Context: an optimization exercise on an open-source flow, tuned for small area. The choices shown serve that exercise and are no tape-out recipe. Function was checked by simulation only, so behaviour that the tests miss may differ from the original. Not every run is shown, and edits may drop behaviour that the tests do not exercise.

<file path="design/flow/config.mk">
export PLATFORM = sky130hd
export DESIGN_NAME = cpu
export DESIGN_NICKNAME = cpu
export VERILOG_FILES = /design/flow/design.v
export SDC_FILE = /design/flow/constraint.sdc
export NUM_CORES = 4
export LEC_CHECK = 0
export ABC_AREA = 1
export CAP_MARGIN = 20
export CORE_MARGIN = 2
export CORE_UTILIZATION = 40
export SLEW_MARGIN = 20
</file>
<file path="design/flow/constraint.sdc">
create_clock -name core_clock -period 12.0 [get_ports {clk}]
set_input_delay 2.4000 -clock core_clock [delete_from_list [all_inputs] [get_ports {clk}]]
set_output_delay 2.4000 -clock core_clock [all_outputs]
set_load 0.01 [all_outputs]
</file>
<file path="design/flow/design.v">
module cpu (
    input  logic clk,
    input  logic cpu_en,
    input  logic reset,
    output logic [15:0] mem_addr,
    input  logic [7:0] mem_rdata,
    output logic [7:0] mem_wdata,
    output logic mem_read,
    output logic mem_write,
    input  logic nmi,
    input  logic irq
);
    localparam logic [3:0] S0 = 4'd0, S1 = 4'd1, S2 = 4'd2, S3 = 4'd3,
                           S4 = 4'd4, S5 = 4'd5, S6 = 4'd6,
                           SI1 = 4'd8, SI2 = 4'd9, SI3 = 4'd10,
                           SI4 = 4'd11, SI5 = 4'd12, SI6 = 4'd13;
    logic [3:0] state, next_state;
    logic [7:0] a, x, y, s, op, al, ah, data, pcl, pch;
    logic p_c, p_z, p_i, p_d, p_b, p_v, p_n;
    logic [7:0] p;
    logic vsel;        
    logic reset_flg, nmi_flg, brk_flg, nmi_prev;
    assign p = {p_n, p_v, 1'b1, p_b, p_d, p_i, p_z, p_c};
    wire [7:0] rd = mem_rdata;
    wire c_nop    = (op == 8'hEA);
    wire c_flag   = (op[4:0] == 5'b11000) && (op[7:5] != 3'b100);
    wire c_inxy   = ({op[7:6], op[4:0]} == 7'b1101000);
    wire c_dex    = (op == 8'hCA);
    wire c_dey    = (op == 8'h88);
    wire c_taxy   = ({op[7:2], op[0]} == 7'b1010100);
    wire c_txas   = ({op[7:5], op[3:0]} == 7'b1001010);
    wire c_tya    = (op == 8'h98);
    wire c_tsx    = (op == 8'hBA);
    wire c_stk    = ({op[7], op[4:0]} == 6'b001000);
    wire c_br     = (op[4:0] == 5'b10000);
    wire c_bit    = ({op[7:4], op[2:0]} == 7'b0010100);
    wire c_jmp    = ({op[7:6], op[4:0]} == 7'b0101100);
    wire c_jsr    = (op == 8'h20);
    wire c_rt     = ({op[7:6], op[4:0]} == 7'b0100000);
    wire c_brk    = (op == 8'h00);
    wire c_lda    = (op[1:0] == 2'b01);
    wire c_sh     = ({op[7], op[1:0]} == 3'b010);
    wire c_incdec = ({op[7:6], op[2:0]} == 5'b11110);
    wire c_cpxy   = ({op[7:6], op[4], op[1:0]} == 5'b11000) && !c_inxy;
    wire c_stxy   = ({op[7:5], op[2], op[0]} == 5'b10010);
    wire c_ldxy   = ({op[7:5], op[0]} == 4'b1010) && !c_taxy && !c_tsx && !c_br && !c_flag;
    logic lo_al, lo_s, lo_vec;       
    logic hi_ah, hi_zero, hi_pc;     
    logic sa_a, sa_x, sa_y, sa_s, sa_p, sa_pch, sa_pcl, sa_ah, sa_data;
    logic sb_y, sb_al, sb_rd;
    logic f_inv, f_cin1, f_cinc, f_and, f_or, f_xor, f_shl, f_shr, f_bit;
    logic we_a, we_x, we_y, we_s, s_inc, s_dec;
    logic we_al, we_ah, ah_rd, we_data, we_pcl, we_pch, pch_rd, pc_inc, we_op;
    logic we_vec, vec_next;
    logic nz_w, c_w, v_w, p_load, we_i, we_d, we_b, i_val;
    logic flag_c, flag_v;
    logic brk_set, brk_clear, intflg_clear;
    wire int_pend = nmi_flg | (irq & ~p_i);
    wire abort = brk_flg & (nmi_flg | irq);
    logic alu_c;
    always_comb begin
        next_state = S0;
        mem_read = 1'b0; mem_write = 1'b0;
        lo_al = 1'b0; lo_s = 1'b0; lo_vec = 1'b0;
        hi_ah = 1'b0; hi_zero = 1'b0; hi_pc = 1'b0;
        sa_a = 1'b0; sa_x = 1'b0; sa_y = 1'b0; sa_s = 1'b0; sa_p = 1'b0;
        sa_pch = 1'b0; sa_pcl = 1'b0; sa_ah = 1'b0; sa_data = 1'b0;
        sb_y = 1'b0; sb_al = 1'b0; sb_rd = 1'b0;
        f_inv = 1'b0; f_cin1 = 1'b0; f_cinc = 1'b0;
        f_and = 1'b0; f_or = 1'b0; f_xor = 1'b0; f_shl = 1'b0; f_shr = 1'b0; f_bit = 1'b0;
        we_a = 1'b0; we_x = 1'b0; we_y = 1'b0; we_s = 1'b0; s_inc = 1'b0; s_dec = 1'b0;
        we_al = 1'b0; we_ah = 1'b0; ah_rd = 1'b0; we_data = 1'b0;
        we_pcl = 1'b0; we_pch = 1'b0; pch_rd = 1'b0; pc_inc = 1'b0; we_op = 1'b0;
        we_vec = 1'b0; vec_next = 1'b0;
        nz_w = 1'b0; c_w = 1'b0; v_w = 1'b0; p_load = 1'b0;
        we_i = 1'b0; we_d = 1'b0; we_b = 1'b0; i_val = op[5];
        flag_c = 1'b0; flag_v = 1'b0;
        brk_set = 1'b0; brk_clear = 1'b0; intflg_clear = 1'b0;
        case (state)
        S0: begin
            if (int_pend) begin
                we_vec = 1'b1;
                vec_next = nmi_flg;
                we_b = 1'b1;
                next_state = SI1;
            end else begin
                mem_read = 1'b1; hi_pc = 1'b1;
                we_op = 1'b1; pc_inc = 1'b1;
                next_state = S1;
            end
        end
        SI1: begin
            if (abort) brk_clear = 1'b1;
            else next_state = SI2;
        end
        SI2, SI3: begin
            lo_s = 1'b1;
            sa_pch = (state == SI2); sa_pcl = (state == SI3);
            mem_write = ~reset_flg;
            s_dec = 1'b1;
            if (abort) brk_clear = 1'b1;
            else next_state = (state == SI2) ? SI3 : SI4;
        end
        SI4: begin
            lo_s = 1'b1; sa_p = 1'b1;
            mem_write = ~reset_flg;
            s_dec = 1'b1;
            next_state = SI5;
        end
        SI5: begin
            mem_read = 1'b1; lo_vec = 1'b1;
            sb_rd = 1'b1; we_pcl = 1'b1;
            next_state = SI6;
        end
        SI6: begin
            mem_read = 1'b1; lo_vec = 1'b1;
            we_pch = 1'b1; pch_rd = 1'b1;
            we_i = 1'b1; i_val = 1'b1;
            brk_clear = 1'b1; intflg_clear = 1'b1;
        end
        S1: begin
            we_al = 1'b1; sb_rd = 1'b1;
            hi_pc = 1'b1;
            if (c_flag) begin
                c_w = (op[7:6] == 2'b00); flag_c = 1'b1;
                we_i = (op[7:6] == 2'b01);
                we_d = (op[7:6] == 2'b11);
                v_w = (op[7:6] == 2'b10); flag_v = 1'b1;
            end else if (c_inxy) begin
                sb_rd = 1'b0;
                sa_x = op[5]; sa_y = ~op[5]; f_cin1 = 1'b1;
                we_x = op[5]; we_y = ~op[5]; nz_w = 1'b1;
            end else if (c_dex | c_dey) begin
                sb_rd = 1'b0;
                sa_x = c_dex; sa_y = c_dey; f_inv = 1'b1;
                we_x = c_dex; we_y = c_dey; nz_w = 1'b1;
            end else if (c_taxy) begin
                sb_rd = 1'b0;
                sa_a = 1'b1;
                we_x = op[1]; we_y = ~op[1]; nz_w = 1'b1;
            end else if (c_txas) begin
                sb_rd = 1'b0;
                sa_x = 1'b1;
                we_a = ~op[4]; we_s = op[4]; nz_w = ~op[4];
            end else if (c_tya) begin
                sb_rd = 1'b0;
                sa_y = 1'b1; we_a = 1'b1; nz_w = 1'b1;
            end else if (c_tsx) begin
                sb_rd = 1'b0;
                sa_s = 1'b1; we_x = 1'b1; nz_w = 1'b1;
            end else if (c_stk | c_rt) begin
                next_state = S2;
            end else if (c_br) begin
                mem_read = 1'b1; pc_inc = 1'b1;
                case (op[7:6])
                    2'b00: next_state = (p_n == op[5]) ? S2 : S0;
                    2'b01: next_state = (p_v == op[5]) ? S2 : S0;
                    2'b10: next_state = (p_c == op[5]) ? S2 : S0;
                    default: next_state = (p_z == op[5]) ? S2 : S0;
                endcase
            end else if (c_bit) begin
                mem_read = 1'b1; pc_inc = 1'b1;
                next_state = op[3] ? S2 : S3;
            end else if (c_jmp | c_jsr) begin
                mem_read = 1'b1; pc_inc = 1'b1;
                next_state = S2;
            end else if (c_brk) begin
                if (~p_i) begin
                    we_b = 1'b1; brk_set = 1'b1;
                    we_vec = 1'b1;
                    pc_inc = 1'b1;
                    next_state = SI2;
                end
            end else if (c_lda) begin
                mem_read = 1'b1; pc_inc = 1'b1;
                if (op[4:2] == 3'b010) begin
                    sa_a = (op[7:6] != 2'b10);
                    we_a = ({op[7], op[5]} != 2'b10);
                    case (op[7:5])
                        3'b000: f_or = 1'b1;
                        3'b001: f_and = 1'b1;
                        3'b010: f_xor = 1'b1;
                        3'b011: f_cinc = 1'b1;
                        3'b110: begin f_inv = 1'b1; f_cin1 = 1'b1; end
                        3'b111: begin f_inv = 1'b1; f_cinc = 1'b1; end
                        default: ;
                    endcase
                    nz_w = 1'b1;
                    c_w = (op[7:5] == 3'b011) | (op[7:6] == 2'b11);
                    v_w = (op[6:5] == 2'b11);
                end else if (op[4:2] == 3'b001) begin
                    next_state = S6;
                end else if (op[4:2] == 3'b100) begin
                    next_state = S3;
                end else begin
                    next_state = S2;
                end
            end else if (c_sh) begin
                mem_read = 1'b1;
                if (op[4:2] == 3'b010) begin
                    sb_rd = 1'b0;
                    sa_a = 1'b1; f_shl = ~op[6]; f_shr = op[6]; f_cinc = op[5];
                    we_a = 1'b1; nz_w = 1'b1; c_w = 1'b1;
                end else begin
                    pc_inc = 1'b1;
                    next_state = (op[4:3] == 2'b00) ? S4 : S2;
                end
            end else if (c_incdec) begin
                mem_read = 1'b1; pc_inc = 1'b1;
                next_state = (op[4:3] == 2'b00) ? S4 : S2;
            end else if (c_cpxy) begin
                mem_read = 1'b1; pc_inc = 1'b1;
                if (~op[2]) begin
                    sa_x = op[5]; sa_y = ~op[5]; f_inv = 1'b1; f_cin1 = 1'b1;
                    nz_w = 1'b1; c_w = 1'b1;
                end else begin
                    next_state = op[3] ? S2 : S3;
                end
            end else if (c_stxy) begin
                mem_read = 1'b1; pc_inc = 1'b1;
                case (op[4:3])
                    2'b00: next_state = S4;
                    2'b01: next_state = S2;
                    2'b10: next_state = S3;
                    default: ;
                endcase
            end else if (c_ldxy) begin
                mem_read = 1'b1; pc_inc = 1'b1;
                if (op[4:2] == 3'b000) begin
                    we_x = op[1]; we_y = ~op[1]; nz_w = 1'b1;
                end else begin
                    next_state = (op[4:2] == 3'b001) ? S4 : S2;
                end
            end
        end
        S2: begin
            we_ah = 1'b1; ah_rd = 1'b1;
            hi_pc = 1'b1;
            if (c_stk) begin
                if (op[5]) begin
                    s_inc = 1'b1;
                    next_state = S3;
                end else begin
                    lo_s = 1'b1;
                    sa_a = op[6]; sa_p = ~op[6];
                    mem_write = 1'b1;
                    s_dec = 1'b1;
                end
            end else if (c_br) begin
                sa_pcl = 1'b1; sb_al = 1'b1; we_pcl = 1'b1;
                if ((pcl[7] == alu_c) & (al[7] != alu_c))
                    next_state = alu_c ? S3 : S4;
            end else if (c_jmp) begin
                mem_read = 1'b1;
                we_pch = 1'b1; pch_rd = 1'b1;
                sb_al = 1'b1; we_pcl = 1'b1;
                next_state = op[5] ? S3 : S0;
            end else if (c_jsr) begin
                next_state = S3;
            end else if (c_rt) begin
                s_inc = 1'b1;
                next_state = op[5] ? S4 : S3;
            end else if (c_bit | c_cpxy) begin
                mem_read = 1'b1; pc_inc = 1'b1;
                next_state = S3;
            end else if (c_stxy) begin
                mem_read = 1'b1; pc_inc = 1'b1;
                next_state = S4;
            end else if (c_lda) begin
                mem_read = 1'b1; pc_inc = op[3];
                sa_y = (op[4:2] == 3'b110); sa_x = (op[4:2] != 3'b110);
                sb_al = 1'b1; we_al = (op[4:2] != 3'b011);
                if (op[4:3] == 2'b00) next_state = S3;
                else if (op[4:3] == 2'b11) next_state = alu_c ? S5 : S6;
                else next_state = S6;
            end else if (c_sh | c_incdec) begin
                mem_read = 1'b1; pc_inc = op[3];
                sa_x = 1'b1; sb_al = 1'b1; we_al = op[4];
                next_state = ((op[4:2] == 3'b111) & alu_c) ? S3 : S4;
            end else if (c_ldxy) begin
                mem_read = 1'b1; pc_inc = op[3];
                sa_y = op[1]; sa_x = ~op[1];
                sb_al = 1'b1; we_al = op[4];
                next_state = ((op[4:2] == 3'b111) & alu_c) ? S3 : S4;
            end
        end
        S3: begin
            if (c_stk) begin
                mem_read = 1'b1; lo_s = 1'b1;
                sb_rd = 1'b1;
                we_a = op[6]; nz_w = op[6];
                p_load = ~op[6];
            end else if (c_br) begin
                sa_pch = 1'b1; f_cin1 = 1'b1; we_pch = 1'b1;
            end else if (c_bit) begin
                mem_read = 1'b1; lo_al = 1'b1; hi_ah = op[3]; hi_zero = ~op[3];
                sa_a = 1'b1; sb_rd = 1'b1; f_and = 1'b1; f_bit = 1'b1;
                nz_w = 1'b1; v_w = 1'b1;
            end else if (c_jmp) begin
                mem_read = 1'b1; lo_al = 1'b1; hi_ah = 1'b1;
                sb_rd = 1'b1; we_data = 1'b1;
                pc_inc = 1'b1;
                next_state = S4;
            end else if (c_jsr) begin
                lo_s = 1'b1; sa_pch = 1'b1; mem_write = 1'b1; s_dec = 1'b1;
                next_state = S4;
            end else if (c_rt) begin
                mem_read = 1'b1; lo_s = 1'b1;
                sb_rd = 1'b1; p_load = 1'b1; s_inc = 1'b1;
                next_state = S4;
            end else if (c_lda) begin
                mem_read = 1'b1; lo_al = 1'b1; hi_zero = 1'b1;
                we_ah = 1'b1; ah_rd = 1'b1;
                sb_al = 1'b1; f_cin1 = 1'b1; we_al = 1'b1;
                next_state = S4;
            end else if (c_sh | c_incdec | c_ldxy) begin
                sa_ah = 1'b1; f_cin1 = 1'b1; we_ah = 1'b1;
                next_state = S4;
            end else if (c_cpxy) begin
                mem_read = 1'b1; lo_al = 1'b1; hi_ah = op[3]; hi_zero = ~op[3];
                sa_x = op[5]; sa_y = ~op[5]; sb_rd = 1'b1;
                f_inv = 1'b1; f_cin1 = 1'b1;
                nz_w = 1'b1; c_w = 1'b1;
            end else if (c_stxy) begin
                sa_y = op[1]; sa_x = ~op[1]; sb_al = 1'b1; we_al = 1'b1;
                next_state = S4;
            end
        end
        S4: begin
            if (c_br) begin
                sa_pch = 1'b1; f_inv = 1'b1; we_pch = 1'b1;
            end else if (c_jmp) begin
                mem_read = 1'b1; hi_ah = 1'b1;
                we_pch = 1'b1; pch_rd = 1'b1;
                sa_data = 1'b1; we_pcl = 1'b1;
            end else if (c_jsr) begin
                lo_s = 1'b1; sa_pcl = 1'b1; mem_write = 1'b1; s_dec = 1'b1;
                next_state = S5;
            end else if (c_rt) begin
                mem_read = 1'b1; lo_s = 1'b1;
                sb_rd = 1'b1; we_pcl = 1'b1; s_inc = 1'b1;
                next_state = S5;
            end else if (c_lda) begin
                mem_read = 1'b1; lo_al = 1'b1; hi_zero = 1'b1;
                we_ah = 1'b1; ah_rd = 1'b1;
                sa_ah = 1'b1; sb_y = op[4]; we_al = 1'b1;
                next_state = alu_c ? S5 : S6;
            end else if (c_sh | c_incdec) begin
                mem_read = 1'b1; lo_al = 1'b1; hi_ah = op[3]; hi_zero = ~op[3];
                sb_rd = 1'b1; we_data = 1'b1;
                next_state = S5;
            end else if (c_stxy) begin
                mem_write = 1'b1; lo_al = 1'b1; hi_ah = op[3]; hi_zero = ~op[3];
                sa_x = op[1]; sa_y = ~op[1];
            end else if (c_ldxy) begin
                mem_read = 1'b1; lo_al = 1'b1; hi_ah = op[3]; hi_zero = ~op[3];
                sb_rd = 1'b1;
                we_x = op[1]; we_y = ~op[1]; nz_w = 1'b1;
            end
        end
        S5: begin
            if (c_jsr) begin
                mem_read = 1'b1; hi_pc = 1'b1;
                we_pch = 1'b1; pch_rd = 1'b1;
                sb_al = 1'b1; we_pcl = 1'b1;
            end else if (c_rt) begin
                mem_read = 1'b1; lo_s = 1'b1;
                we_pch = 1'b1; pch_rd = 1'b1;
                next_state = op[5] ? S6 : S0;
            end else if (c_lda) begin
                sa_ah = 1'b1; f_cin1 = 1'b1; we_ah = 1'b1;
                next_state = S6;
            end else if (c_sh) begin
                sa_data = 1'b1; f_shl = ~op[6]; f_shr = op[6]; f_cinc = op[5];
                we_data = 1'b1; nz_w = 1'b1; c_w = 1'b1;
                next_state = S6;
            end else if (c_incdec) begin
                sa_data = 1'b1; f_cin1 = op[5]; f_inv = ~op[5];
                we_data = 1'b1; nz_w = 1'b1;
                next_state = S6;
            end
        end
        S6: begin
            if (c_rt) begin
                pc_inc = 1'b1;
            end else if (c_lda) begin
                lo_al = 1'b1;
                hi_ah = op[3] | ~op[2]; hi_zero = ~(op[3] | ~op[2]);
                mem_write = (op[7:5] == 3'b100);
                mem_read = (op[7:5] != 3'b100);
                sa_a = (op[7:5] != 3'b101);
                sb_rd = (op[7:5] != 3'b100);
                we_a = ({op[7], op[5]} != 2'b10);
                case (op[7:5])
                    3'b000: f_or = 1'b1;
                    3'b001: f_and = 1'b1;
                    3'b010: f_xor = 1'b1;
                    3'b011: f_cinc = 1'b1;
                    3'b110: begin f_inv = 1'b1; f_cin1 = 1'b1; end
                    3'b111: begin f_inv = 1'b1; f_cinc = 1'b1; end
                    default: ;
                endcase
                nz_w = (op[7:5] != 3'b100);
                c_w = (op[7:5] == 3'b011) | (op[7:6] == 2'b11);
                v_w = (op[6:5] == 2'b11);
            end else if (c_sh | c_incdec) begin
                mem_write = 1'b1; lo_al = 1'b1; hi_ah = op[3]; hi_zero = ~op[3];
                sa_data = 1'b1;
            end
        end
        default: ;
        endcase
    end
    logic [7:0] alu_a, alu_b, bx, alu_y;
    assign alu_a = ({8{sa_a}} & a) | ({8{sa_x}} & x) | ({8{sa_y}} & y) |
                   ({8{sa_s}} & s) | ({8{sa_p}} & p) | ({8{sa_pch}} & pch) |
                   ({8{sa_pcl}} & pcl) | ({8{sa_ah}} & ah) | ({8{sa_data}} & data);
    assign alu_b = ({8{sb_y}} & y) | ({8{sb_al}} & al) | ({8{sb_rd}} & rd);
    assign bx = alu_b ^ {8{f_inv}};
    wire cin = f_cin1 | (f_cinc & p_c);
    wire [8:0] sum = {1'b0, alu_a} + {1'b0, bx} + {8'h00, cin};
    wire f_add = ~(f_and | f_or | f_xor | f_shl | f_shr);
    always_comb begin
        alu_y = ({8{f_add}} & sum[7:0]) |
                ({8{f_and}} & (alu_a & alu_b)) |
                ({8{f_or}}  & (alu_a | alu_b)) |
                ({8{f_xor}} & (alu_a ^ alu_b)) |
                ({8{f_shl}} & {alu_a[6:0], f_cinc & p_c}) |
                ({8{f_shr}} & {f_cinc & p_c, alu_a[7:1]});
        alu_c = (f_add & sum[8]) | (f_shl & alu_a[7]) | (f_shr & alu_a[0]);
    end
    wire alu_z = (alu_y == 8'h00);
    wire alu_v = f_bit ? alu_b[6] : ((~(alu_a[7] ^ bx[7])) & (alu_a[7] ^ alu_y[7]));
    wire alu_n = f_bit ? alu_b[7] : alu_y[7];
    always_comb begin
        if (lo_vec) mem_addr = {8'hff, 5'b11111, reset_flg | ~vsel, ~reset_flg, state[0]};
        else if (lo_s) mem_addr = {8'h01, s};
        else begin
            mem_addr[7:0] = lo_al ? al : pcl;
            mem_addr[15:8] = hi_pc ? pch : hi_ah ? ah : 8'h00;
        end
    end
    assign mem_wdata = alu_a;    
    always_ff @(posedge clk) begin
        if (reset) state <= SI1;
        else if (cpu_en) state <= next_state;
    end
    always_ff @(posedge clk) begin
        if (reset) begin
            reset_flg <= 1'b1;
            brk_flg <= 1'b0;
        end else if (cpu_en) begin
            if (intflg_clear) reset_flg <= 1'b0;
            if (brk_clear) brk_flg <= 1'b0;
            else if (brk_set) brk_flg <= 1'b1;
        end
    end
    always_ff @(posedge clk) begin
        if (cpu_en) begin
            nmi_prev <= nmi;
            if (intflg_clear) nmi_flg <= 1'b0;
            else nmi_flg <= nmi_flg | (~nmi_prev & nmi);
        end
    end
    always_ff @(posedge clk) begin
        if (cpu_en & we_vec) vsel <= vec_next;
    end
    always_ff @(posedge clk) begin
        if (reset) begin
            a <= 8'h00;
            x <= 8'h00;
            y <= 8'h00;
            s <= 8'hfd;
        end else if (cpu_en) begin
            if (we_a) a <= alu_y;
            if (we_x) x <= alu_y;
            if (we_y) y <= alu_y;
            if (we_s) s <= alu_y;
            else if (s_inc) s <= s + 8'h01;
            else if (s_dec) s <= s - 8'h01;
        end
    end
    always_ff @(posedge clk) begin
        if (cpu_en) begin
            if (we_op) op <= rd;
            if (we_al) al <= alu_y;
            if (we_ah) ah <= ah_rd ? rd : alu_y;
            if (we_data) data <= alu_y;
            if (pc_inc) {pch, pcl} <= {pch, pcl} + 16'h0001;
            else begin
                if (we_pcl) pcl <= alu_y;
                if (we_pch) pch <= pch_rd ? rd : alu_y;
            end
        end
    end
    always_ff @(posedge clk) begin
        if (reset) begin
            p_c <= 1'b0;
            p_z <= 1'b0;
            p_d <= 1'b0;
            p_b <= 1'b1;
            p_v <= 1'b0;
            p_n <= 1'b0;
        end else if (cpu_en) begin
            if (p_load) begin
                {p_n, p_v, p_b, p_d, p_z, p_c} <= {alu_y[7:6], alu_y[4:3], alu_y[1:0]};
            end else begin
                if (nz_w) begin
                    p_n <= alu_n;
                    p_z <= alu_z;
                end
                if (c_w) p_c <= flag_c ? op[5] : alu_c;
                if (v_w) p_v <= flag_v ? 1'b0 : alu_v;
                if (we_d) p_d <= op[5];
                if (we_b) p_b <= brk_set;
            end
        end
    end
    always_ff @(posedge clk) begin
        if (cpu_en) begin
            if (p_load) p_i <= alu_y[2];
            else if (we_i) p_i <= i_val;
        end
    end
endmodule
</file>
<file path="design/flow/flow/run.sh">
#!/bin/bash
# Layout flow: the standard flow, with one extra step after synthesis.
# The standard synthesis (standard.sh synth) is kept as is, registers included;
# only its combinational logic is re-mapped by ABC with an area-oriented script
# (flow/reopt.ys, flow/reopt.abc), then the standard flow lays the design out.
set -euo pipefail
HERE=$(pwd)
RES=$HERE/orfs/results/$FLOW_PLATFORM/cpu/base
LIB=$FLOW_HOME/platforms/$FLOW_PLATFORM/lib/sky130_fd_sc_hd__tt_025C_1v80.lib

bash standard.sh synth > synth.log 2>&1

cp "$RES/1_2_yosys.v" "$HERE/std_1_2_yosys.v"
sed -e "s#@LIB@#$LIB#g" -e "s#@IN@#$HERE/std_1_2_yosys.v#g" \
    -e "s#@OUT@#$HERE/reopt_1_2_yosys.v#g" -e "s#@ABC@#$HERE/flow/reopt.abc#g" \
    flow/reopt.ys > reopt_run.ys
yosys -s reopt_run.ys > reopt_yosys.log 2>&1

cp "$HERE/reopt_1_2_yosys.v" "$RES/1_2_yosys.v"
rm -f "$RES/1_synth.odb" "$RES/1_synth.sdc"
bash standard.sh finish > finish.log 2>&1
</file>
<file path="design/flow/flow/reopt.abc">
strash
&get -n
&deepsyn -T 30
&put
dch -f
map -a
topo
</file>
<file path="design/flow/flow/reopt.ys">
# Re-map the combinational logic of the standard synthesis netlist.
# Flip-flops are kept as they are (same cells, same instance names).
read_liberty -ignore_miss_func @LIB@
read_verilog @IN@
hierarchy -top cpu
setattr -mod -set keep_hierarchy 1 sky130_fd_sc_hd__df* sky130_fd_sc_hd__edf* sky130_fd_sc_hd__sdf* sky130_fd_sc_hd__dl* sky130_fd_sc_hd__sed*
flatten
opt_clean
abc -script @ABC@ -liberty @LIB@ -dont_use sky130_fd_sc_hd__probe_p_8 -dont_use sky130_fd_sc_hd__probec_p_8 -dont_use sky130_fd_sc_hd__lpflow_*
opt_clean -purge
hilomap -singleton -hicell sky130_fd_sc_hd__conb_1 HI -locell sky130_fd_sc_hd__conb_1 LO
insbuf -buf sky130_fd_sc_hd__buf_4 A X
read_liberty -overwrite -setattr liberty_cell -lib @LIB@
check -assert -mapped
stat -liberty @LIB@
write_verilog -noattr -nohex -nodec @OUT@
</file>
<file path="design/flow/standard.sh">
#!/bin/bash
# synth_recipe.tcl (not shown) runs the flow's synth.tcl, then flattens the netlist and writes it again
# the make line also repeats each setting of config.mk as NAME=value (left out here)
make -C /OpenROAD-flow-scripts/flow DESIGN_CONFIG=/design/flow/config.mk WORK_HOME=/design/flow/orfs CLKGATE_MAP_FILE= SYNTH_SCRIPT=/design/flow/synth_recipe.tcl "${@:-finish}"
</file>
**Run 1: signal wires on met4**

Scale bar: 50 µm. Supply wires on this layer in gray.
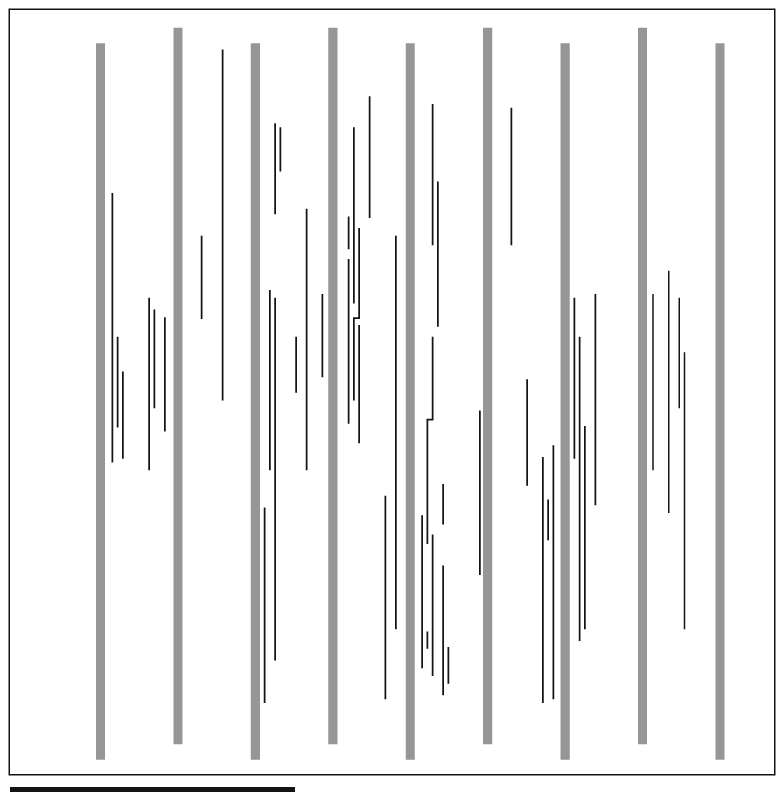
42 nets have wire on it. The longest straight run is 68.7 µm. The layer holds 4.4% of the routed length.
DRT Wirelength: 30,000 µm
DR vias: 7,897

**Run 1: local utilization**

13 x 13 tiles, from white (low) to dark blue (high), 0 to 100% covered.
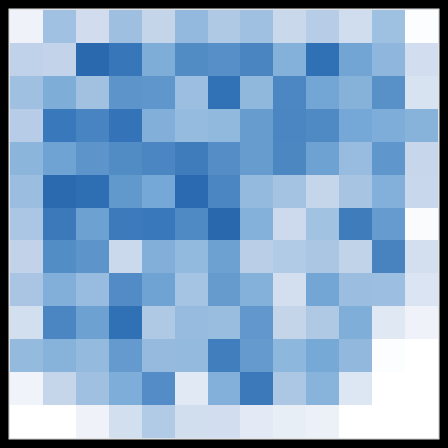
The mean over all tiles is 42%. The emptiest ninth of the die: lower right. 5.9% of the tiles are nearly empty. The fullest tile reaches 77%. 2.4% of the tiles are over 75% full.
post-layout util: 0.470
core area: 16,500 µm²
initial core utilization: 0.408

**Run 1: final layout**

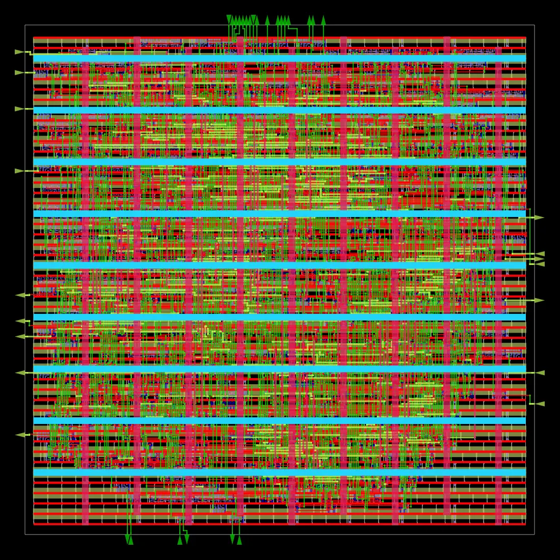
Final Cell Area: 7760 µm²
die footprint: 17,900 µm²
Layout Cells excl Fill: 1,272
Die Ht: 134 µm
IO Pins: 39

==> flow_metrics.tcl, run 1 <==
set metrics [dict create \
    grt_antenna_before_repair 0 \
    dp_slack_ns 4.86 \
    cts_setup_buffers 0 \
    seq_share 0.315 \
    hold_buffers 0 \
    peakVddDrop_v 0.0000766 \
    multi_input_area_share 0.467 \
    critPathBufInv 5 \
    p_switching_mw 0.271 \
    root_buffer "clkbuf_16" \
    grt_pass1_vias 7279 \
    drcViolationCount 0 \
    buf_share 0.0577 \
    insertion_delay_ns 0.37 \
    n_sequential_cell 96 \
    period_share 0.617 \
    dp_cells 1255 \
    fin_hold_ws_ns 0.479 \
    cp-start-kind "register" \
    yosys_warnings 1 \
    hold_viol_final 0 \
    pg_clk_mw 0.295 \
    maxSlewHeadroom 0.227 \
    h-tree-depth 3 \
    antenna_left 0 \
    buffers 47 \
    drive_gt1_frac 0.0342 \
    clk_pin_slew_ns 0.07 \
    ff_latch_area_um2 2440 \
    fin_nets 1060 \
    reg2reg_slack_ns 5.04 \
    p_seq_mw 0.362 \
    timing.fmax_ghz 0.135 \
    grt.met2_usage 0.524 \
    routed-wl-met3_um 2780 \
    largest_cell_class "multi-input gates" \
    hpwlAfterDp_um 23400 \
    mostFrequentLayoutCell "clkinv_1" \
    top_layer "met4" \
    die_w_um 134 \
    track_usage 0.336 \
    hold_depth 2 \
    cp_cell_sequence "clkinv_1, nor2_1, clkinv_1, nor2_1, nand2_1, nor2_1, o21ai_0, a21oi_1, a21oi_1, o21ai_0, a31o_2, nand2_1, nor2_1, clkinv_1, o21ai_0, a21oi_1, clkinv_1, clkdlybuf4s50_1" \
    detailroute.wirelength.met2_um 13300 \
    avgRoutedWirePerCell_um 23.6 \
    wl_met1_um 12700 \
    place.port_buffers 38 \
    synthCells 989 \
    syn_to_final_growth_pct 14.9 \
    antenna_cells 0 \
    grt_util_met3 0.0525 \
    vias_per_cell 6.21 \
    syn-cell-area_um2 6750 \
    r2r-end "state[2]" \
    crit_type "reg2out" \
    swShare 0.327 \
    avgSynthCellArea_um2 6.83 \
    rr_worst_depth 33 \
    drtPass1Iterations 5 \
    fin_crit_ns 7.40 \
    gp_congestion 1.02 \
    worstPathArrival_ns 5.00 \
    crit_start "op[3]" \
    crit_family "compound AO/OA/AOI/OAI gates" \
    grt_pass1_wl_um 45100 \
    path_max_fanout 6 \
    cts_max_path_buffers 2 \
    rsz0062_at_grt "no" \
    top_power_group "sequential cells" \
    grt_max_degree 23 \
    worst-slew-pin-transition_ns 1.15 \
    p_comb_frac 0.207 \
    top_usage_layer "met2" \
    cts_buffers 9 \
    setup_ws_ns 4.60 \
    skew_ns 0.0136 \
    clkCellAreaFrac 0.0368 \
    cts_resized 0 \
    multi_input_area_um2 3620 \
    cts.sinks 96 \
    hold_class "reg2reg" \
    slew_viol_final 0 \
    finalPower_mw 0.829 \
    cts_tree "done" \
    power.internal_mw 0.557 \
    drt_iter0_markers 1144 \
    reg2reg_from "state[0]" \
    multi_input_gates 711 \
    crit_required_ns 9.60 \
    placed_area_um2 7470 \
    setup_violations 0 \
    slowest_delay_ns 0.57 \
    powerComb_mw 0.172 \
    outcome "timing/DRC/antenna clean" \
    tns_ns 0 \
    hold_end "a[5]" \
    crit_end "mem_wdata[5]" \
    p_leak_nw 2.58 \
    rows 47 \
    seq_power_share 0.437 \
    hp-start "a[5]" \
    nNonClkInverters 182 \
    end_kind "output pin" \
    grt-ovfl-total 0 \
    use_met1 0.460 \
    power.density_nw_per_um2 107 \
    maxCapViolCount 0 \
    cp.depth 18 \
    nFillCells 1686 \
    slowest_stage "edfxtp_1" \
    p_clk_frac 0.356 \
    syn_nets 1002 \
    final_cell_mix "clkinv_1, nor2_1, nand2_1" \
    tap_cells 220 \
    nClkBuffers 9 \
]
**Run 1: track usage over the die**

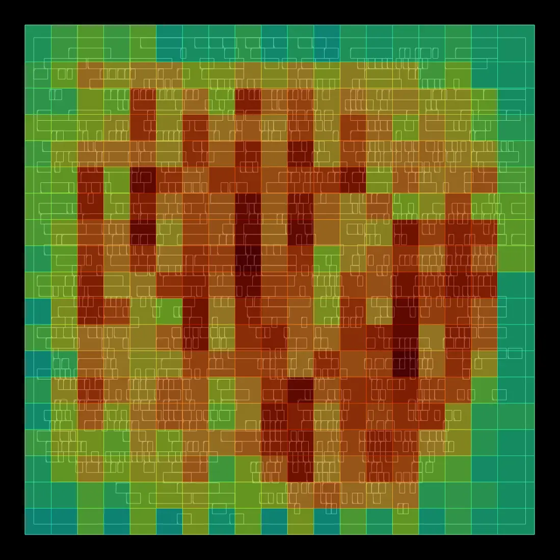

## Run 2: files that changed since run 1, shown whole
==> design/flow/design.v <==
module cpu (
    input  logic clk,
    input  logic cpu_en,
    input  logic reset,
    output logic [15:0] mem_addr,
    input  logic [7:0] mem_rdata,
    output logic [7:0] mem_wdata,
    output logic mem_read,
    output logic mem_write,
    input  logic nmi,
    input  logic irq
);
    localparam logic [3:0] S0 = 4'd0, S1 = 4'd1, S2 = 4'd2, S3 = 4'd3,
                           S4 = 4'd4, S5 = 4'd5, S6 = 4'd6, MOD = 4'd7,
                           SI1 = 4'd8, SI2 = 4'd9, SI3 = 4'd10,
                           SI4 = 4'd11, SI5 = 4'd12, SI6 = 4'd13, WR = 4'd14;
    localparam logic [3:0] P1 = S3, IXA = S3, P2 = S4, FIX = S5, EA = S6;
    logic [3:0] state, next_state;
    logic [7:0] a, x, y, s, op, al, ah, data, pcl, pch;
    logic p_c, p_z, p_i, p_d, p_b, p_v, p_n;
    logic [7:0] p;
    logic vsel;        
    logic reset_flg, nmi_flg, brk_flg, nmi_prev;
    assign p = {p_n, p_v, 1'b1, p_b, p_d, p_i, p_z, p_c};
    wire [7:0] rd = mem_rdata;
    wire c_nop    = (op == 8'hEA);
    wire c_flag   = (op[4:0] == 5'b11000) && (op[7:5] != 3'b100);
    wire c_inxy   = ({op[7:6], op[4:0]} == 7'b1101000);
    wire c_dex    = (op == 8'hCA);
    wire c_dey    = (op == 8'h88);
    wire c_taxy   = ({op[7:2], op[0]} == 7'b1010100);
    wire c_txas   = ({op[7:5], op[3:0]} == 7'b1001010);
    wire c_tya    = (op == 8'h98);
    wire c_tsx    = (op == 8'hBA);
    wire c_stk    = ({op[7], op[4:0]} == 6'b001000);
    wire c_br     = (op[4:0] == 5'b10000);
    wire c_bit    = ({op[7:4], op[2:0]} == 7'b0010100);
    wire c_jmp    = ({op[7:6], op[4:0]} == 7'b0101100);
    wire c_jsr    = (op == 8'h20);
    wire c_rt     = ({op[7:6], op[4:0]} == 7'b0100000);
    wire c_brk    = (op == 8'h00);
    wire c_lda    = (op[1:0] == 2'b01);
    wire c_sh     = ({op[7], op[1:0]} == 3'b010);
    wire c_incdec = ({op[7:6], op[2:0]} == 5'b11110);
    wire c_cpxy   = ({op[7:6], op[4], op[1:0]} == 5'b11000) && !c_inxy;
    wire c_stxy   = ({op[7:5], op[2], op[0]} == 5'b10010);
    wire c_ldxy   = ({op[7:5], op[0]} == 4'b1010) && !c_taxy && !c_tsx && !c_br && !c_flag;
    logic lo_al, lo_s, lo_vec;       
    logic hi_ah, hi_zero, hi_pc;     
    logic sa_a, sa_x, sa_y, sa_s, sa_p, sa_pch, sa_pcl, sa_data;
    logic sb_ah, sb_al, sb_rd;
    logic f_inv, f_cin1, f_cinc, f_and, f_or, f_xor, f_shl, f_shr, f_bit;
    logic we_a, we_x, we_y, we_s, s_inc, s_dec;
    logic we_al, we_ah, ah_rd, we_pcl, we_pch, pch_rd, pc_inc, we_op;
    logic we_vec, vec_next;
    logic nz_w, c_w, v_w, p_load, we_i, we_d, we_b, i_val;
    logic flag_c, flag_v;
    logic brk_set, brk_clear, intflg_clear;
    wire int_pend = nmi_flg | (irq & ~p_i);
    wire abort = brk_flg & (nmi_flg | irq);
    logic alu_c;
    always_comb begin
        next_state = S0;
        mem_read = 1'b0; mem_write = 1'b0;
        lo_al = 1'b0; lo_s = 1'b0; lo_vec = 1'b0;
        hi_ah = 1'b0; hi_zero = 1'b0; hi_pc = 1'b0;
        sa_a = 1'b0; sa_x = 1'b0; sa_y = 1'b0; sa_s = 1'b0; sa_p = 1'b0;
        sa_pch = 1'b0; sa_pcl = 1'b0; sa_data = 1'b0;
        sb_ah = 1'b0; sb_al = 1'b0; sb_rd = 1'b0;
        f_inv = 1'b0; f_cin1 = 1'b0; f_cinc = 1'b0;
        f_and = 1'b0; f_or = 1'b0; f_xor = 1'b0; f_shl = 1'b0; f_shr = 1'b0; f_bit = 1'b0;
        we_a = 1'b0; we_x = 1'b0; we_y = 1'b0; we_s = 1'b0; s_inc = 1'b0; s_dec = 1'b0;
        we_al = 1'b0; we_ah = 1'b0; ah_rd = 1'b0;
        we_pcl = 1'b0; we_pch = 1'b0; pch_rd = 1'b0; pc_inc = 1'b0; we_op = 1'b0;
        we_vec = 1'b0; vec_next = 1'b0;
        nz_w = 1'b0; c_w = 1'b0; v_w = 1'b0; p_load = 1'b0;
        we_i = 1'b0; we_d = 1'b0; we_b = 1'b0; i_val = op[5];
        flag_c = 1'b0; flag_v = 1'b0;
        brk_set = 1'b0; brk_clear = 1'b0; intflg_clear = 1'b0;
        case (state)
        S0: begin
            if (int_pend) begin
                we_vec = 1'b1;
                vec_next = nmi_flg;
                we_b = 1'b1;
                next_state = SI1;
            end else begin
                mem_read = 1'b1; hi_pc = 1'b1;
                we_op = 1'b1; pc_inc = 1'b1;
                next_state = S1;
            end
        end
        SI1: begin
            if (abort) brk_clear = 1'b1;
            else next_state = SI2;
        end
        SI2, SI3: begin
            lo_s = 1'b1;
            sa_pch = (state == SI2); sa_pcl = (state == SI3);
            mem_write = ~reset_flg;
            s_dec = 1'b1;
            if (abort) brk_clear = 1'b1;
            else next_state = (state == SI2) ? SI3 : SI4;
        end
        SI4: begin
            lo_s = 1'b1; sa_p = 1'b1;
            mem_write = ~reset_flg;
            s_dec = 1'b1;
            next_state = SI5;
        end
        SI5: begin
            mem_read = 1'b1; lo_vec = 1'b1;
            sb_rd = 1'b1; we_pcl = 1'b1;
            next_state = SI6;
        end
        SI6: begin
            mem_read = 1'b1; lo_vec = 1'b1;
            we_pch = 1'b1; pch_rd = 1'b1;
            we_i = 1'b1; i_val = 1'b1;
            brk_clear = 1'b1; intflg_clear = 1'b1;
        end
        S1: begin
            we_al = 1'b1; sb_rd = 1'b1;
            hi_pc = 1'b1;
            if (c_flag) begin
                c_w = (op[7:6] == 2'b00); flag_c = 1'b1;
                we_i = (op[7:6] == 2'b01);
                we_d = (op[7:6] == 2'b11);
                v_w = (op[7:6] == 2'b10); flag_v = 1'b1;
            end else if (c_inxy) begin
                sb_rd = 1'b0;
                sa_x = op[5]; sa_y = ~op[5]; f_cin1 = 1'b1;
                we_x = op[5]; we_y = ~op[5]; nz_w = 1'b1;
            end else if (c_dex | c_dey) begin
                sb_rd = 1'b0;
                sa_x = c_dex; sa_y = c_dey; f_inv = 1'b1;
                we_x = c_dex; we_y = c_dey; nz_w = 1'b1;
            end else if (c_taxy) begin
                sb_rd = 1'b0;
                sa_a = 1'b1;
                we_x = op[1]; we_y = ~op[1]; nz_w = 1'b1;
            end else if (c_txas) begin
                sb_rd = 1'b0;
                sa_x = 1'b1;
                we_a = ~op[4]; we_s = op[4]; nz_w = ~op[4];
            end else if (c_tya) begin
                sb_rd = 1'b0;
                sa_y = 1'b1; we_a = 1'b1; nz_w = 1'b1;
            end else if (c_tsx) begin
                sb_rd = 1'b0;
                sa_s = 1'b1; we_x = 1'b1; nz_w = 1'b1;
            end else if (c_stk | c_rt) begin
                next_state = S2;
            end else if (c_br) begin
                mem_read = 1'b1; pc_inc = 1'b1;
                case (op[7:6])
                    2'b00: next_state = (p_n == op[5]) ? S2 : S0;
                    2'b01: next_state = (p_v == op[5]) ? S2 : S0;
                    2'b10: next_state = (p_c == op[5]) ? S2 : S0;
                    default: next_state = (p_z == op[5]) ? S2 : S0;
                endcase
            end else if (c_bit) begin
                mem_read = 1'b1; pc_inc = 1'b1;
                next_state = op[3] ? S2 : EA;
            end else if (c_jmp | c_jsr) begin
                mem_read = 1'b1; pc_inc = 1'b1;
                next_state = S2;
            end else if (c_brk) begin
                if (~p_i) begin
                    we_b = 1'b1; brk_set = 1'b1;
                    we_vec = 1'b1;
                    pc_inc = 1'b1;
                    next_state = SI2;
                end
            end else if (c_lda) begin
                mem_read = 1'b1; pc_inc = 1'b1;
                if (op[4:2] == 3'b010) begin
                    sa_a = (op[7:6] != 2'b10);
                    we_a = ({op[7], op[5]} != 2'b10);
                    case (op[7:5])
                        3'b000: f_or = 1'b1;
                        3'b001: f_and = 1'b1;
                        3'b010: f_xor = 1'b1;
                        3'b011: f_cinc = 1'b1;
                        3'b110: begin f_inv = 1'b1; f_cin1 = 1'b1; end
                        3'b111: begin f_inv = 1'b1; f_cinc = 1'b1; end
                        default: ;
                    endcase
                    nz_w = 1'b1;
                    c_w = (op[7:5] == 3'b011) | (op[7:6] == 2'b11);
                    v_w = (op[6:5] == 2'b11);
                end else if (op[4:2] == 3'b001) begin
                    next_state = EA;
                end else if (op[4:2] == 3'b100) begin
                    next_state = P1;
                end else begin
                    next_state = S2;
                end
            end else if (c_sh) begin
                mem_read = 1'b1;
                if (op[4:2] == 3'b010) begin
                    sb_rd = 1'b0;
                    sa_a = 1'b1; f_shl = ~op[6]; f_shr = op[6]; f_cinc = op[5];
                    we_a = 1'b1; nz_w = 1'b1; c_w = 1'b1;
                end else begin
                    pc_inc = 1'b1;
                    next_state = (op[4:3] == 2'b00) ? EA : S2;
                end
            end else if (c_incdec) begin
                mem_read = 1'b1; pc_inc = 1'b1;
                next_state = (op[4:3] == 2'b00) ? EA : S2;
            end else if (c_cpxy) begin
                mem_read = 1'b1; pc_inc = 1'b1;
                if (~op[2]) begin
                    sa_x = op[5]; sa_y = ~op[5]; f_inv = 1'b1; f_cin1 = 1'b1;
                    nz_w = 1'b1; c_w = 1'b1;
                end else begin
                    next_state = op[3] ? S2 : EA;
                end
            end else if (c_stxy) begin
                mem_read = 1'b1; pc_inc = 1'b1;
                case (op[4:3])
                    2'b00: next_state = EA;
                    2'b01: next_state = S2;
                    2'b10: next_state = IXA;
                    default: ;
                endcase
            end else if (c_ldxy) begin
                mem_read = 1'b1; pc_inc = 1'b1;
                if (op[4:2] == 3'b000) begin
                    we_x = op[1]; we_y = ~op[1]; nz_w = 1'b1;
                end else begin
                    next_state = (op[4:2] == 3'b001) ? EA : S2;
                end
            end
        end
        S2: begin
            we_ah = 1'b1; ah_rd = 1'b1;
            hi_pc = 1'b1;
            if (c_stk) begin
                if (op[5]) begin
                    s_inc = 1'b1;
                    next_state = S3;
                end else begin
                    lo_s = 1'b1;
                    sa_a = op[6]; sa_p = ~op[6];
                    mem_write = 1'b1;
                    s_dec = 1'b1;
                end
            end else if (c_br) begin
                sa_pcl = 1'b1; sb_al = 1'b1; we_pcl = 1'b1;
                if ((pcl[7] == alu_c) & (al[7] != alu_c))
                    next_state = alu_c ? S3 : S4;
            end else if (c_jmp) begin
                mem_read = 1'b1;
                we_pch = 1'b1; pch_rd = 1'b1;
                sb_al = 1'b1; we_pcl = 1'b1;
                next_state = op[5] ? S3 : S0;
            end else if (c_jsr) begin
                next_state = S3;
            end else if (c_rt) begin
                s_inc = 1'b1;
                next_state = op[5] ? S4 : S3;
            end else if (c_bit | c_cpxy | c_stxy) begin
                mem_read = 1'b1; pc_inc = 1'b1;
                next_state = EA;
            end else if (c_lda) begin
                mem_read = 1'b1; pc_inc = op[3];
                sa_y = (op[4:2] == 3'b110); sa_x = (op[4:2] != 3'b110);
                sb_al = 1'b1; we_al = (op[4:2] != 3'b011);
                if (op[4:3] == 2'b00) next_state = P1;
                else if ((op[4:3] == 2'b11) & alu_c) next_state = FIX;
                else next_state = EA;
            end else if (c_sh | c_incdec) begin
                mem_read = 1'b1; pc_inc = op[3];
                sa_x = 1'b1; sb_al = 1'b1; we_al = op[4];
                next_state = ((op[4:2] == 3'b111) & alu_c) ? FIX : EA;
            end else if (c_ldxy) begin
                mem_read = 1'b1; pc_inc = op[3];
                sa_y = op[1]; sa_x = ~op[1];
                sb_al = 1'b1; we_al = op[4];
                next_state = ((op[4:2] == 3'b111) & alu_c) ? FIX : EA;
            end
        end
        S3: begin    
            if (c_stk) begin
                mem_read = 1'b1; lo_s = 1'b1;
                sb_rd = 1'b1;
                we_a = op[6]; nz_w = op[6];
                p_load = ~op[6];
            end else if (c_br) begin
                sa_pch = 1'b1; f_cin1 = 1'b1; we_pch = 1'b1;
            end else if (c_jmp) begin
                mem_read = 1'b1; lo_al = 1'b1; hi_ah = 1'b1;
                sb_rd = 1'b1;
                pc_inc = 1'b1;
                next_state = S4;
            end else if (c_jsr) begin
                lo_s = 1'b1; sa_pch = 1'b1; mem_write = 1'b1; s_dec = 1'b1;
                next_state = S4;
            end else if (c_rt) begin
                mem_read = 1'b1; lo_s = 1'b1;
                sb_rd = 1'b1; p_load = 1'b1; s_inc = 1'b1;
                next_state = S4;
            end else if (c_lda) begin
                mem_read = 1'b1; lo_al = 1'b1;
                we_ah = 1'b1; ah_rd = 1'b1;
                sb_al = 1'b1; f_cin1 = 1'b1; we_al = 1'b1;
                next_state = P2;
            end else if (c_stxy) begin
                sa_y = op[1]; sa_x = ~op[1]; sb_al = 1'b1; we_al = 1'b1;
                next_state = EA;
            end
        end
        S4: begin    
            if (c_br) begin
                sa_pch = 1'b1; f_inv = 1'b1; we_pch = 1'b1;
            end else if (c_jmp) begin
                mem_read = 1'b1; hi_ah = 1'b1;
                we_pch = 1'b1; pch_rd = 1'b1;
                sa_data = 1'b1; we_pcl = 1'b1;
            end else if (c_jsr) begin
                lo_s = 1'b1; sa_pcl = 1'b1; mem_write = 1'b1; s_dec = 1'b1;
                next_state = S5;
            end else if (c_rt) begin
                mem_read = 1'b1; lo_s = 1'b1;
                sb_rd = 1'b1; we_pcl = 1'b1; s_inc = 1'b1;
                next_state = S5;
            end else if (c_lda) begin
                mem_read = 1'b1; lo_al = 1'b1;
                we_ah = 1'b1; ah_rd = 1'b1;
                sb_ah = 1'b1; sa_y = op[4]; we_al = 1'b1;
                next_state = alu_c ? FIX : EA;
            end
        end
        S5: begin    
            if (c_jsr) begin
                mem_read = 1'b1; hi_pc = 1'b1;
                we_pch = 1'b1; pch_rd = 1'b1;
                sb_al = 1'b1; we_pcl = 1'b1;
            end else if (c_rt) begin
                mem_read = 1'b1; lo_s = 1'b1;
                we_pch = 1'b1; pch_rd = 1'b1;
                next_state = op[5] ? S6 : S0;
            end else begin
                sb_ah = 1'b1; f_cin1 = 1'b1; we_ah = 1'b1;
                next_state = EA;
            end
        end
        S6: begin    
            lo_al = 1'b1;
            hi_ah = op[3] | (~op[2] & op[0]);
            if (c_rt) begin
                pc_inc = 1'b1;
            end else if (c_lda) begin
                mem_write = (op[7:5] == 3'b100);
                mem_read = (op[7:5] != 3'b100);
                sa_a = (op[7:5] != 3'b101);
                sb_rd = (op[7:5] != 3'b100);
                we_a = ({op[7], op[5]} != 2'b10);
                case (op[7:5])
                    3'b000: f_or = 1'b1;
                    3'b001: f_and = 1'b1;
                    3'b010: f_xor = 1'b1;
                    3'b011: f_cinc = 1'b1;
                    3'b110: begin f_inv = 1'b1; f_cin1 = 1'b1; end
                    3'b111: begin f_inv = 1'b1; f_cinc = 1'b1; end
                    default: ;
                endcase
                nz_w = (op[7:5] != 3'b100);
                c_w = (op[7:5] == 3'b011) | (op[7:6] == 2'b11);
                v_w = (op[6:5] == 2'b11);
            end else if (c_bit) begin
                mem_read = 1'b1;
                sa_a = 1'b1; sb_rd = 1'b1; f_and = 1'b1; f_bit = 1'b1;
                nz_w = 1'b1; v_w = 1'b1;
            end else if (c_sh | c_incdec) begin
                mem_read = 1'b1;
                sb_rd = 1'b1;
                next_state = MOD;
            end else if (c_cpxy) begin
                mem_read = 1'b1;
                sa_x = op[5]; sa_y = ~op[5]; sb_rd = 1'b1;
                f_inv = 1'b1; f_cin1 = 1'b1;
                nz_w = 1'b1; c_w = 1'b1;
            end else if (c_stxy) begin
                mem_write = 1'b1;
                sa_x = op[1]; sa_y = ~op[1];
            end else if (c_ldxy) begin
                mem_read = 1'b1;
                sb_rd = 1'b1;
                we_x = op[1]; we_y = ~op[1]; nz_w = 1'b1;
            end
        end
        MOD: begin    
            sa_data = 1'b1;
            if (c_sh) begin
                f_shl = ~op[6]; f_shr = op[6]; f_cinc = op[5];
                c_w = 1'b1;
            end else begin
                f_cin1 = op[5]; f_inv = ~op[5];
            end
            nz_w = 1'b1;
            next_state = WR;
        end
        WR: begin     
            mem_write = 1'b1; lo_al = 1'b1; hi_ah = op[3];
            sa_data = 1'b1;
        end
        default: ;
        endcase
    end
    logic [7:0] alu_a, alu_b, bx, alu_y;
    assign alu_a = ({8{sa_a}} & a) | ({8{sa_x}} & x) | ({8{sa_y}} & y) |
                   ({8{sa_s}} & s) | ({8{sa_p}} & p) | ({8{sa_pch}} & pch) |
                   ({8{sa_pcl}} & pcl) | ({8{sa_data}} & data);
    assign alu_b = ({8{sb_ah}} & ah) | ({8{sb_al}} & al) | ({8{sb_rd}} & rd);
    assign bx = alu_b ^ {8{f_inv}};
    wire cin = f_cin1 | (f_cinc & p_c);
    wire [8:0] sum = {1'b0, alu_a} + {1'b0, bx} + {8'h00, cin};
    wire f_add = ~(f_and | f_or | f_xor | f_shl | f_shr);
    always_comb begin
        alu_y = ({8{f_add}} & sum[7:0]) |
                ({8{f_and}} & (alu_a & alu_b)) |
                ({8{f_or}}  & (alu_a | alu_b)) |
                ({8{f_xor}} & (alu_a ^ alu_b)) |
                ({8{f_shl}} & {alu_a[6:0], f_cinc & p_c}) |
                ({8{f_shr}} & {f_cinc & p_c, alu_a[7:1]});
        alu_c = (f_add & sum[8]) | (f_shl & alu_a[7]) | (f_shr & alu_a[0]);
    end
    wire alu_z = (alu_y == 8'h00);
    wire alu_v = f_bit ? alu_b[6] : ((~(alu_a[7] ^ bx[7])) & (alu_a[7] ^ alu_y[7]));
    wire alu_n = f_bit ? alu_b[7] : alu_y[7];
    always_comb begin
        if (lo_vec) mem_addr = {8'hff, 5'b11111, reset_flg | ~vsel, ~reset_flg, state[0]};
        else if (lo_s) mem_addr = {8'h01, s};
        else begin
            mem_addr[7:0] = lo_al ? al : pcl;
            mem_addr[15:8] = hi_pc ? pch : hi_ah ? ah : 8'h00;
        end
    end
    assign mem_wdata = alu_a;    
    always_ff @(posedge clk) begin
        if (reset) state <= SI1;
        else if (cpu_en) state <= next_state;
    end
    always_ff @(posedge clk) begin
        if (reset) begin
            reset_flg <= 1'b1;
            brk_flg <= 1'b0;
        end else if (cpu_en) begin
            if (intflg_clear) reset_flg <= 1'b0;
            if (brk_clear) brk_flg <= 1'b0;
            else if (brk_set) brk_flg <= 1'b1;
        end
    end
    always_ff @(posedge clk) begin
        if (cpu_en) begin
            nmi_prev <= nmi;
            if (intflg_clear) nmi_flg <= 1'b0;
            else nmi_flg <= nmi_flg | (~nmi_prev & nmi);
        end
    end
    logic [15:0] pc_next;
    logic [16:0] pc_cy;
    wire [15:0] pc = {pch, pcl};
    always_comb begin
        pc_cy[0] = 1'b1;
        for (int i = 0; i < 16; i++) begin
            pc_next[i] = pc[i] ^ pc_cy[i];
            pc_cy[i+1] = pc_cy[i] & pc[i];
        end
    end
    logic [7:0] s_step;
    logic [8:0] s_cy;
    always_comb begin
        s_cy[0] = 1'b1;
        for (int i = 0; i < 8; i++) begin
            s_step[i] = s[i] ^ s_cy[i];
            s_cy[i+1] = s_cy[i] & (s[i] ^ s_dec);
        end
    end
    always_ff @(posedge clk) begin
        if (cpu_en & we_vec) vsel <= vec_next;
    end
    always_ff @(posedge clk) begin
        if (reset) begin
            a <= 8'h00;
            x <= 8'h00;
            y <= 8'h00;
            s <= 8'hfd;
        end else if (cpu_en) begin
            if (we_a) a <= alu_y;
            if (we_x) x <= alu_y;
            if (we_y) y <= alu_y;
            if (we_s) s <= alu_y;
            else if (s_inc | s_dec) s <= s_step;
        end
    end
    always_ff @(posedge clk) begin
        if (cpu_en) begin
            if (we_op) op <= rd;
            if (we_al) al <= alu_y;
            if (we_ah) ah <= ah_rd ? rd : alu_y;
            data <= alu_y;    
            if (pc_inc) {pch, pcl} <= pc_next;
            else begin
                if (we_pcl) pcl <= alu_y;
                if (we_pch) pch <= pch_rd ? rd : alu_y;
            end
        end
    end
    always_ff @(posedge clk) begin
        if (reset) begin
            p_c <= 1'b0;
            p_z <= 1'b0;
            p_d <= 1'b0;
            p_b <= 1'b1;
            p_v <= 1'b0;
            p_n <= 1'b0;
        end else if (cpu_en) begin
            if (p_load) begin
                {p_n, p_v, p_b, p_d, p_z, p_c} <= {alu_y[7:6], alu_y[4:3], alu_y[1:0]};
            end else begin
                if (nz_w) begin
                    p_n <= alu_n;
                    p_z <= alu_z;
                end
                if (c_w) p_c <= flag_c ? op[5] : alu_c;
                if (v_w) p_v <= flag_v ? 1'b0 : alu_v;
                if (we_d) p_d <= op[5];
                if (we_b) p_b <= brk_set;
            end
        end
    end
    always_ff @(posedge clk) begin
        if (cpu_en) begin
            if (p_load) p_i <= alu_y[2];
            else if (we_i) p_i <= i_val;
        end
    end
endmodule
==> design/flow/flow/run.sh <==
#!/bin/bash
# Layout flow: the standard flow, with one extra step after synthesis.
# The standard synthesis (standard.sh synth) is kept as is, registers included;
# only its combinational logic is re-mapped by ABC with an area-oriented script
# (flow/reopt.ys, flow/reopt.abc): four runs with different seeds in parallel,
# keeping the smallest netlist. The standard flow then lays the design out,
# with smaller port buffers and clock buffers.
set -euo pipefail
HERE=$(pwd)
RES=$HERE/orfs/results/$FLOW_PLATFORM/cpu/base
LIB=$FLOW_HOME/platforms/$FLOW_PLATFORM/lib/sky130_fd_sc_hd__tt_025C_1v80.lib
T=150

bash standard.sh synth > synth.log 2>&1

cp "$RES/1_2_yosys.v" "$HERE/std_1_2_yosys.v"
for seed in 1 2 3 4; do
    sed -e "s#@T@#$T#g" -e "s#@SEED@#$seed#g" flow/reopt.abc > "reopt_$seed.abc"
    sed -e "s#@LIB@#$LIB#g" -e "s#@IN@#$HERE/std_1_2_yosys.v#g" \
        -e "s#@OUT@#$HERE/reopt_$seed.v#g" -e "s#@ABC@#$HERE/reopt_$seed.abc#g" \
        flow/reopt.ys > "reopt_$seed.ys"
    yosys -s "reopt_$seed.ys" > "reopt_yosys_$seed.log" 2>&1 &
done
wait
best=""
best_area=""
for seed in 1 2 3 4; do
    area=$(grep -i "chip area" "reopt_yosys_$seed.log" | tail -1 | awk '{print $NF}')
    echo "seed $seed: $area" >> reopt_areas.log
    if [[ -n "$area" && -s "reopt_$seed.v" ]]; then
        if [[ -z "$best" ]] || awk "BEGIN{exit !($area < $best_area)}"; then
            best=$seed; best_area=$area
        fi
    fi
done
echo "best: seed $best, $best_area" >> reopt_areas.log

cp "$HERE/reopt_$best.v" "$RES/1_2_yosys.v"
rm -f "$RES/1_synth.odb" "$RES/1_synth.sdc"
# Port buffers: the smallest buffer cell instead of the default delay cell.
# Clock tree: small clock buffers and no dummy loads.
bash standard.sh \
    BUFFER_PORTS_ARGS="-buffer_cell sky130_fd_sc_hd__buf_1" \
    CTS_ARGS="-sink_clustering_enable -repair_clock_nets -buf_list sky130_fd_sc_hd__clkbuf_8 -dont_use_dummy_load" \
    finish > finish.log 2>&1
==> design/flow/flow/reopt.abc <==
strash
&get -n
&deepsyn -T @T@ -S @SEED@
&put
&get -n
&nf -a -R 1000
&put
topo
**Run 2: track usage over the die**

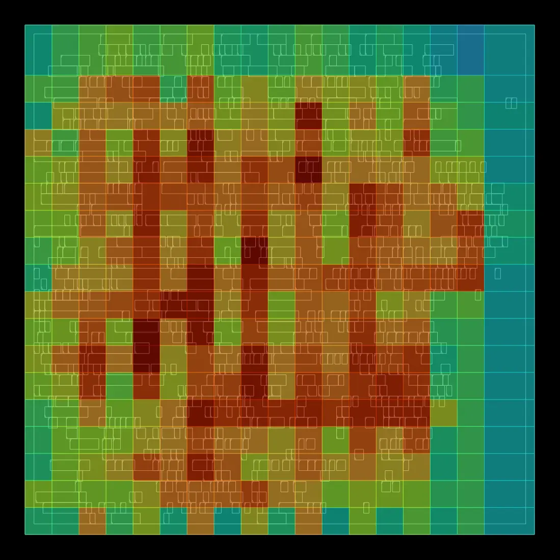
drt wl/cell: 24.5 µm
GRT met2 Usage: 0.471
grt peak-use layer: met2
grt met1 use: 0.460

**Run 2: close-up of the layout**

Window x 85 to 110, y 85 to 110 µm. Cells in gray, sequential cells in the stronger gray; small squares are vias.
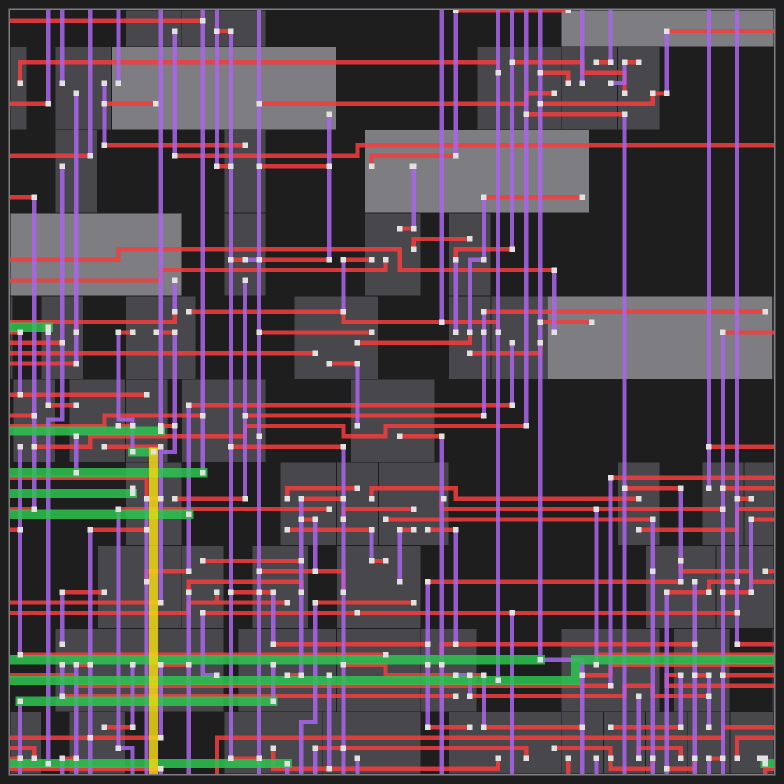
Key: yellow = met4; red = met1; green = met3; purple = met2
Most frequent: nand2_1 (11), o21ai_0 (6). Netlist names of flops here include x (3), y (1). 51 logic cells have their middle in the window. Sequential cells in the window: 4.

**Run 2: signal wires on met4**

Scale bar: 50 µm. Supply wires on this layer in gray.
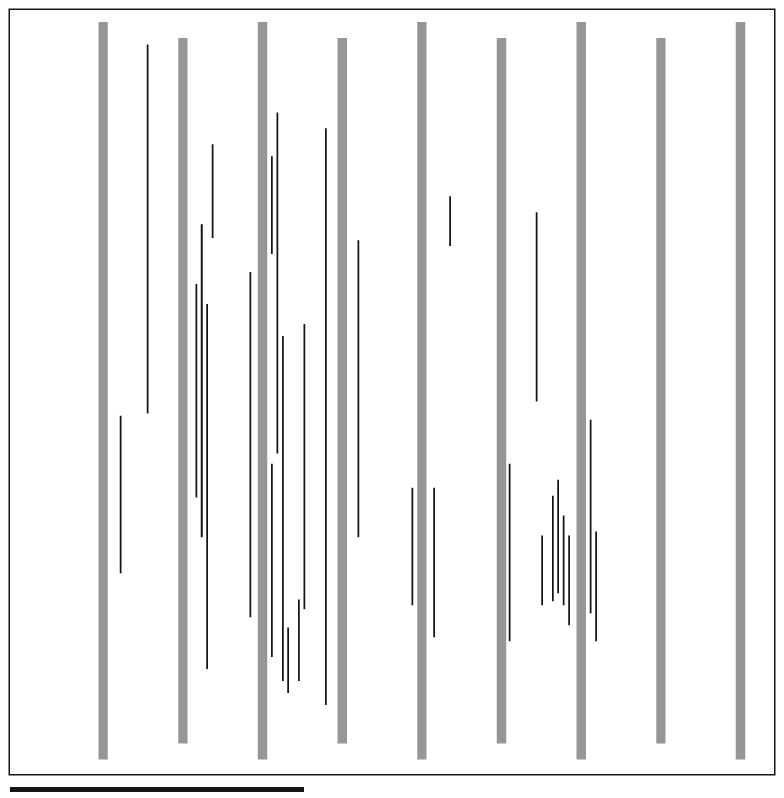
DR vias: 7,017
DRT Wirelength: 26,500 µm

==> flow_metrics.tcl, run 2 <==
set metrics [dict create \
    r2r-end "state[0]" \
    synthCells 802 \
    yosys_warnings 1 \
    buf_share 0.0404 \
    finalPower_mw 0.704 \
    cts_max_path_buffers 2 \
    outcome "timing/DRC/antenna clean" \
    buffers 57 \
    grt_antenna_before_repair 0 \
    antenna_cells 0 \
    ff_latch_area_um2 2440 \
    timing.fmax_ghz 0.115 \
    placed_area_um2 6940 \
    dp_cells 1075 \
    track_usage 0.320 \
    slowest_delay_ns 0.93 \
    p_switching_mw 0.227 \
    die_area_um2 16900 \
    utilization 0.449 \
    cp-start-kind "register" \
    hold_viol_final 0 \
    maxSlewHeadroom 0.242 \
    skew_ns 0.0477 \
    hold_depth 2 \
    cts_tree "done" \
    final_cell_count_no_fill 1084 \
    crit_family "compound AO/OA/AOI/OAI gates" \
    grt_util_met3 0.0722 \
    clk_pin_slew_ns 0.12 \
    place.port_buffers 38 \
    drtPass1Iterations 8 \
    detailroute.wirelength.met2_um 11100 \
    rsz0062_at_grt "no" \
    multi_input_area_share 0.537 \
    hold_buffers 0 \
    crit_start "op[6]" \
    reg2reg_from "op[6]" \
    core_area_um2 15700 \
    rr_worst_depth 29 \
    top_power_group "sequential cells" \
    dp_slack_ns 3.66 \
    syn-cell-area_um2 6360 \
    cts.sinks 96 \
    die_y_um 130 \
    hp-start "x[2]" \
    p_comb_frac 0.218 \
    drt_iter0_markers 1309 \
    drive_gt1_frac 0.0357 \
    grt-ovfl-total 0 \
    wl_met1_um 11300 \
    maxCapViolCount 0 \
    nNonClkInverters 40 \
    drcViolationCount 0 \
    hold_class "reg2reg" \
    tap_cells 216 \
    grt_pass1_vias 6450 \
    fin_crit_ns 8.69 \
    crit_path_frequent_cell "maj3_1" \
    powerComb_mw 0.153 \
    antenna_left 0 \
    end_kind "register" \
    vias_per_cell 6.47 \
    n_sequential_cell 96 \
    multi_input_gates 666 \
    critPathBufInv 0 \
    largest_cell_class "multi-input gates" \
    hold_end "x[2]" \
    seq_power_share 0.530 \
    cts_setup_buffers 0 \
    tns_ns 0 \
    power.internal_mw 0.477 \
    clkCellAreaFrac 0.0175 \
    crit_end "state[0]" \
    cp.depth 29 \
    setup_violations 0 \
    root_buffer "clkbuf_8" \
    top_layer "met5" \
    fin_nets 883 \
    peakVddDrop_v 0.0000820 \
    setup_ws_ns 3.31 \
    multi_input_area_um2 3790 \
    worst-slew-pin-transition_ns 1.13 \
    fin_hold_ws_ns 0.466 \
    cts_resized 0 \
    p_leak_nw 2.35 \
    syn_nets 815 \
    grt_pass1_wl_um 40000 \
    rows 46 \
    gp_congestion 0.997 \
    crit_required_ns 12.23 \
    cts_buffers 9 \
    final_cell_mix "nand2_1, nor2_1, o21ai_0" \
    power.density_nw_per_um2 99.7 \
    slew_viol_final 0 \
    slowest_stage "o32ai_1" \
    path_max_fanout 19 \
    h-tree-depth 3 \
    reg2reg_slack_ns 3.31 \
    swShare 0.322 \
    nClkBuffers 9 \
    seq_share 0.346 \
    pg_clk_mw 0.178 \
    p_seq_mw 0.373 \
    die_w_um 130 \
    hpwlAfterDp_um 20200 \
    start_util 0.405 \
    worstPathArrival_ns 8.92 \
    io_pins 39 \
    syn_to_final_growth_pct 11.0 \
    grt_max_degree 32 \
    period_share 0.724 \
    final_area_um2 7060 \
    avgSynthCellArea_um2 7.93 \
    routed-wl-met3_um 3160 \
    p_clk_frac 0.252 \
    mostFrequentLayoutCell "nand2_1" \
    crit_type "reg2reg" \
    nFillCells 1597 \
    insertion_delay_ns 0.40 \
]
**Run 2: met2 routing**

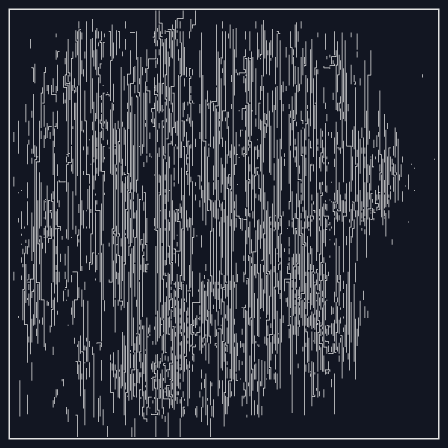

==> run 3: changes to the inputs <==
==> design/flow/flow/run.sh (replaced) <==
#!/bin/bash
# Layout flow: the standard flow, with one extra step after synthesis.
# The standard synthesis (standard.sh synth) is kept as is, registers included;
# only its combinational logic is re-mapped by ABC with an area-oriented script
# (flow/reopt.ys, flow/reopt.abc): two rounds of four runs with different
# seeds in parallel, each keeping the smallest netlist. The standard flow then lays the design out,
# with smaller port buffers and clock buffers.
set -euo pipefail
HERE=$(pwd)
RES=$HERE/orfs/results/$FLOW_PLATFORM/cpu/base
LIB=$FLOW_HOME/platforms/$FLOW_PLATFORM/lib/sky130_fd_sc_hd__tt_025C_1v80.lib
T=150

bash standard.sh synth > synth.log 2>&1

cp "$RES/1_2_yosys.v" "$HERE/std_1_2_yosys.v"

# reopt ROUND INPUT: four seeds in parallel from INPUT, keeping the smallest
reopt() {
    local round=$1 input=$2 seed best="" best_area="" area
    for seed in 1 2 3 4; do
        local tag="r${round}_s${seed}"
        sed -e "s#@T@#$T#g" -e "s#@SEED@#$((seed + 4 * (round - 1)))#g" flow/reopt.abc > "reopt_$tag.abc"
        sed -e "s#@LIB@#$LIB#g" -e "s#@IN@#$input#g" \
            -e "s#@OUT@#$HERE/reopt_$tag.v#g" -e "s#@ABC@#$HERE/reopt_$tag.abc#g" \
            flow/reopt.ys > "reopt_$tag.ys"
        yosys -s "reopt_$tag.ys" > "reopt_yosys_$tag.log" 2>&1 &
    done
    wait
    for seed in 1 2 3 4; do
        local tag="r${round}_s${seed}"
        area=$(grep -i "chip area" "reopt_yosys_$tag.log" | tail -1 | awk '{print $NF}')
        echo "round $round seed $seed: $area" >> reopt_areas.log
        if [[ -n "$area" && -s "reopt_$tag.v" ]]; then
            if [[ -z "$best" ]] || awk "BEGIN{exit !($area < $best_area)}"; then
                best=$tag; best_area=$area
            fi
        fi
    done
    echo "round $round best: $best, $best_area" >> reopt_areas.log
    cp "reopt_$best.v" "reopt_round$round.v"
}

reopt 1 "$HERE/std_1_2_yosys.v"
reopt 2 "$HERE/reopt_round1.v"
r1=$(grep "round 1 best" reopt_areas.log | awk '{print $NF}')
r2=$(grep "round 2 best" reopt_areas.log | awk '{print $NF}')
if awk "BEGIN{exit !($r2 < $r1)}"; then final=reopt_round2.v; else final=reopt_round1.v; fi
echo "final: $final" >> reopt_areas.log

cp "$HERE/$final" "$RES/1_2_yosys.v"
rm -f "$RES/1_synth.odb" "$RES/1_synth.sdc"
# Port buffers: the smallest buffer cell instead of the default delay cell.
# Clock tree: small clock buffers and no dummy loads.
bash standard.sh \
    BUFFER_PORTS_ARGS="-buffer_cell sky130_fd_sc_hd__buf_1" \
    CTS_ARGS="-sink_clustering_enable -repair_clock_nets -buf_list sky130_fd_sc_hd__clkbuf_8 -dont_use_dummy_load" \
    finish > finish.log 2>&1
--- a/design/flow/config.mk
+++ b/design/flow/config.mk
@@ -10,3 +10,4 @@
 export CORE_MARGIN = 2
 export CORE_UTILIZATION = 40
+export GPL_TIMING_DRIVEN = 0
 export SLEW_MARGIN = 20
**Run 3: met2 routing**

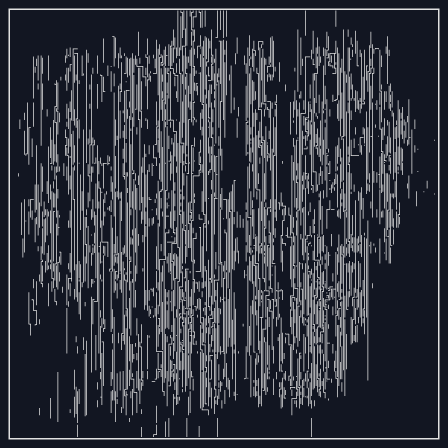
The layer carries 11,400 µm of wire. The wires run mostly vertical. 740 nets have wire on it. The longest straight run is 54.7 µm.
GRT met2 Usage: 0.466
DRT Wirelength: 25,800 µm
DR vias: 7,031

**Run 3: signal wires on met4**

Scale bar: 50 µm. Supply wires on this layer in gray.
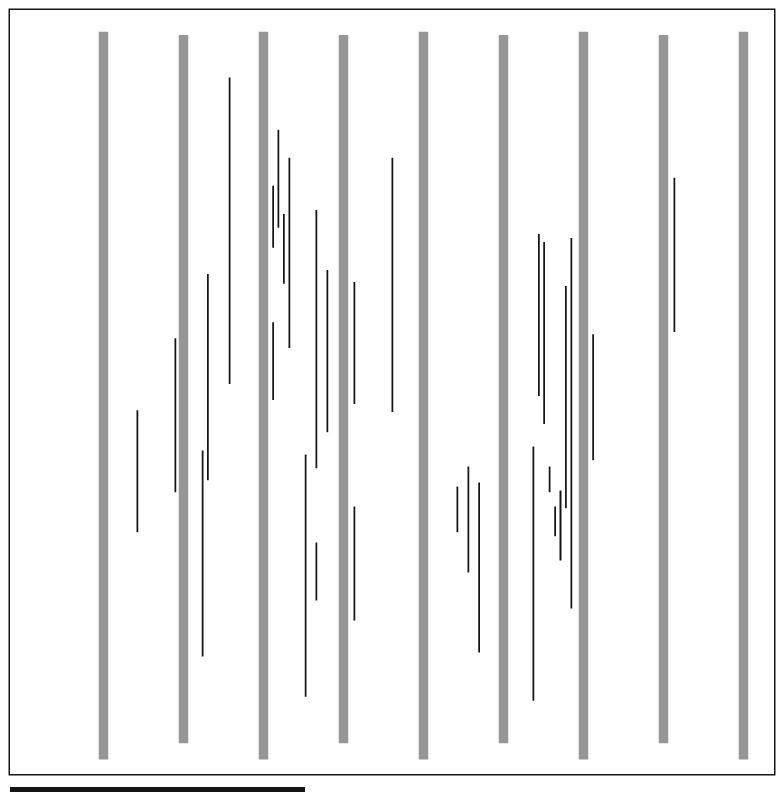

**Run 3: final layout**

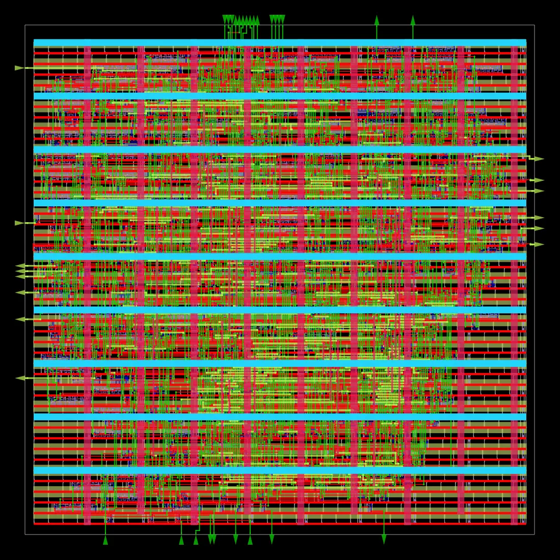
post-layout util: 0.454
Final Cell Area: 6960 µm²
Layout Cells excl Fill: 1,042

==> flow_metrics.tcl, run 3 <==
set metrics [dict create \
    path_max_fanout 22 \
    power.density_nw_per_um2 104 \
    skew_ns 0.0380 \
    clk_pin_slew_ns 0.09 \
    slew_viol_final 0 \
    grt-ovfl-total 0 \
    mostFrequentLayoutCell "nand2_1" \
    routed-wl-met3_um 2620 \
    reg2reg_slack_ns 1.89 \
    maxSlewHeadroom 0.248 \
    rsz0062_at_grt "no" \
    multi_input_area_um2 3770 \
    p_switching_mw 0.235 \
    rows 45 \
    grt_util_met3 0.0652 \
    avgSynthCellArea_um2 8.16 \
    timing.fmax_ghz 0.0989 \
    syn-cell-area_um2 6310 \
    wl_met1_um 11000 \
    crit_type "reg2reg" \
    top_layer "met4" \
    p_seq_mw 0.375 \
    p_comb_frac 0.240 \
    cp-start-kind "register" \
    hold_buffers 0 \
    drtPass1Iterations 9 \
    io_pins 39 \
    seq_power_share 0.520 \
    antenna_left 0 \
    avgRoutedWirePerCell_um 24.7 \
    slowest_delay_ns 0.90 \
    dp_slack_ns 2.06 \
    syn_nets 786 \
    power.internal_mw 0.485 \
    syn_to_final_growth_pct 10.2 \
    p_leak_nw 2.30 \
    setup_violations 0 \
    worst-slew-pin-transition_ns 1.13 \
    hold_viol_final 0 \
    tns_ns 0 \
    seq_share 0.351 \
    fin_hold_ws_ns 0.471 \
    cts_tree "done" \
    cp.depth 30 \
    powerComb_mw 0.173 \
    nNonClkInverters 38 \
    cts_setup_buffers 0 \
    slowest_stage "nor4_1" \
    detailroute.wirelength.met2_um 11400 \
    n_sequential_cell 96 \
    placed_area_um2 6820 \
    largest_cell_class "multi-input gates" \
    nClkBuffers 9 \
    r2r-end "p_z" \
    antenna_cells 1 \
    crit_start "op[1]" \
    multi_input_area_share 0.543 \
    place.port_buffers 38 \
    root_buffer "clkbuf_8" \
    crit_end "p_z" \
    hold_depth 2 \
    nFillCells 1592 \
    insertion_delay_ns 0.39 \
    worstPathArrival_ns 10.43 \
    crit_required_ns 12.32 \
    cts_resized 0 \
    synthCells 773 \
    period_share 0.842 \
    track_usage 0.308 \
    ff_latch_area_um2 2440 \
    final_cell_mix "nand2_1, nor2_1, o21ai_0" \
    h-tree-depth 3 \
    yosys_warnings 1 \
    outcome "timing/DRC/antenna clean" \
    crit_family "simple AND/OR/NAND/NOR gates" \
    top_power_group "sequential cells" \
    hold_end "a[0]" \
    cts.sinks 96 \
    drt_iter0_markers 1226 \
    gp_congestion 1.00 \
    clkCellAreaFrac 0.0178 \
    grt_max_degree 33 \
    cts_buffers 9 \
    setup_ws_ns 1.89 \
    critPathBufInv 2 \
    end_kind "register" \
    multi_input_gates 639 \
    vias_per_cell 6.75 \
    buf_share 0.0297 \
    die_area_um2 16800 \
    maxCapViolCount 0 \
    finalPower_mw 0.720 \
    fin_crit_ns 10.11 \
    dp_cells 1032 \
    use_met1 0.443 \
    p_clk_frac 0.240 \
    tap_cells 211 \
    grt_antenna_before_repair 1 \
    core_area_um2 15300 \
    drive_gt1_frac 0.0349 \
    hold_class "reg2reg" \
    peakVddDrop_v 0.0000561 \
    reg2reg_from "op[1]" \
    pg_clk_mw 0.173 \
    cts_max_path_buffers 2 \
    die_y_um 130 \
    top_usage_layer "met2" \
    hpwlAfterDp_um 19500 \
    rr_worst_depth 30 \
    swShare 0.327 \
    grt_pass1_vias 6290 \
    fin_nets 845 \
    die_w_um 130 \
    drcViolationCount 0 \
    buffers 48 \
    grt_pass1_wl_um 38900 \
    start_util 0.412 \
    hp-start "a[0]" \
]
**Run 3: local utilization**

13 x 13 tiles, from white (low) to dark blue (high), 0 to 100% covered.
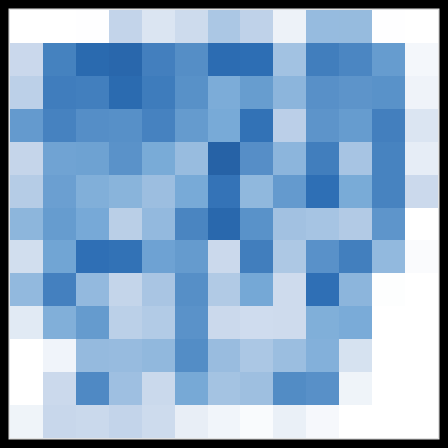

==> run 4: changes to the inputs <==
--- a/design/flow/design.v
+++ b/design/flow/design.v
@@ -20,5 +20,4 @@
     logic p_c, p_z, p_i, p_d, p_b, p_v, p_n;
     logic [7:0] p;
-    logic vsel;        
     logic reset_flg, nmi_flg, brk_flg, nmi_prev;
     assign p = {p_n, p_v, 1'b1, p_b, p_d, p_i, p_z, p_c};
@@ -47,11 +46,10 @@
     wire c_ldxy   = ({op[7:5], op[0]} == 4'b1010) && !c_taxy && !c_tsx && !c_br && !c_flag;
     logic lo_al, lo_s, lo_vec;       
-    logic hi_ah, hi_zero, hi_pc;     
+    logic hi_ah, hi_pc;     
     logic sa_a, sa_x, sa_y, sa_s, sa_p, sa_pch, sa_pcl, sa_data;
     logic sb_ah, sb_al, sb_rd;
     logic f_inv, f_cin1, f_cinc, f_and, f_or, f_xor, f_shl, f_shr, f_bit;
     logic we_a, we_x, we_y, we_s, s_inc, s_dec;
-    logic we_al, we_ah, ah_rd, we_pcl, we_pch, pch_rd, pc_inc, we_op;
-    logic we_vec, vec_next;
+    logic we_al, we_ah, ah_rd, we_pcl, we_pch, pch_rd, pc_inc;
     logic nz_w, c_w, v_w, p_load, we_i, we_d, we_b, i_val;
     logic flag_c, flag_v;
@@ -64,5 +62,5 @@
         mem_read = 1'b0; mem_write = 1'b0;
         lo_al = 1'b0; lo_s = 1'b0; lo_vec = 1'b0;
-        hi_ah = 1'b0; hi_zero = 1'b0; hi_pc = 1'b0;
+        hi_ah = 1'b0; hi_pc = 1'b0;
         sa_a = 1'b0; sa_x = 1'b0; sa_y = 1'b0; sa_s = 1'b0; sa_p = 1'b0;
         sa_pch = 1'b0; sa_pcl = 1'b0; sa_data = 1'b0;
@@ -72,6 +70,5 @@
         we_a = 1'b0; we_x = 1'b0; we_y = 1'b0; we_s = 1'b0; s_inc = 1'b0; s_dec = 1'b0;
         we_al = 1'b0; we_ah = 1'b0; ah_rd = 1'b0;
-        we_pcl = 1'b0; we_pch = 1'b0; pch_rd = 1'b0; pc_inc = 1'b0; we_op = 1'b0;
-        we_vec = 1'b0; vec_next = 1'b0;
+        we_pcl = 1'b0; we_pch = 1'b0; pch_rd = 1'b0; pc_inc = 1'b0;
         nz_w = 1'b0; c_w = 1'b0; v_w = 1'b0; p_load = 1'b0;
         we_i = 1'b0; we_d = 1'b0; we_b = 1'b0; i_val = op[5];
@@ -80,18 +77,17 @@
         case (state)
         S0: begin
+            we_al = 1'b1; f_inv = nmi_flg;
             if (int_pend) begin
-                we_vec = 1'b1;
-                vec_next = nmi_flg;
                 we_b = 1'b1;
                 next_state = SI1;
             end else begin
                 mem_read = 1'b1; hi_pc = 1'b1;
-                we_op = 1'b1; pc_inc = 1'b1;
+                pc_inc = 1'b1;
                 next_state = S1;
             end
         end
         SI1: begin
-            if (abort) brk_clear = 1'b1;
-            else next_state = SI2;
+            we_a = reset_flg; we_x = reset_flg; we_y = reset_flg;
+            next_state = SI2;
         end
         SI2, SI3: begin
@@ -167,7 +163,7 @@
                 next_state = S2;
             end else if (c_brk) begin
+                sb_rd = 1'b0;    
                 if (~p_i) begin
                     we_b = 1'b1; brk_set = 1'b1;
-                    we_vec = 1'b1;
                     pc_inc = 1'b1;
                     next_state = SI2;
@@ -433,5 +429,5 @@
     wire alu_n = f_bit ? alu_b[7] : alu_y[7];
     always_comb begin
-        if (lo_vec) mem_addr = {8'hff, 5'b11111, reset_flg | ~vsel, ~reset_flg, state[0]};
+        if (lo_vec) mem_addr = {8'hff, 5'b11111, reset_flg | ~al[0], ~reset_flg, state[0]};
         else if (lo_s) mem_addr = {8'h01, s};
         else begin
@@ -482,23 +478,21 @@
     end
     always_ff @(posedge clk) begin
-        if (cpu_en & we_vec) vsel <= vec_next;
-    end
-    always_ff @(posedge clk) begin
         if (reset) begin
-            a <= 8'h00;
-            x <= 8'h00;
-            y <= 8'h00;
             s <= 8'hfd;
         end else if (cpu_en) begin
+            if (we_s) s <= alu_y;
+            else if (s_inc | s_dec) s <= s_step;
+        end
+    end
+    always_ff @(posedge clk) begin
+        if (cpu_en) begin
             if (we_a) a <= alu_y;
             if (we_x) x <= alu_y;
             if (we_y) y <= alu_y;
-            if (we_s) s <= alu_y;
-            else if (s_inc | s_dec) s <= s_step;
         end
     end
     always_ff @(posedge clk) begin
         if (cpu_en) begin
-            if (we_op) op <= rd;
+            if (state == S0) op <= rd;    
             if (we_al) al <= alu_y;
             if (we_ah) ah <= ah_rd ? rd : alu_y;
--- a/design/flow/flow/run.sh
+++ b/design/flow/flow/run.sh
@@ -3,6 +3,7 @@
 # The standard synthesis (standard.sh synth) is kept as is, registers included;
 # only its combinational logic is re-mapped by ABC with an area-oriented script
-# (flow/reopt.ys, flow/reopt.abc): two rounds of four runs with different
-# seeds in parallel, each keeping the smallest netlist. The standard flow then lays the design out,
+# (flow/reopt.ys, flow/reopt.abc): five rounds of four runs with different
+# seeds in parallel, each keeping the smallest netlist. The standard flow then
+# lays the design out,
 # with smaller port buffers and clock buffers.
 set -euo pipefail
@@ -10,5 +11,5 @@
 RES=$HERE/orfs/results/$FLOW_PLATFORM/cpu/base
 LIB=$FLOW_HOME/platforms/$FLOW_PLATFORM/lib/sky130_fd_sc_hd__tt_025C_1v80.lib
-T=150
+T=75
 
 bash standard.sh synth > synth.log 2>&1
@@ -42,12 +43,17 @@
 }
 
-reopt 1 "$HERE/std_1_2_yosys.v"
-reopt 2 "$HERE/reopt_round1.v"
-r1=$(grep "round 1 best" reopt_areas.log | awk '{print $NF}')
-r2=$(grep "round 2 best" reopt_areas.log | awk '{print $NF}')
-if awk "BEGIN{exit !($r2 < $r1)}"; then final=reopt_round2.v; else final=reopt_round1.v; fi
-echo "final: $final" >> reopt_areas.log
+# each round starts from the best netlist so far
+final="$HERE/std_1_2_yosys.v"
+final_area=""
+for round in 1 2 3 4 5; do
+    reopt $round "$final"
+    area=$(grep "round $round best" reopt_areas.log | awk '{print $NF}')
+    if [[ -z "$final_area" ]] || awk "BEGIN{exit !($area < $final_area)}"; then
+        final="$HERE/reopt_round$round.v"; final_area=$area
+    fi
+done
+echo "final: $final $final_area" >> reopt_areas.log
 
-cp "$HERE/$final" "$RES/1_2_yosys.v"
+cp "$final" "$RES/1_2_yosys.v"
 rm -f "$RES/1_synth.odb" "$RES/1_synth.sdc"
 # Port buffers: the smallest buffer cell instead of the default delay cell.
**Run 4: local utilization**

13 x 13 tiles, from white (low) to dark blue (high), 0 to 100% covered.
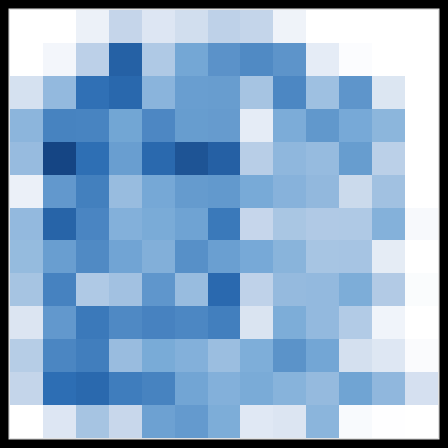
11% of the tiles are nearly empty. The emptiest ninth of the die: upper right. The mean over all tiles is 40%.
post-layout util: 0.453
core area: 15,300 µm²
initial core utilization: 0.413

**Run 4: met2 routing**

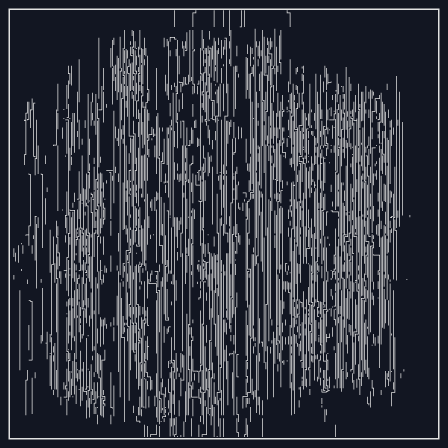
The longest straight run is 71.7 µm. 694 nets have wire on it.
GRT met2 Usage: 0.495
DRT Wirelength: 25,700 µm
DR vias: 6,831

==> flow_metrics.tcl, run 4 <==
set metrics [dict create \
    outcome "timing/DRC/antenna clean" \
    peakVddDrop_v 0.0000668 \
    clkCellAreaFrac 0.0179 \
    cts_max_path_buffers 2 \
    nClkBuffers 9 \
    slowest_delay_ns 0.98 \
    crit_family "simple AND/OR/NAND/NOR gates" \
    rsz0062_at_grt "no" \
    syn_to_final_growth_pct 9.64 \
    swShare 0.318 \
    placed_area_um2 6800 \
    pg_clk_mw 0.174 \
    dp_slack_ns 2.54 \
    top_power_group "sequential cells" \
    use_met1 0.408 \
    setup_ws_ns 2.35 \
    cts_buffers 9 \
    syn_nets 750 \
    multi_input_gates 614 \
    avgRoutedWirePerCell_um 25.7 \
    insertion_delay_ns 0.40 \
    crit_type "reg2reg" \
    fin_nets 805 \
    grt_util_met3 0.0496 \
    nNonClkInverters 28 \
    hold_buffers 0 \
    seq_share 0.383 \
    p_leak_nw 2.30 \
    r2r-end "state[1]" \
    crit_end "state[1]" \
    buffers 44 \
    n_sequential_cell 95 \
    hp-start "p_z" \
    end_kind "register" \
    hold_depth 2 \
    die_y_um 130 \
    reg2reg_from "op[5]" \
    period_share 0.804 \
    power.internal_mw 0.500 \
    place.port_buffers 38 \
    reg2reg_slack_ns 2.35 \
    ff_latch_area_um2 2650 \
    drcViolationCount 0 \
    track_usage 0.309 \
    final_area_um2 6930 \
    rr_worst_depth 33 \
    powerComb_mw 0.158 \
    final_cell_count_no_fill 1001 \
    vias_per_cell 6.82 \
    mostFrequentLayoutCell "nand2_1" \
    dp_cells 991 \
    p_switching_mw 0.233 \
    maxSlewHeadroom 0.280 \
    multi_input_area_um2 3600 \
    antenna_left 0 \
    nFillCells 1567 \
    cts_setup_buffers 0 \
    grt-ovfl-total 0 \
    p_comb_frac 0.216 \
    worst-slew-pin-transition_ns 1.07 \
    p_clk_frac 0.238 \
    grt_pass1_vias 6294 \
    syn-cell-area_um2 6320 \
    top_layer "met4" \
    drt_iter0_markers 916 \
    cts.sinks 95 \
    fin_crit_ns 9.65 \
    root_buffer "clkbuf_8" \
    drtPass1Iterations 9 \
    maxCapViolCount 0 \
    multi_input_area_share 0.520 \
    fin_hold_ws_ns 0.513 \
    crit_start "op[5]" \
]
**Run 4: close-up of the layout**

Window x 85 to 110, y 85 to 110 µm. Cells in gray, sequential cells in the stronger gray; small squares are vias.
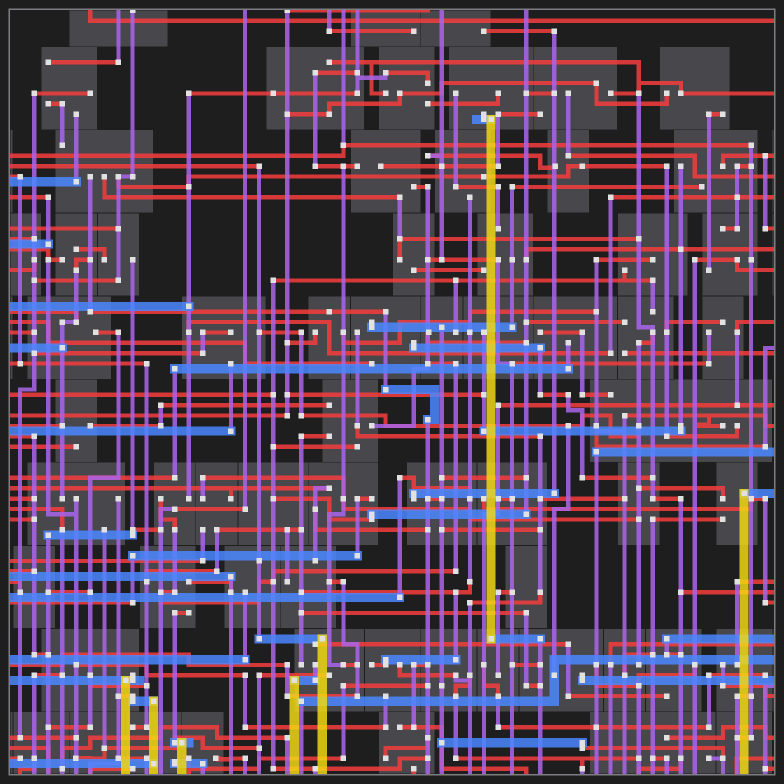
Key: yellow = met4; purple = met2; red = met1; blue = met3
Most frequent: nor2_1 (9), nand2_1 (8). 59 logic cells have their middle in the window. Sequential cells in the window: 0.

**Run 4: signal wires on met4**

Scale bar: 50 µm. Supply wires on this layer in gray.
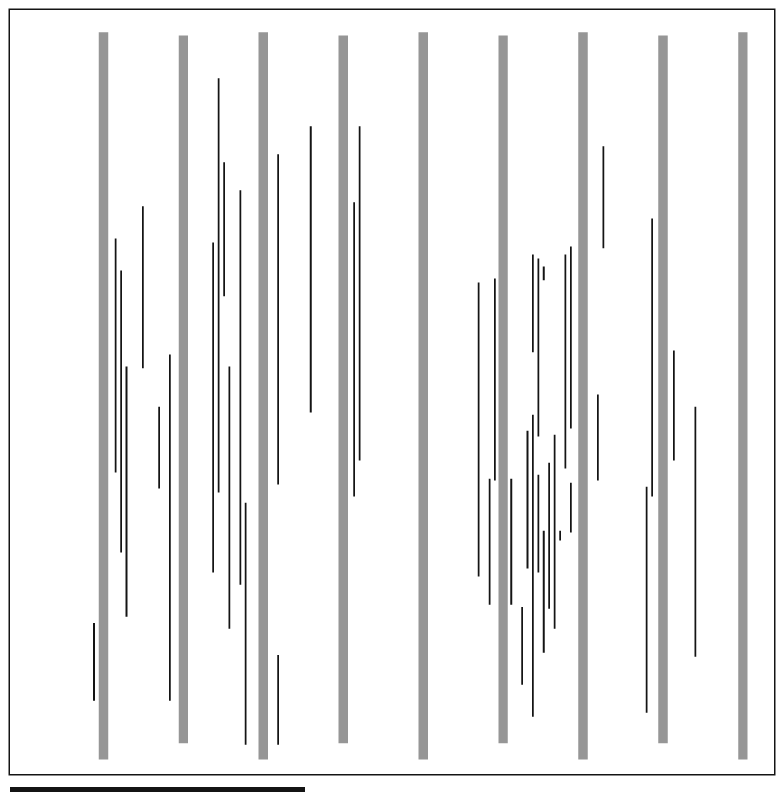

==> run 5: changes to the inputs <==
--- a/design/flow/design.v
+++ b/design/flow/design.v
@@ -89,4 +89,5 @@
         SI1: begin
             we_a = reset_flg; we_x = reset_flg; we_y = reset_flg;
+            p_load = reset_flg;
             next_state = SI2;
         end
@@ -506,14 +507,7 @@
     end
     always_ff @(posedge clk) begin
-        if (reset) begin
-            p_c <= 1'b0;
-            p_z <= 1'b0;
-            p_d <= 1'b0;
-            p_b <= 1'b1;
-            p_v <= 1'b0;
-            p_n <= 1'b0;
-        end else if (cpu_en) begin
+        if (cpu_en) begin
             if (p_load) begin
-                {p_n, p_v, p_b, p_d, p_z, p_c} <= {alu_y[7:6], alu_y[4:3], alu_y[1:0]};
+                {p_n, p_v, p_b, p_d, p_z, p_c} <= {alu_y[7:6], alu_y[4] | reset_flg, alu_y[3], alu_y[1:0]};
             end else begin
                 if (nz_w) begin
--- a/design/flow/flow/run.sh
+++ b/design/flow/flow/run.sh
@@ -3,5 +3,5 @@
 # The standard synthesis (standard.sh synth) is kept as is, registers included;
 # only its combinational logic is re-mapped by ABC with an area-oriented script
-# (flow/reopt.ys, flow/reopt.abc): five rounds of four runs with different
+# (flow/reopt.ys, flow/reopt.abc): four rounds of four runs with different
 # seeds in parallel, each keeping the smallest netlist. The standard flow then
 # lays the design out,
@@ -11,5 +11,5 @@
 RES=$HERE/orfs/results/$FLOW_PLATFORM/cpu/base
 LIB=$FLOW_HOME/platforms/$FLOW_PLATFORM/lib/sky130_fd_sc_hd__tt_025C_1v80.lib
-T=75
+T=150
 
 bash standard.sh synth > synth.log 2>&1
@@ -46,5 +46,5 @@
 final="$HERE/std_1_2_yosys.v"
 final_area=""
-for round in 1 2 3 4 5; do
+for round in 1 2 3 4; do
     reopt $round "$final"
     area=$(grep "round $round best" reopt_areas.log | awk '{print $NF}')
**Run 5: signal wires on met4**

Scale bar: 50 µm. Supply wires on this layer in gray.
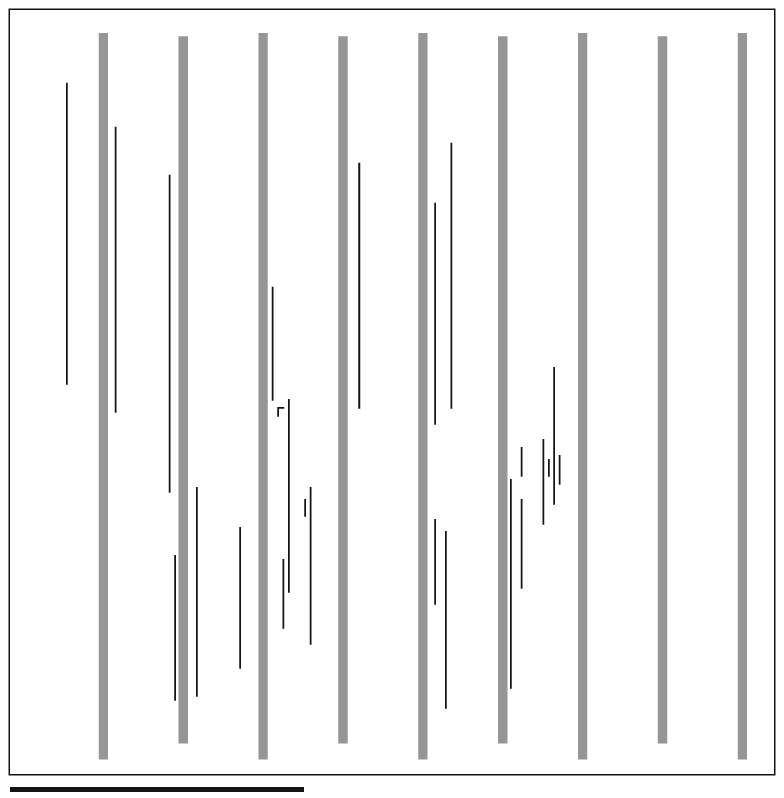
DRT Wirelength: 25,000 µm
DR vias: 6,686

**Run 5: met2 routing**

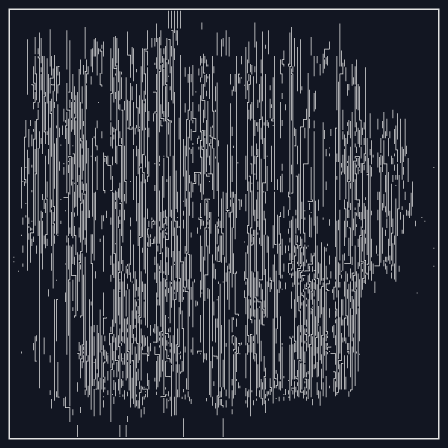
The layer carries 10,800 µm of wire. The layer holds 43% of the routed length. The wires run mostly vertical. 698 nets have wire on it.
GRT met2 Usage: 0.448

**Run 5: final layout**

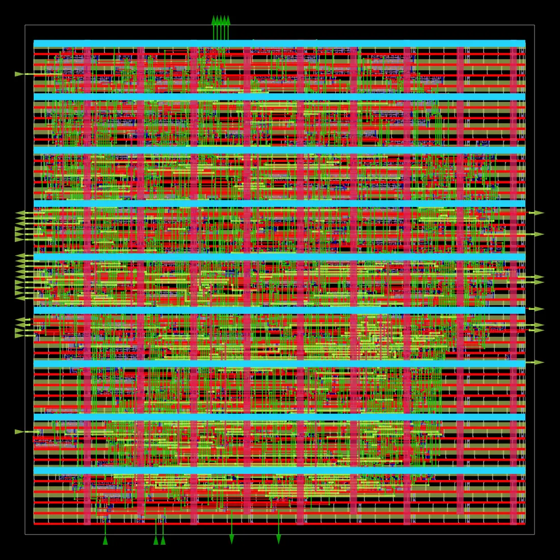
DIE WIDTH: 130 µm
Layout Cells excl Fill: 1,003
Die Ht: 130 µm
Final Cell Area: 6930 µm²

==> flow_metrics.tcl, run 5 <==
set metrics [dict create \
    outcome "timing/DRC/antenna clean" \
    avgRoutedWirePerCell_um 24.9 \
    grt-ovfl-total 0 \
    nClkBuffers 9 \
    track_usage 0.300 \
    clkCellAreaFrac 0.0179 \
    use_met1 0.447 \
    r2r-end "state[1]" \
    fin_hold_ws_ns 0.531 \
    powerComb_mw 0.197 \
    worst-slew-pin-transition_ns 1.06 \
    start_util 0.413 \
    root_buffer "clkbuf_8" \
    maxCapViolCount 0 \
    critPathBufInv 3 \
    crit_family "simple AND/OR/NAND/NOR gates" \
    drcViolationCount 0 \
    top_power_group "sequential cells" \
    end_kind "register" \
    maxSlewHeadroom 0.284 \
    multi_input_area_share 0.508 \
    power.internal_mw 0.529 \
    rsz0062_at_grt "no" \
    hold_depth 2 \
    setup_ws_ns 2.03 \
    drt_iter0_markers 1120 \
    cts_resized 0 \
    mostFrequentLayoutCell "nand2_1" \
    dp_slack_ns 2.42 \
    insertion_delay_ns 0.39 \
    cts.sinks 95 \
    placed_area_um2 6780 \
    multi_input_gates 610 \
    io_pins 39 \
    dp_cells 994 \
    syn_to_final_growth_pct 9.41 \
    pg_clk_mw 0.173 \
    p_switching_mw 0.260 \
    h-tree-depth 3 \
    cp.depth 42 \
    buffers 42 \
    ff_latch_area_um2 2710 \
    period_share 0.831 \
    crit_type "reg2reg" \
    fin_crit_ns 9.97 \
    crit_end "state[1]" \
    n_sequential_cell 95 \
    hold_viol_final 0 \
    grt_pass1_vias 6120 \
    seq_share 0.392 \
    crit_path_frequent_cell "nand2_1" \
    swShare 0.330 \
    p_comb_frac 0.250 \
    fin_nets 807 \
    crit_start "op[1]" \
    syn_nets 754 \
    nNonClkInverters 36 \
    cts_buffers 9 \
    vias_per_cell 6.67 \
    antenna_left 0 \
    utilization 0.452 \
    hold_buffers 0 \
    p_clk_frac 0.219 \
    cts_max_path_buffers 2 \
    rr_worst_depth 42 \
    slowest_delay_ns 0.82 \
    p_leak_nw 2.29 \
    drtPass1Iterations 6 \
    grt_util_met3 0.0607 \
    hp-start "brk_flg" \
    reg2reg_slack_ns 2.03 \
    place.port_buffers 38 \
    syn-cell-area_um2 6330 \
    core_area_um2 15300 \
    nFillCells 1575 \
    top_layer "met4" \
    cts_setup_buffers 0 \
    peakVddDrop_v 0.0000806 \
]
**Run 5: close-up of the layout**

Window x 85 to 110, y 85 to 110 µm. Cells in gray, sequential cells in the stronger gray; small squares are vias.
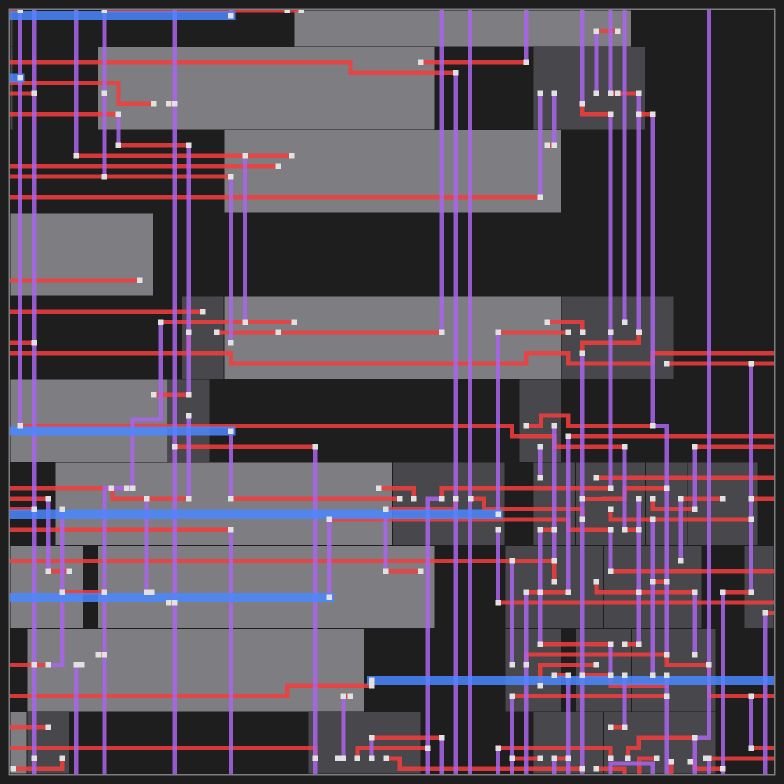

==> run 6: changes to the inputs <==
--- a/design/flow/config.mk
+++ b/design/flow/config.mk
@@ -7,7 +7,7 @@
 export LEC_CHECK = 0
 export ABC_AREA = 1
-export CAP_MARGIN = 20
+export CAP_MARGIN = 10
 export CORE_MARGIN = 2
 export CORE_UTILIZATION = 40
 export GPL_TIMING_DRIVEN = 0
-export SLEW_MARGIN = 20
+export SLEW_MARGIN = 10
**Run 6: close-up of the layout**

Window x 85 to 110, y 85 to 110 µm. Cells in gray, sequential cells in the stronger gray; small squares are vias.
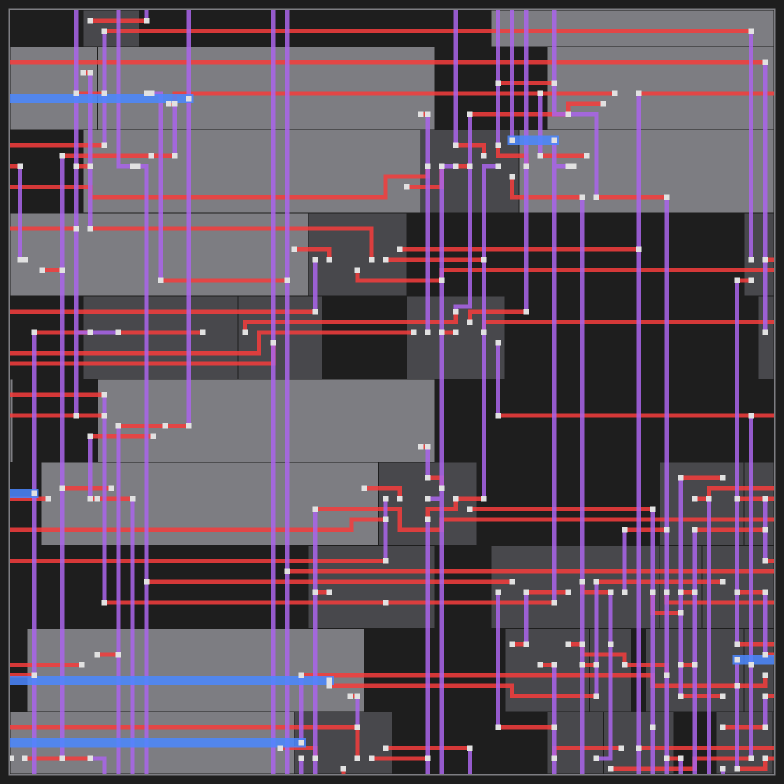
Key: red = met1; blue = met3; purple = met2
28 logic cells have their middle in the window. Sequential cells in the window: 9. Most frequent: edfxtp_1 (9), a221oi_1 (5). Netlist names of flops here include y (7), x (2).

**Run 6: met2 routing**

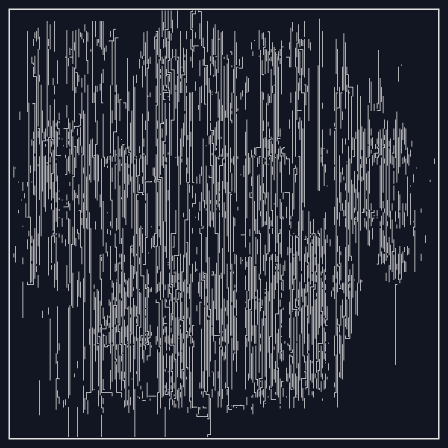
GRT met2 Usage: 0.455
DR vias: 6,566

**Run 6: final layout**

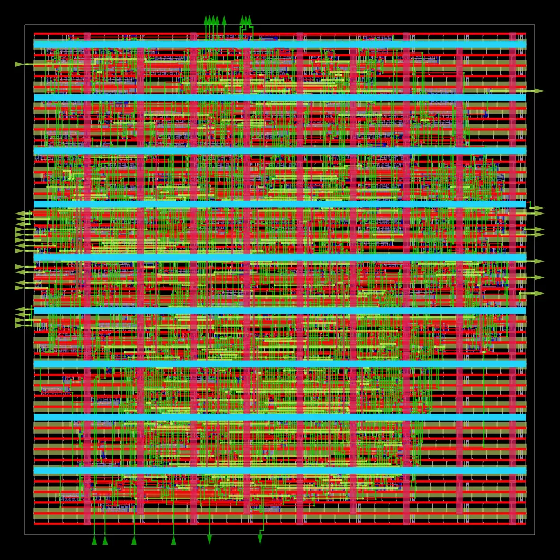
Layout Cells excl Fill: 988
Rows: 46

==> flow_metrics.tcl, run 6 <==
set metrics [dict create \
    cp.depth 33 \
    grt-ovfl-total 0 \
    die_area_um2 16900 \
    die_y_um 130 \
    grt_max_degree 38 \
    dp_cells 978 \
    power.internal_mw 0.556 \
    crit_family "compound AO/OA/AOI/OAI gates" \
    buffers 42 \
    mostFrequentLayoutCell "nand2_1" \
    final_cell_mix "nand2_1, nor2_1, edfxtp_1" \
    timing.fmax_ghz 0.0910 \
    syn_nets 734 \
    grt_util_met3 0.0619 \
    multi_input_area_um2 3560 \
    pg_clk_mw 0.175 \
    setup_ws_ns 1.01 \
    h-tree-depth 3 \
    utilization 0.443 \
    syn-cell-area_um2 6360 \
    placed_area_um2 6830 \
    syn_to_final_growth_pct 9.45 \
    hold_viol_final 0 \
    dp_slack_ns 1.40 \
    crit_end "state[1]" \
    multi_input_gates 596 \
    hp-start "x[0]" \
    hold_end "s[0]" \
    io_pins 39 \
    end_kind "register" \
    top_layer "met4" \
    hold_depth 2 \
    slew_viol_final 0 \
    fin_hold_ws_ns 0.546 \
    p_clk_frac 0.205 \
    insertion_delay_ns 0.38 \
    die_w_um 130 \
    period_share 0.916 \
    clkCellAreaFrac 0.0178 \
    seq_share 0.390 \
    p_comb_frac 0.283 \
    critPathBufInv 0 \
    maxSlewHeadroom 0.108 \
    power.density_nw_per_um2 123 \
    fin_crit_ns 10.99 \
    maxCapViolCount 0 \
    skew_ns 0.0227 \
    root_buffer "clkbuf_8" \
    reg2reg_slack_ns 1.01 \
    place.port_buffers 38 \
    hold_buffers 0 \
    fin_nets 787 \
    grt_antenna_before_repair 0 \
    multi_input_area_share 0.512 \
    cts_resized 0 \
    crit_start "state[1]" \
    cts_max_path_buffers 2 \
    avgRoutedWirePerCell_um 25.6 \
    clk_pin_slew_ns 0.08 \
    nClkBuffers 9 \
    drtPass1Iterations 9 \
    crit_path_frequent_cell "a21oi_1" \
    gp_congestion 0.974 \
    use_met1 0.440 \
    grt_pass1_vias 6050 \
    core_area_um2 15700 \
    slowest_delay_ns 1.09 \
    cts_setup_buffers 0 \
    r2r-end "state[1]" \
    avgSynthCellArea_um2 8.82 \
    p_seq_mw 0.437 \
    top_power_group "sequential cells" \
    final_area_um2 6960 \
    swShare 0.348 \
    detailroute.wirelength.met2_um 11200 \
    path_max_fanout 20 \
    track_usage 0.304 \
    peakVddDrop_v 0.0000642 \
    synthCells 721 \
    p_leak_nw 2.24 \
    drcViolationCount 0 \
    rsz0062_at_grt "no" \
    setup_violations 0 \
    worst-slew-pin-transition_ns 1.33 \
    antenna_left 0 \
    cts.sinks 95 \
    drt_iter0_markers 930 \
    outcome "timing/DRC/antenna clean" \
    reg2reg_from "state[1]" \
    p_switching_mw 0.297 \
    rr_worst_depth 33 \
    n_sequential_cell 95 \
    cts_buffers 9 \
    ff_latch_area_um2 2710 \
    wirelength_um 25300 \
    powerComb_mw 0.242 \
    vias_per_cell 6.65 \
    nFillCells 1603 \
    start_util 0.405 \
    nNonClkInverters 30 \
    largest_cell_class "multi-input gates" \
    crit_type "reg2reg" \
]

==> screenshots <==
Local utilization.
13 x 13 tiles, from white (low) to dark blue (high), 0 to 100% covered.
panel A
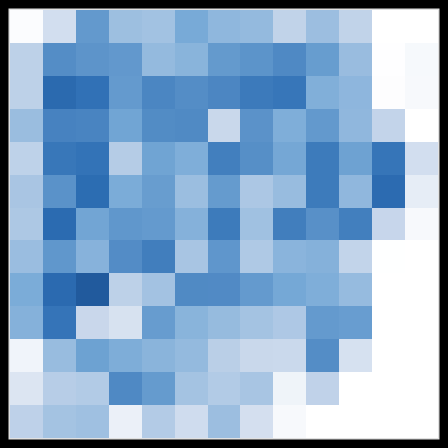
panel B
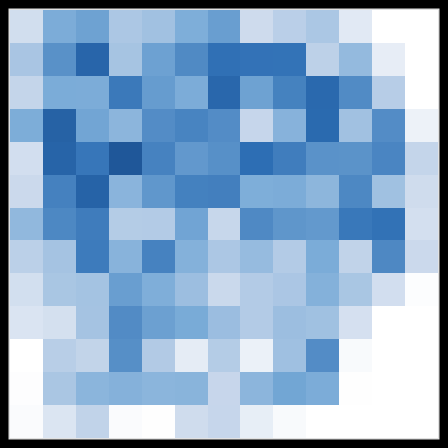
panel C
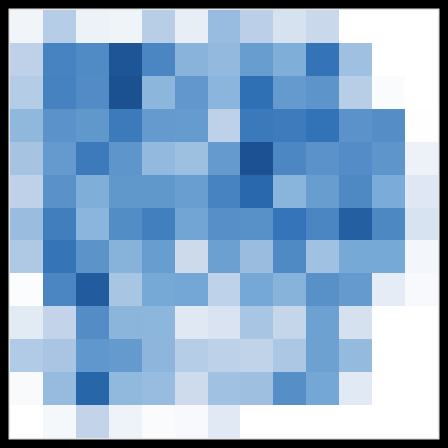
Panel A comes from run 2.
Panel B comes from run 6.
Panel C comes from run 5.

Key to panel C:
12% of the tiles are nearly empty. The emptiest ninth of the die: lower right. The mean over all tiles is 40%.

[static timing again, ports no longer ideal]
No port has a modelled driver above. Below, the same layouts with a new extraction and two added sets of constraints. Step 1 sets driving cells, clkbuf_16 on the clock port and buf_2 on the other inputs (assumed; they add their load-dependent delay and slew). Step 2, shift: input delay + t, output delay - t, t = (earliest + latest rising clock arrival at the registers) / 2. This alone moves slack from input paths to output paths. Slacks: ideal / step 1 / step 2; pairs: ideal / step 1.
run | t (ns) | slack for setup (ns) | clock arrival spread, ns | worst slew at a driven data input, ns
run 1 | 0.410 | 4.599 / 4.551 / 4.751 | 0.014 / 0.014 | 0.03
run 2 | 0.419 | 3.311 / 3.311 / 3.311 | 0.048 / 0.048 | 0.05
run 3 | 0.405 | 1.891 / 1.891 / 1.891 | 0.038 / 0.038 | 0.04
run 4 | 0.413 | 2.354 / 2.354 / 2.354 | 0.039 / 0.039 | 0.04
run 5 | 0.405 | 2.032 / 2.032 / 2.032 | 0.044 / 0.044 | 0.03
run 6 | 0.410 | 1.006 / 1.006 / 1.006 | 0.023 / 0.022 | 0.03
After both steps every run listed still meets setup and hold.
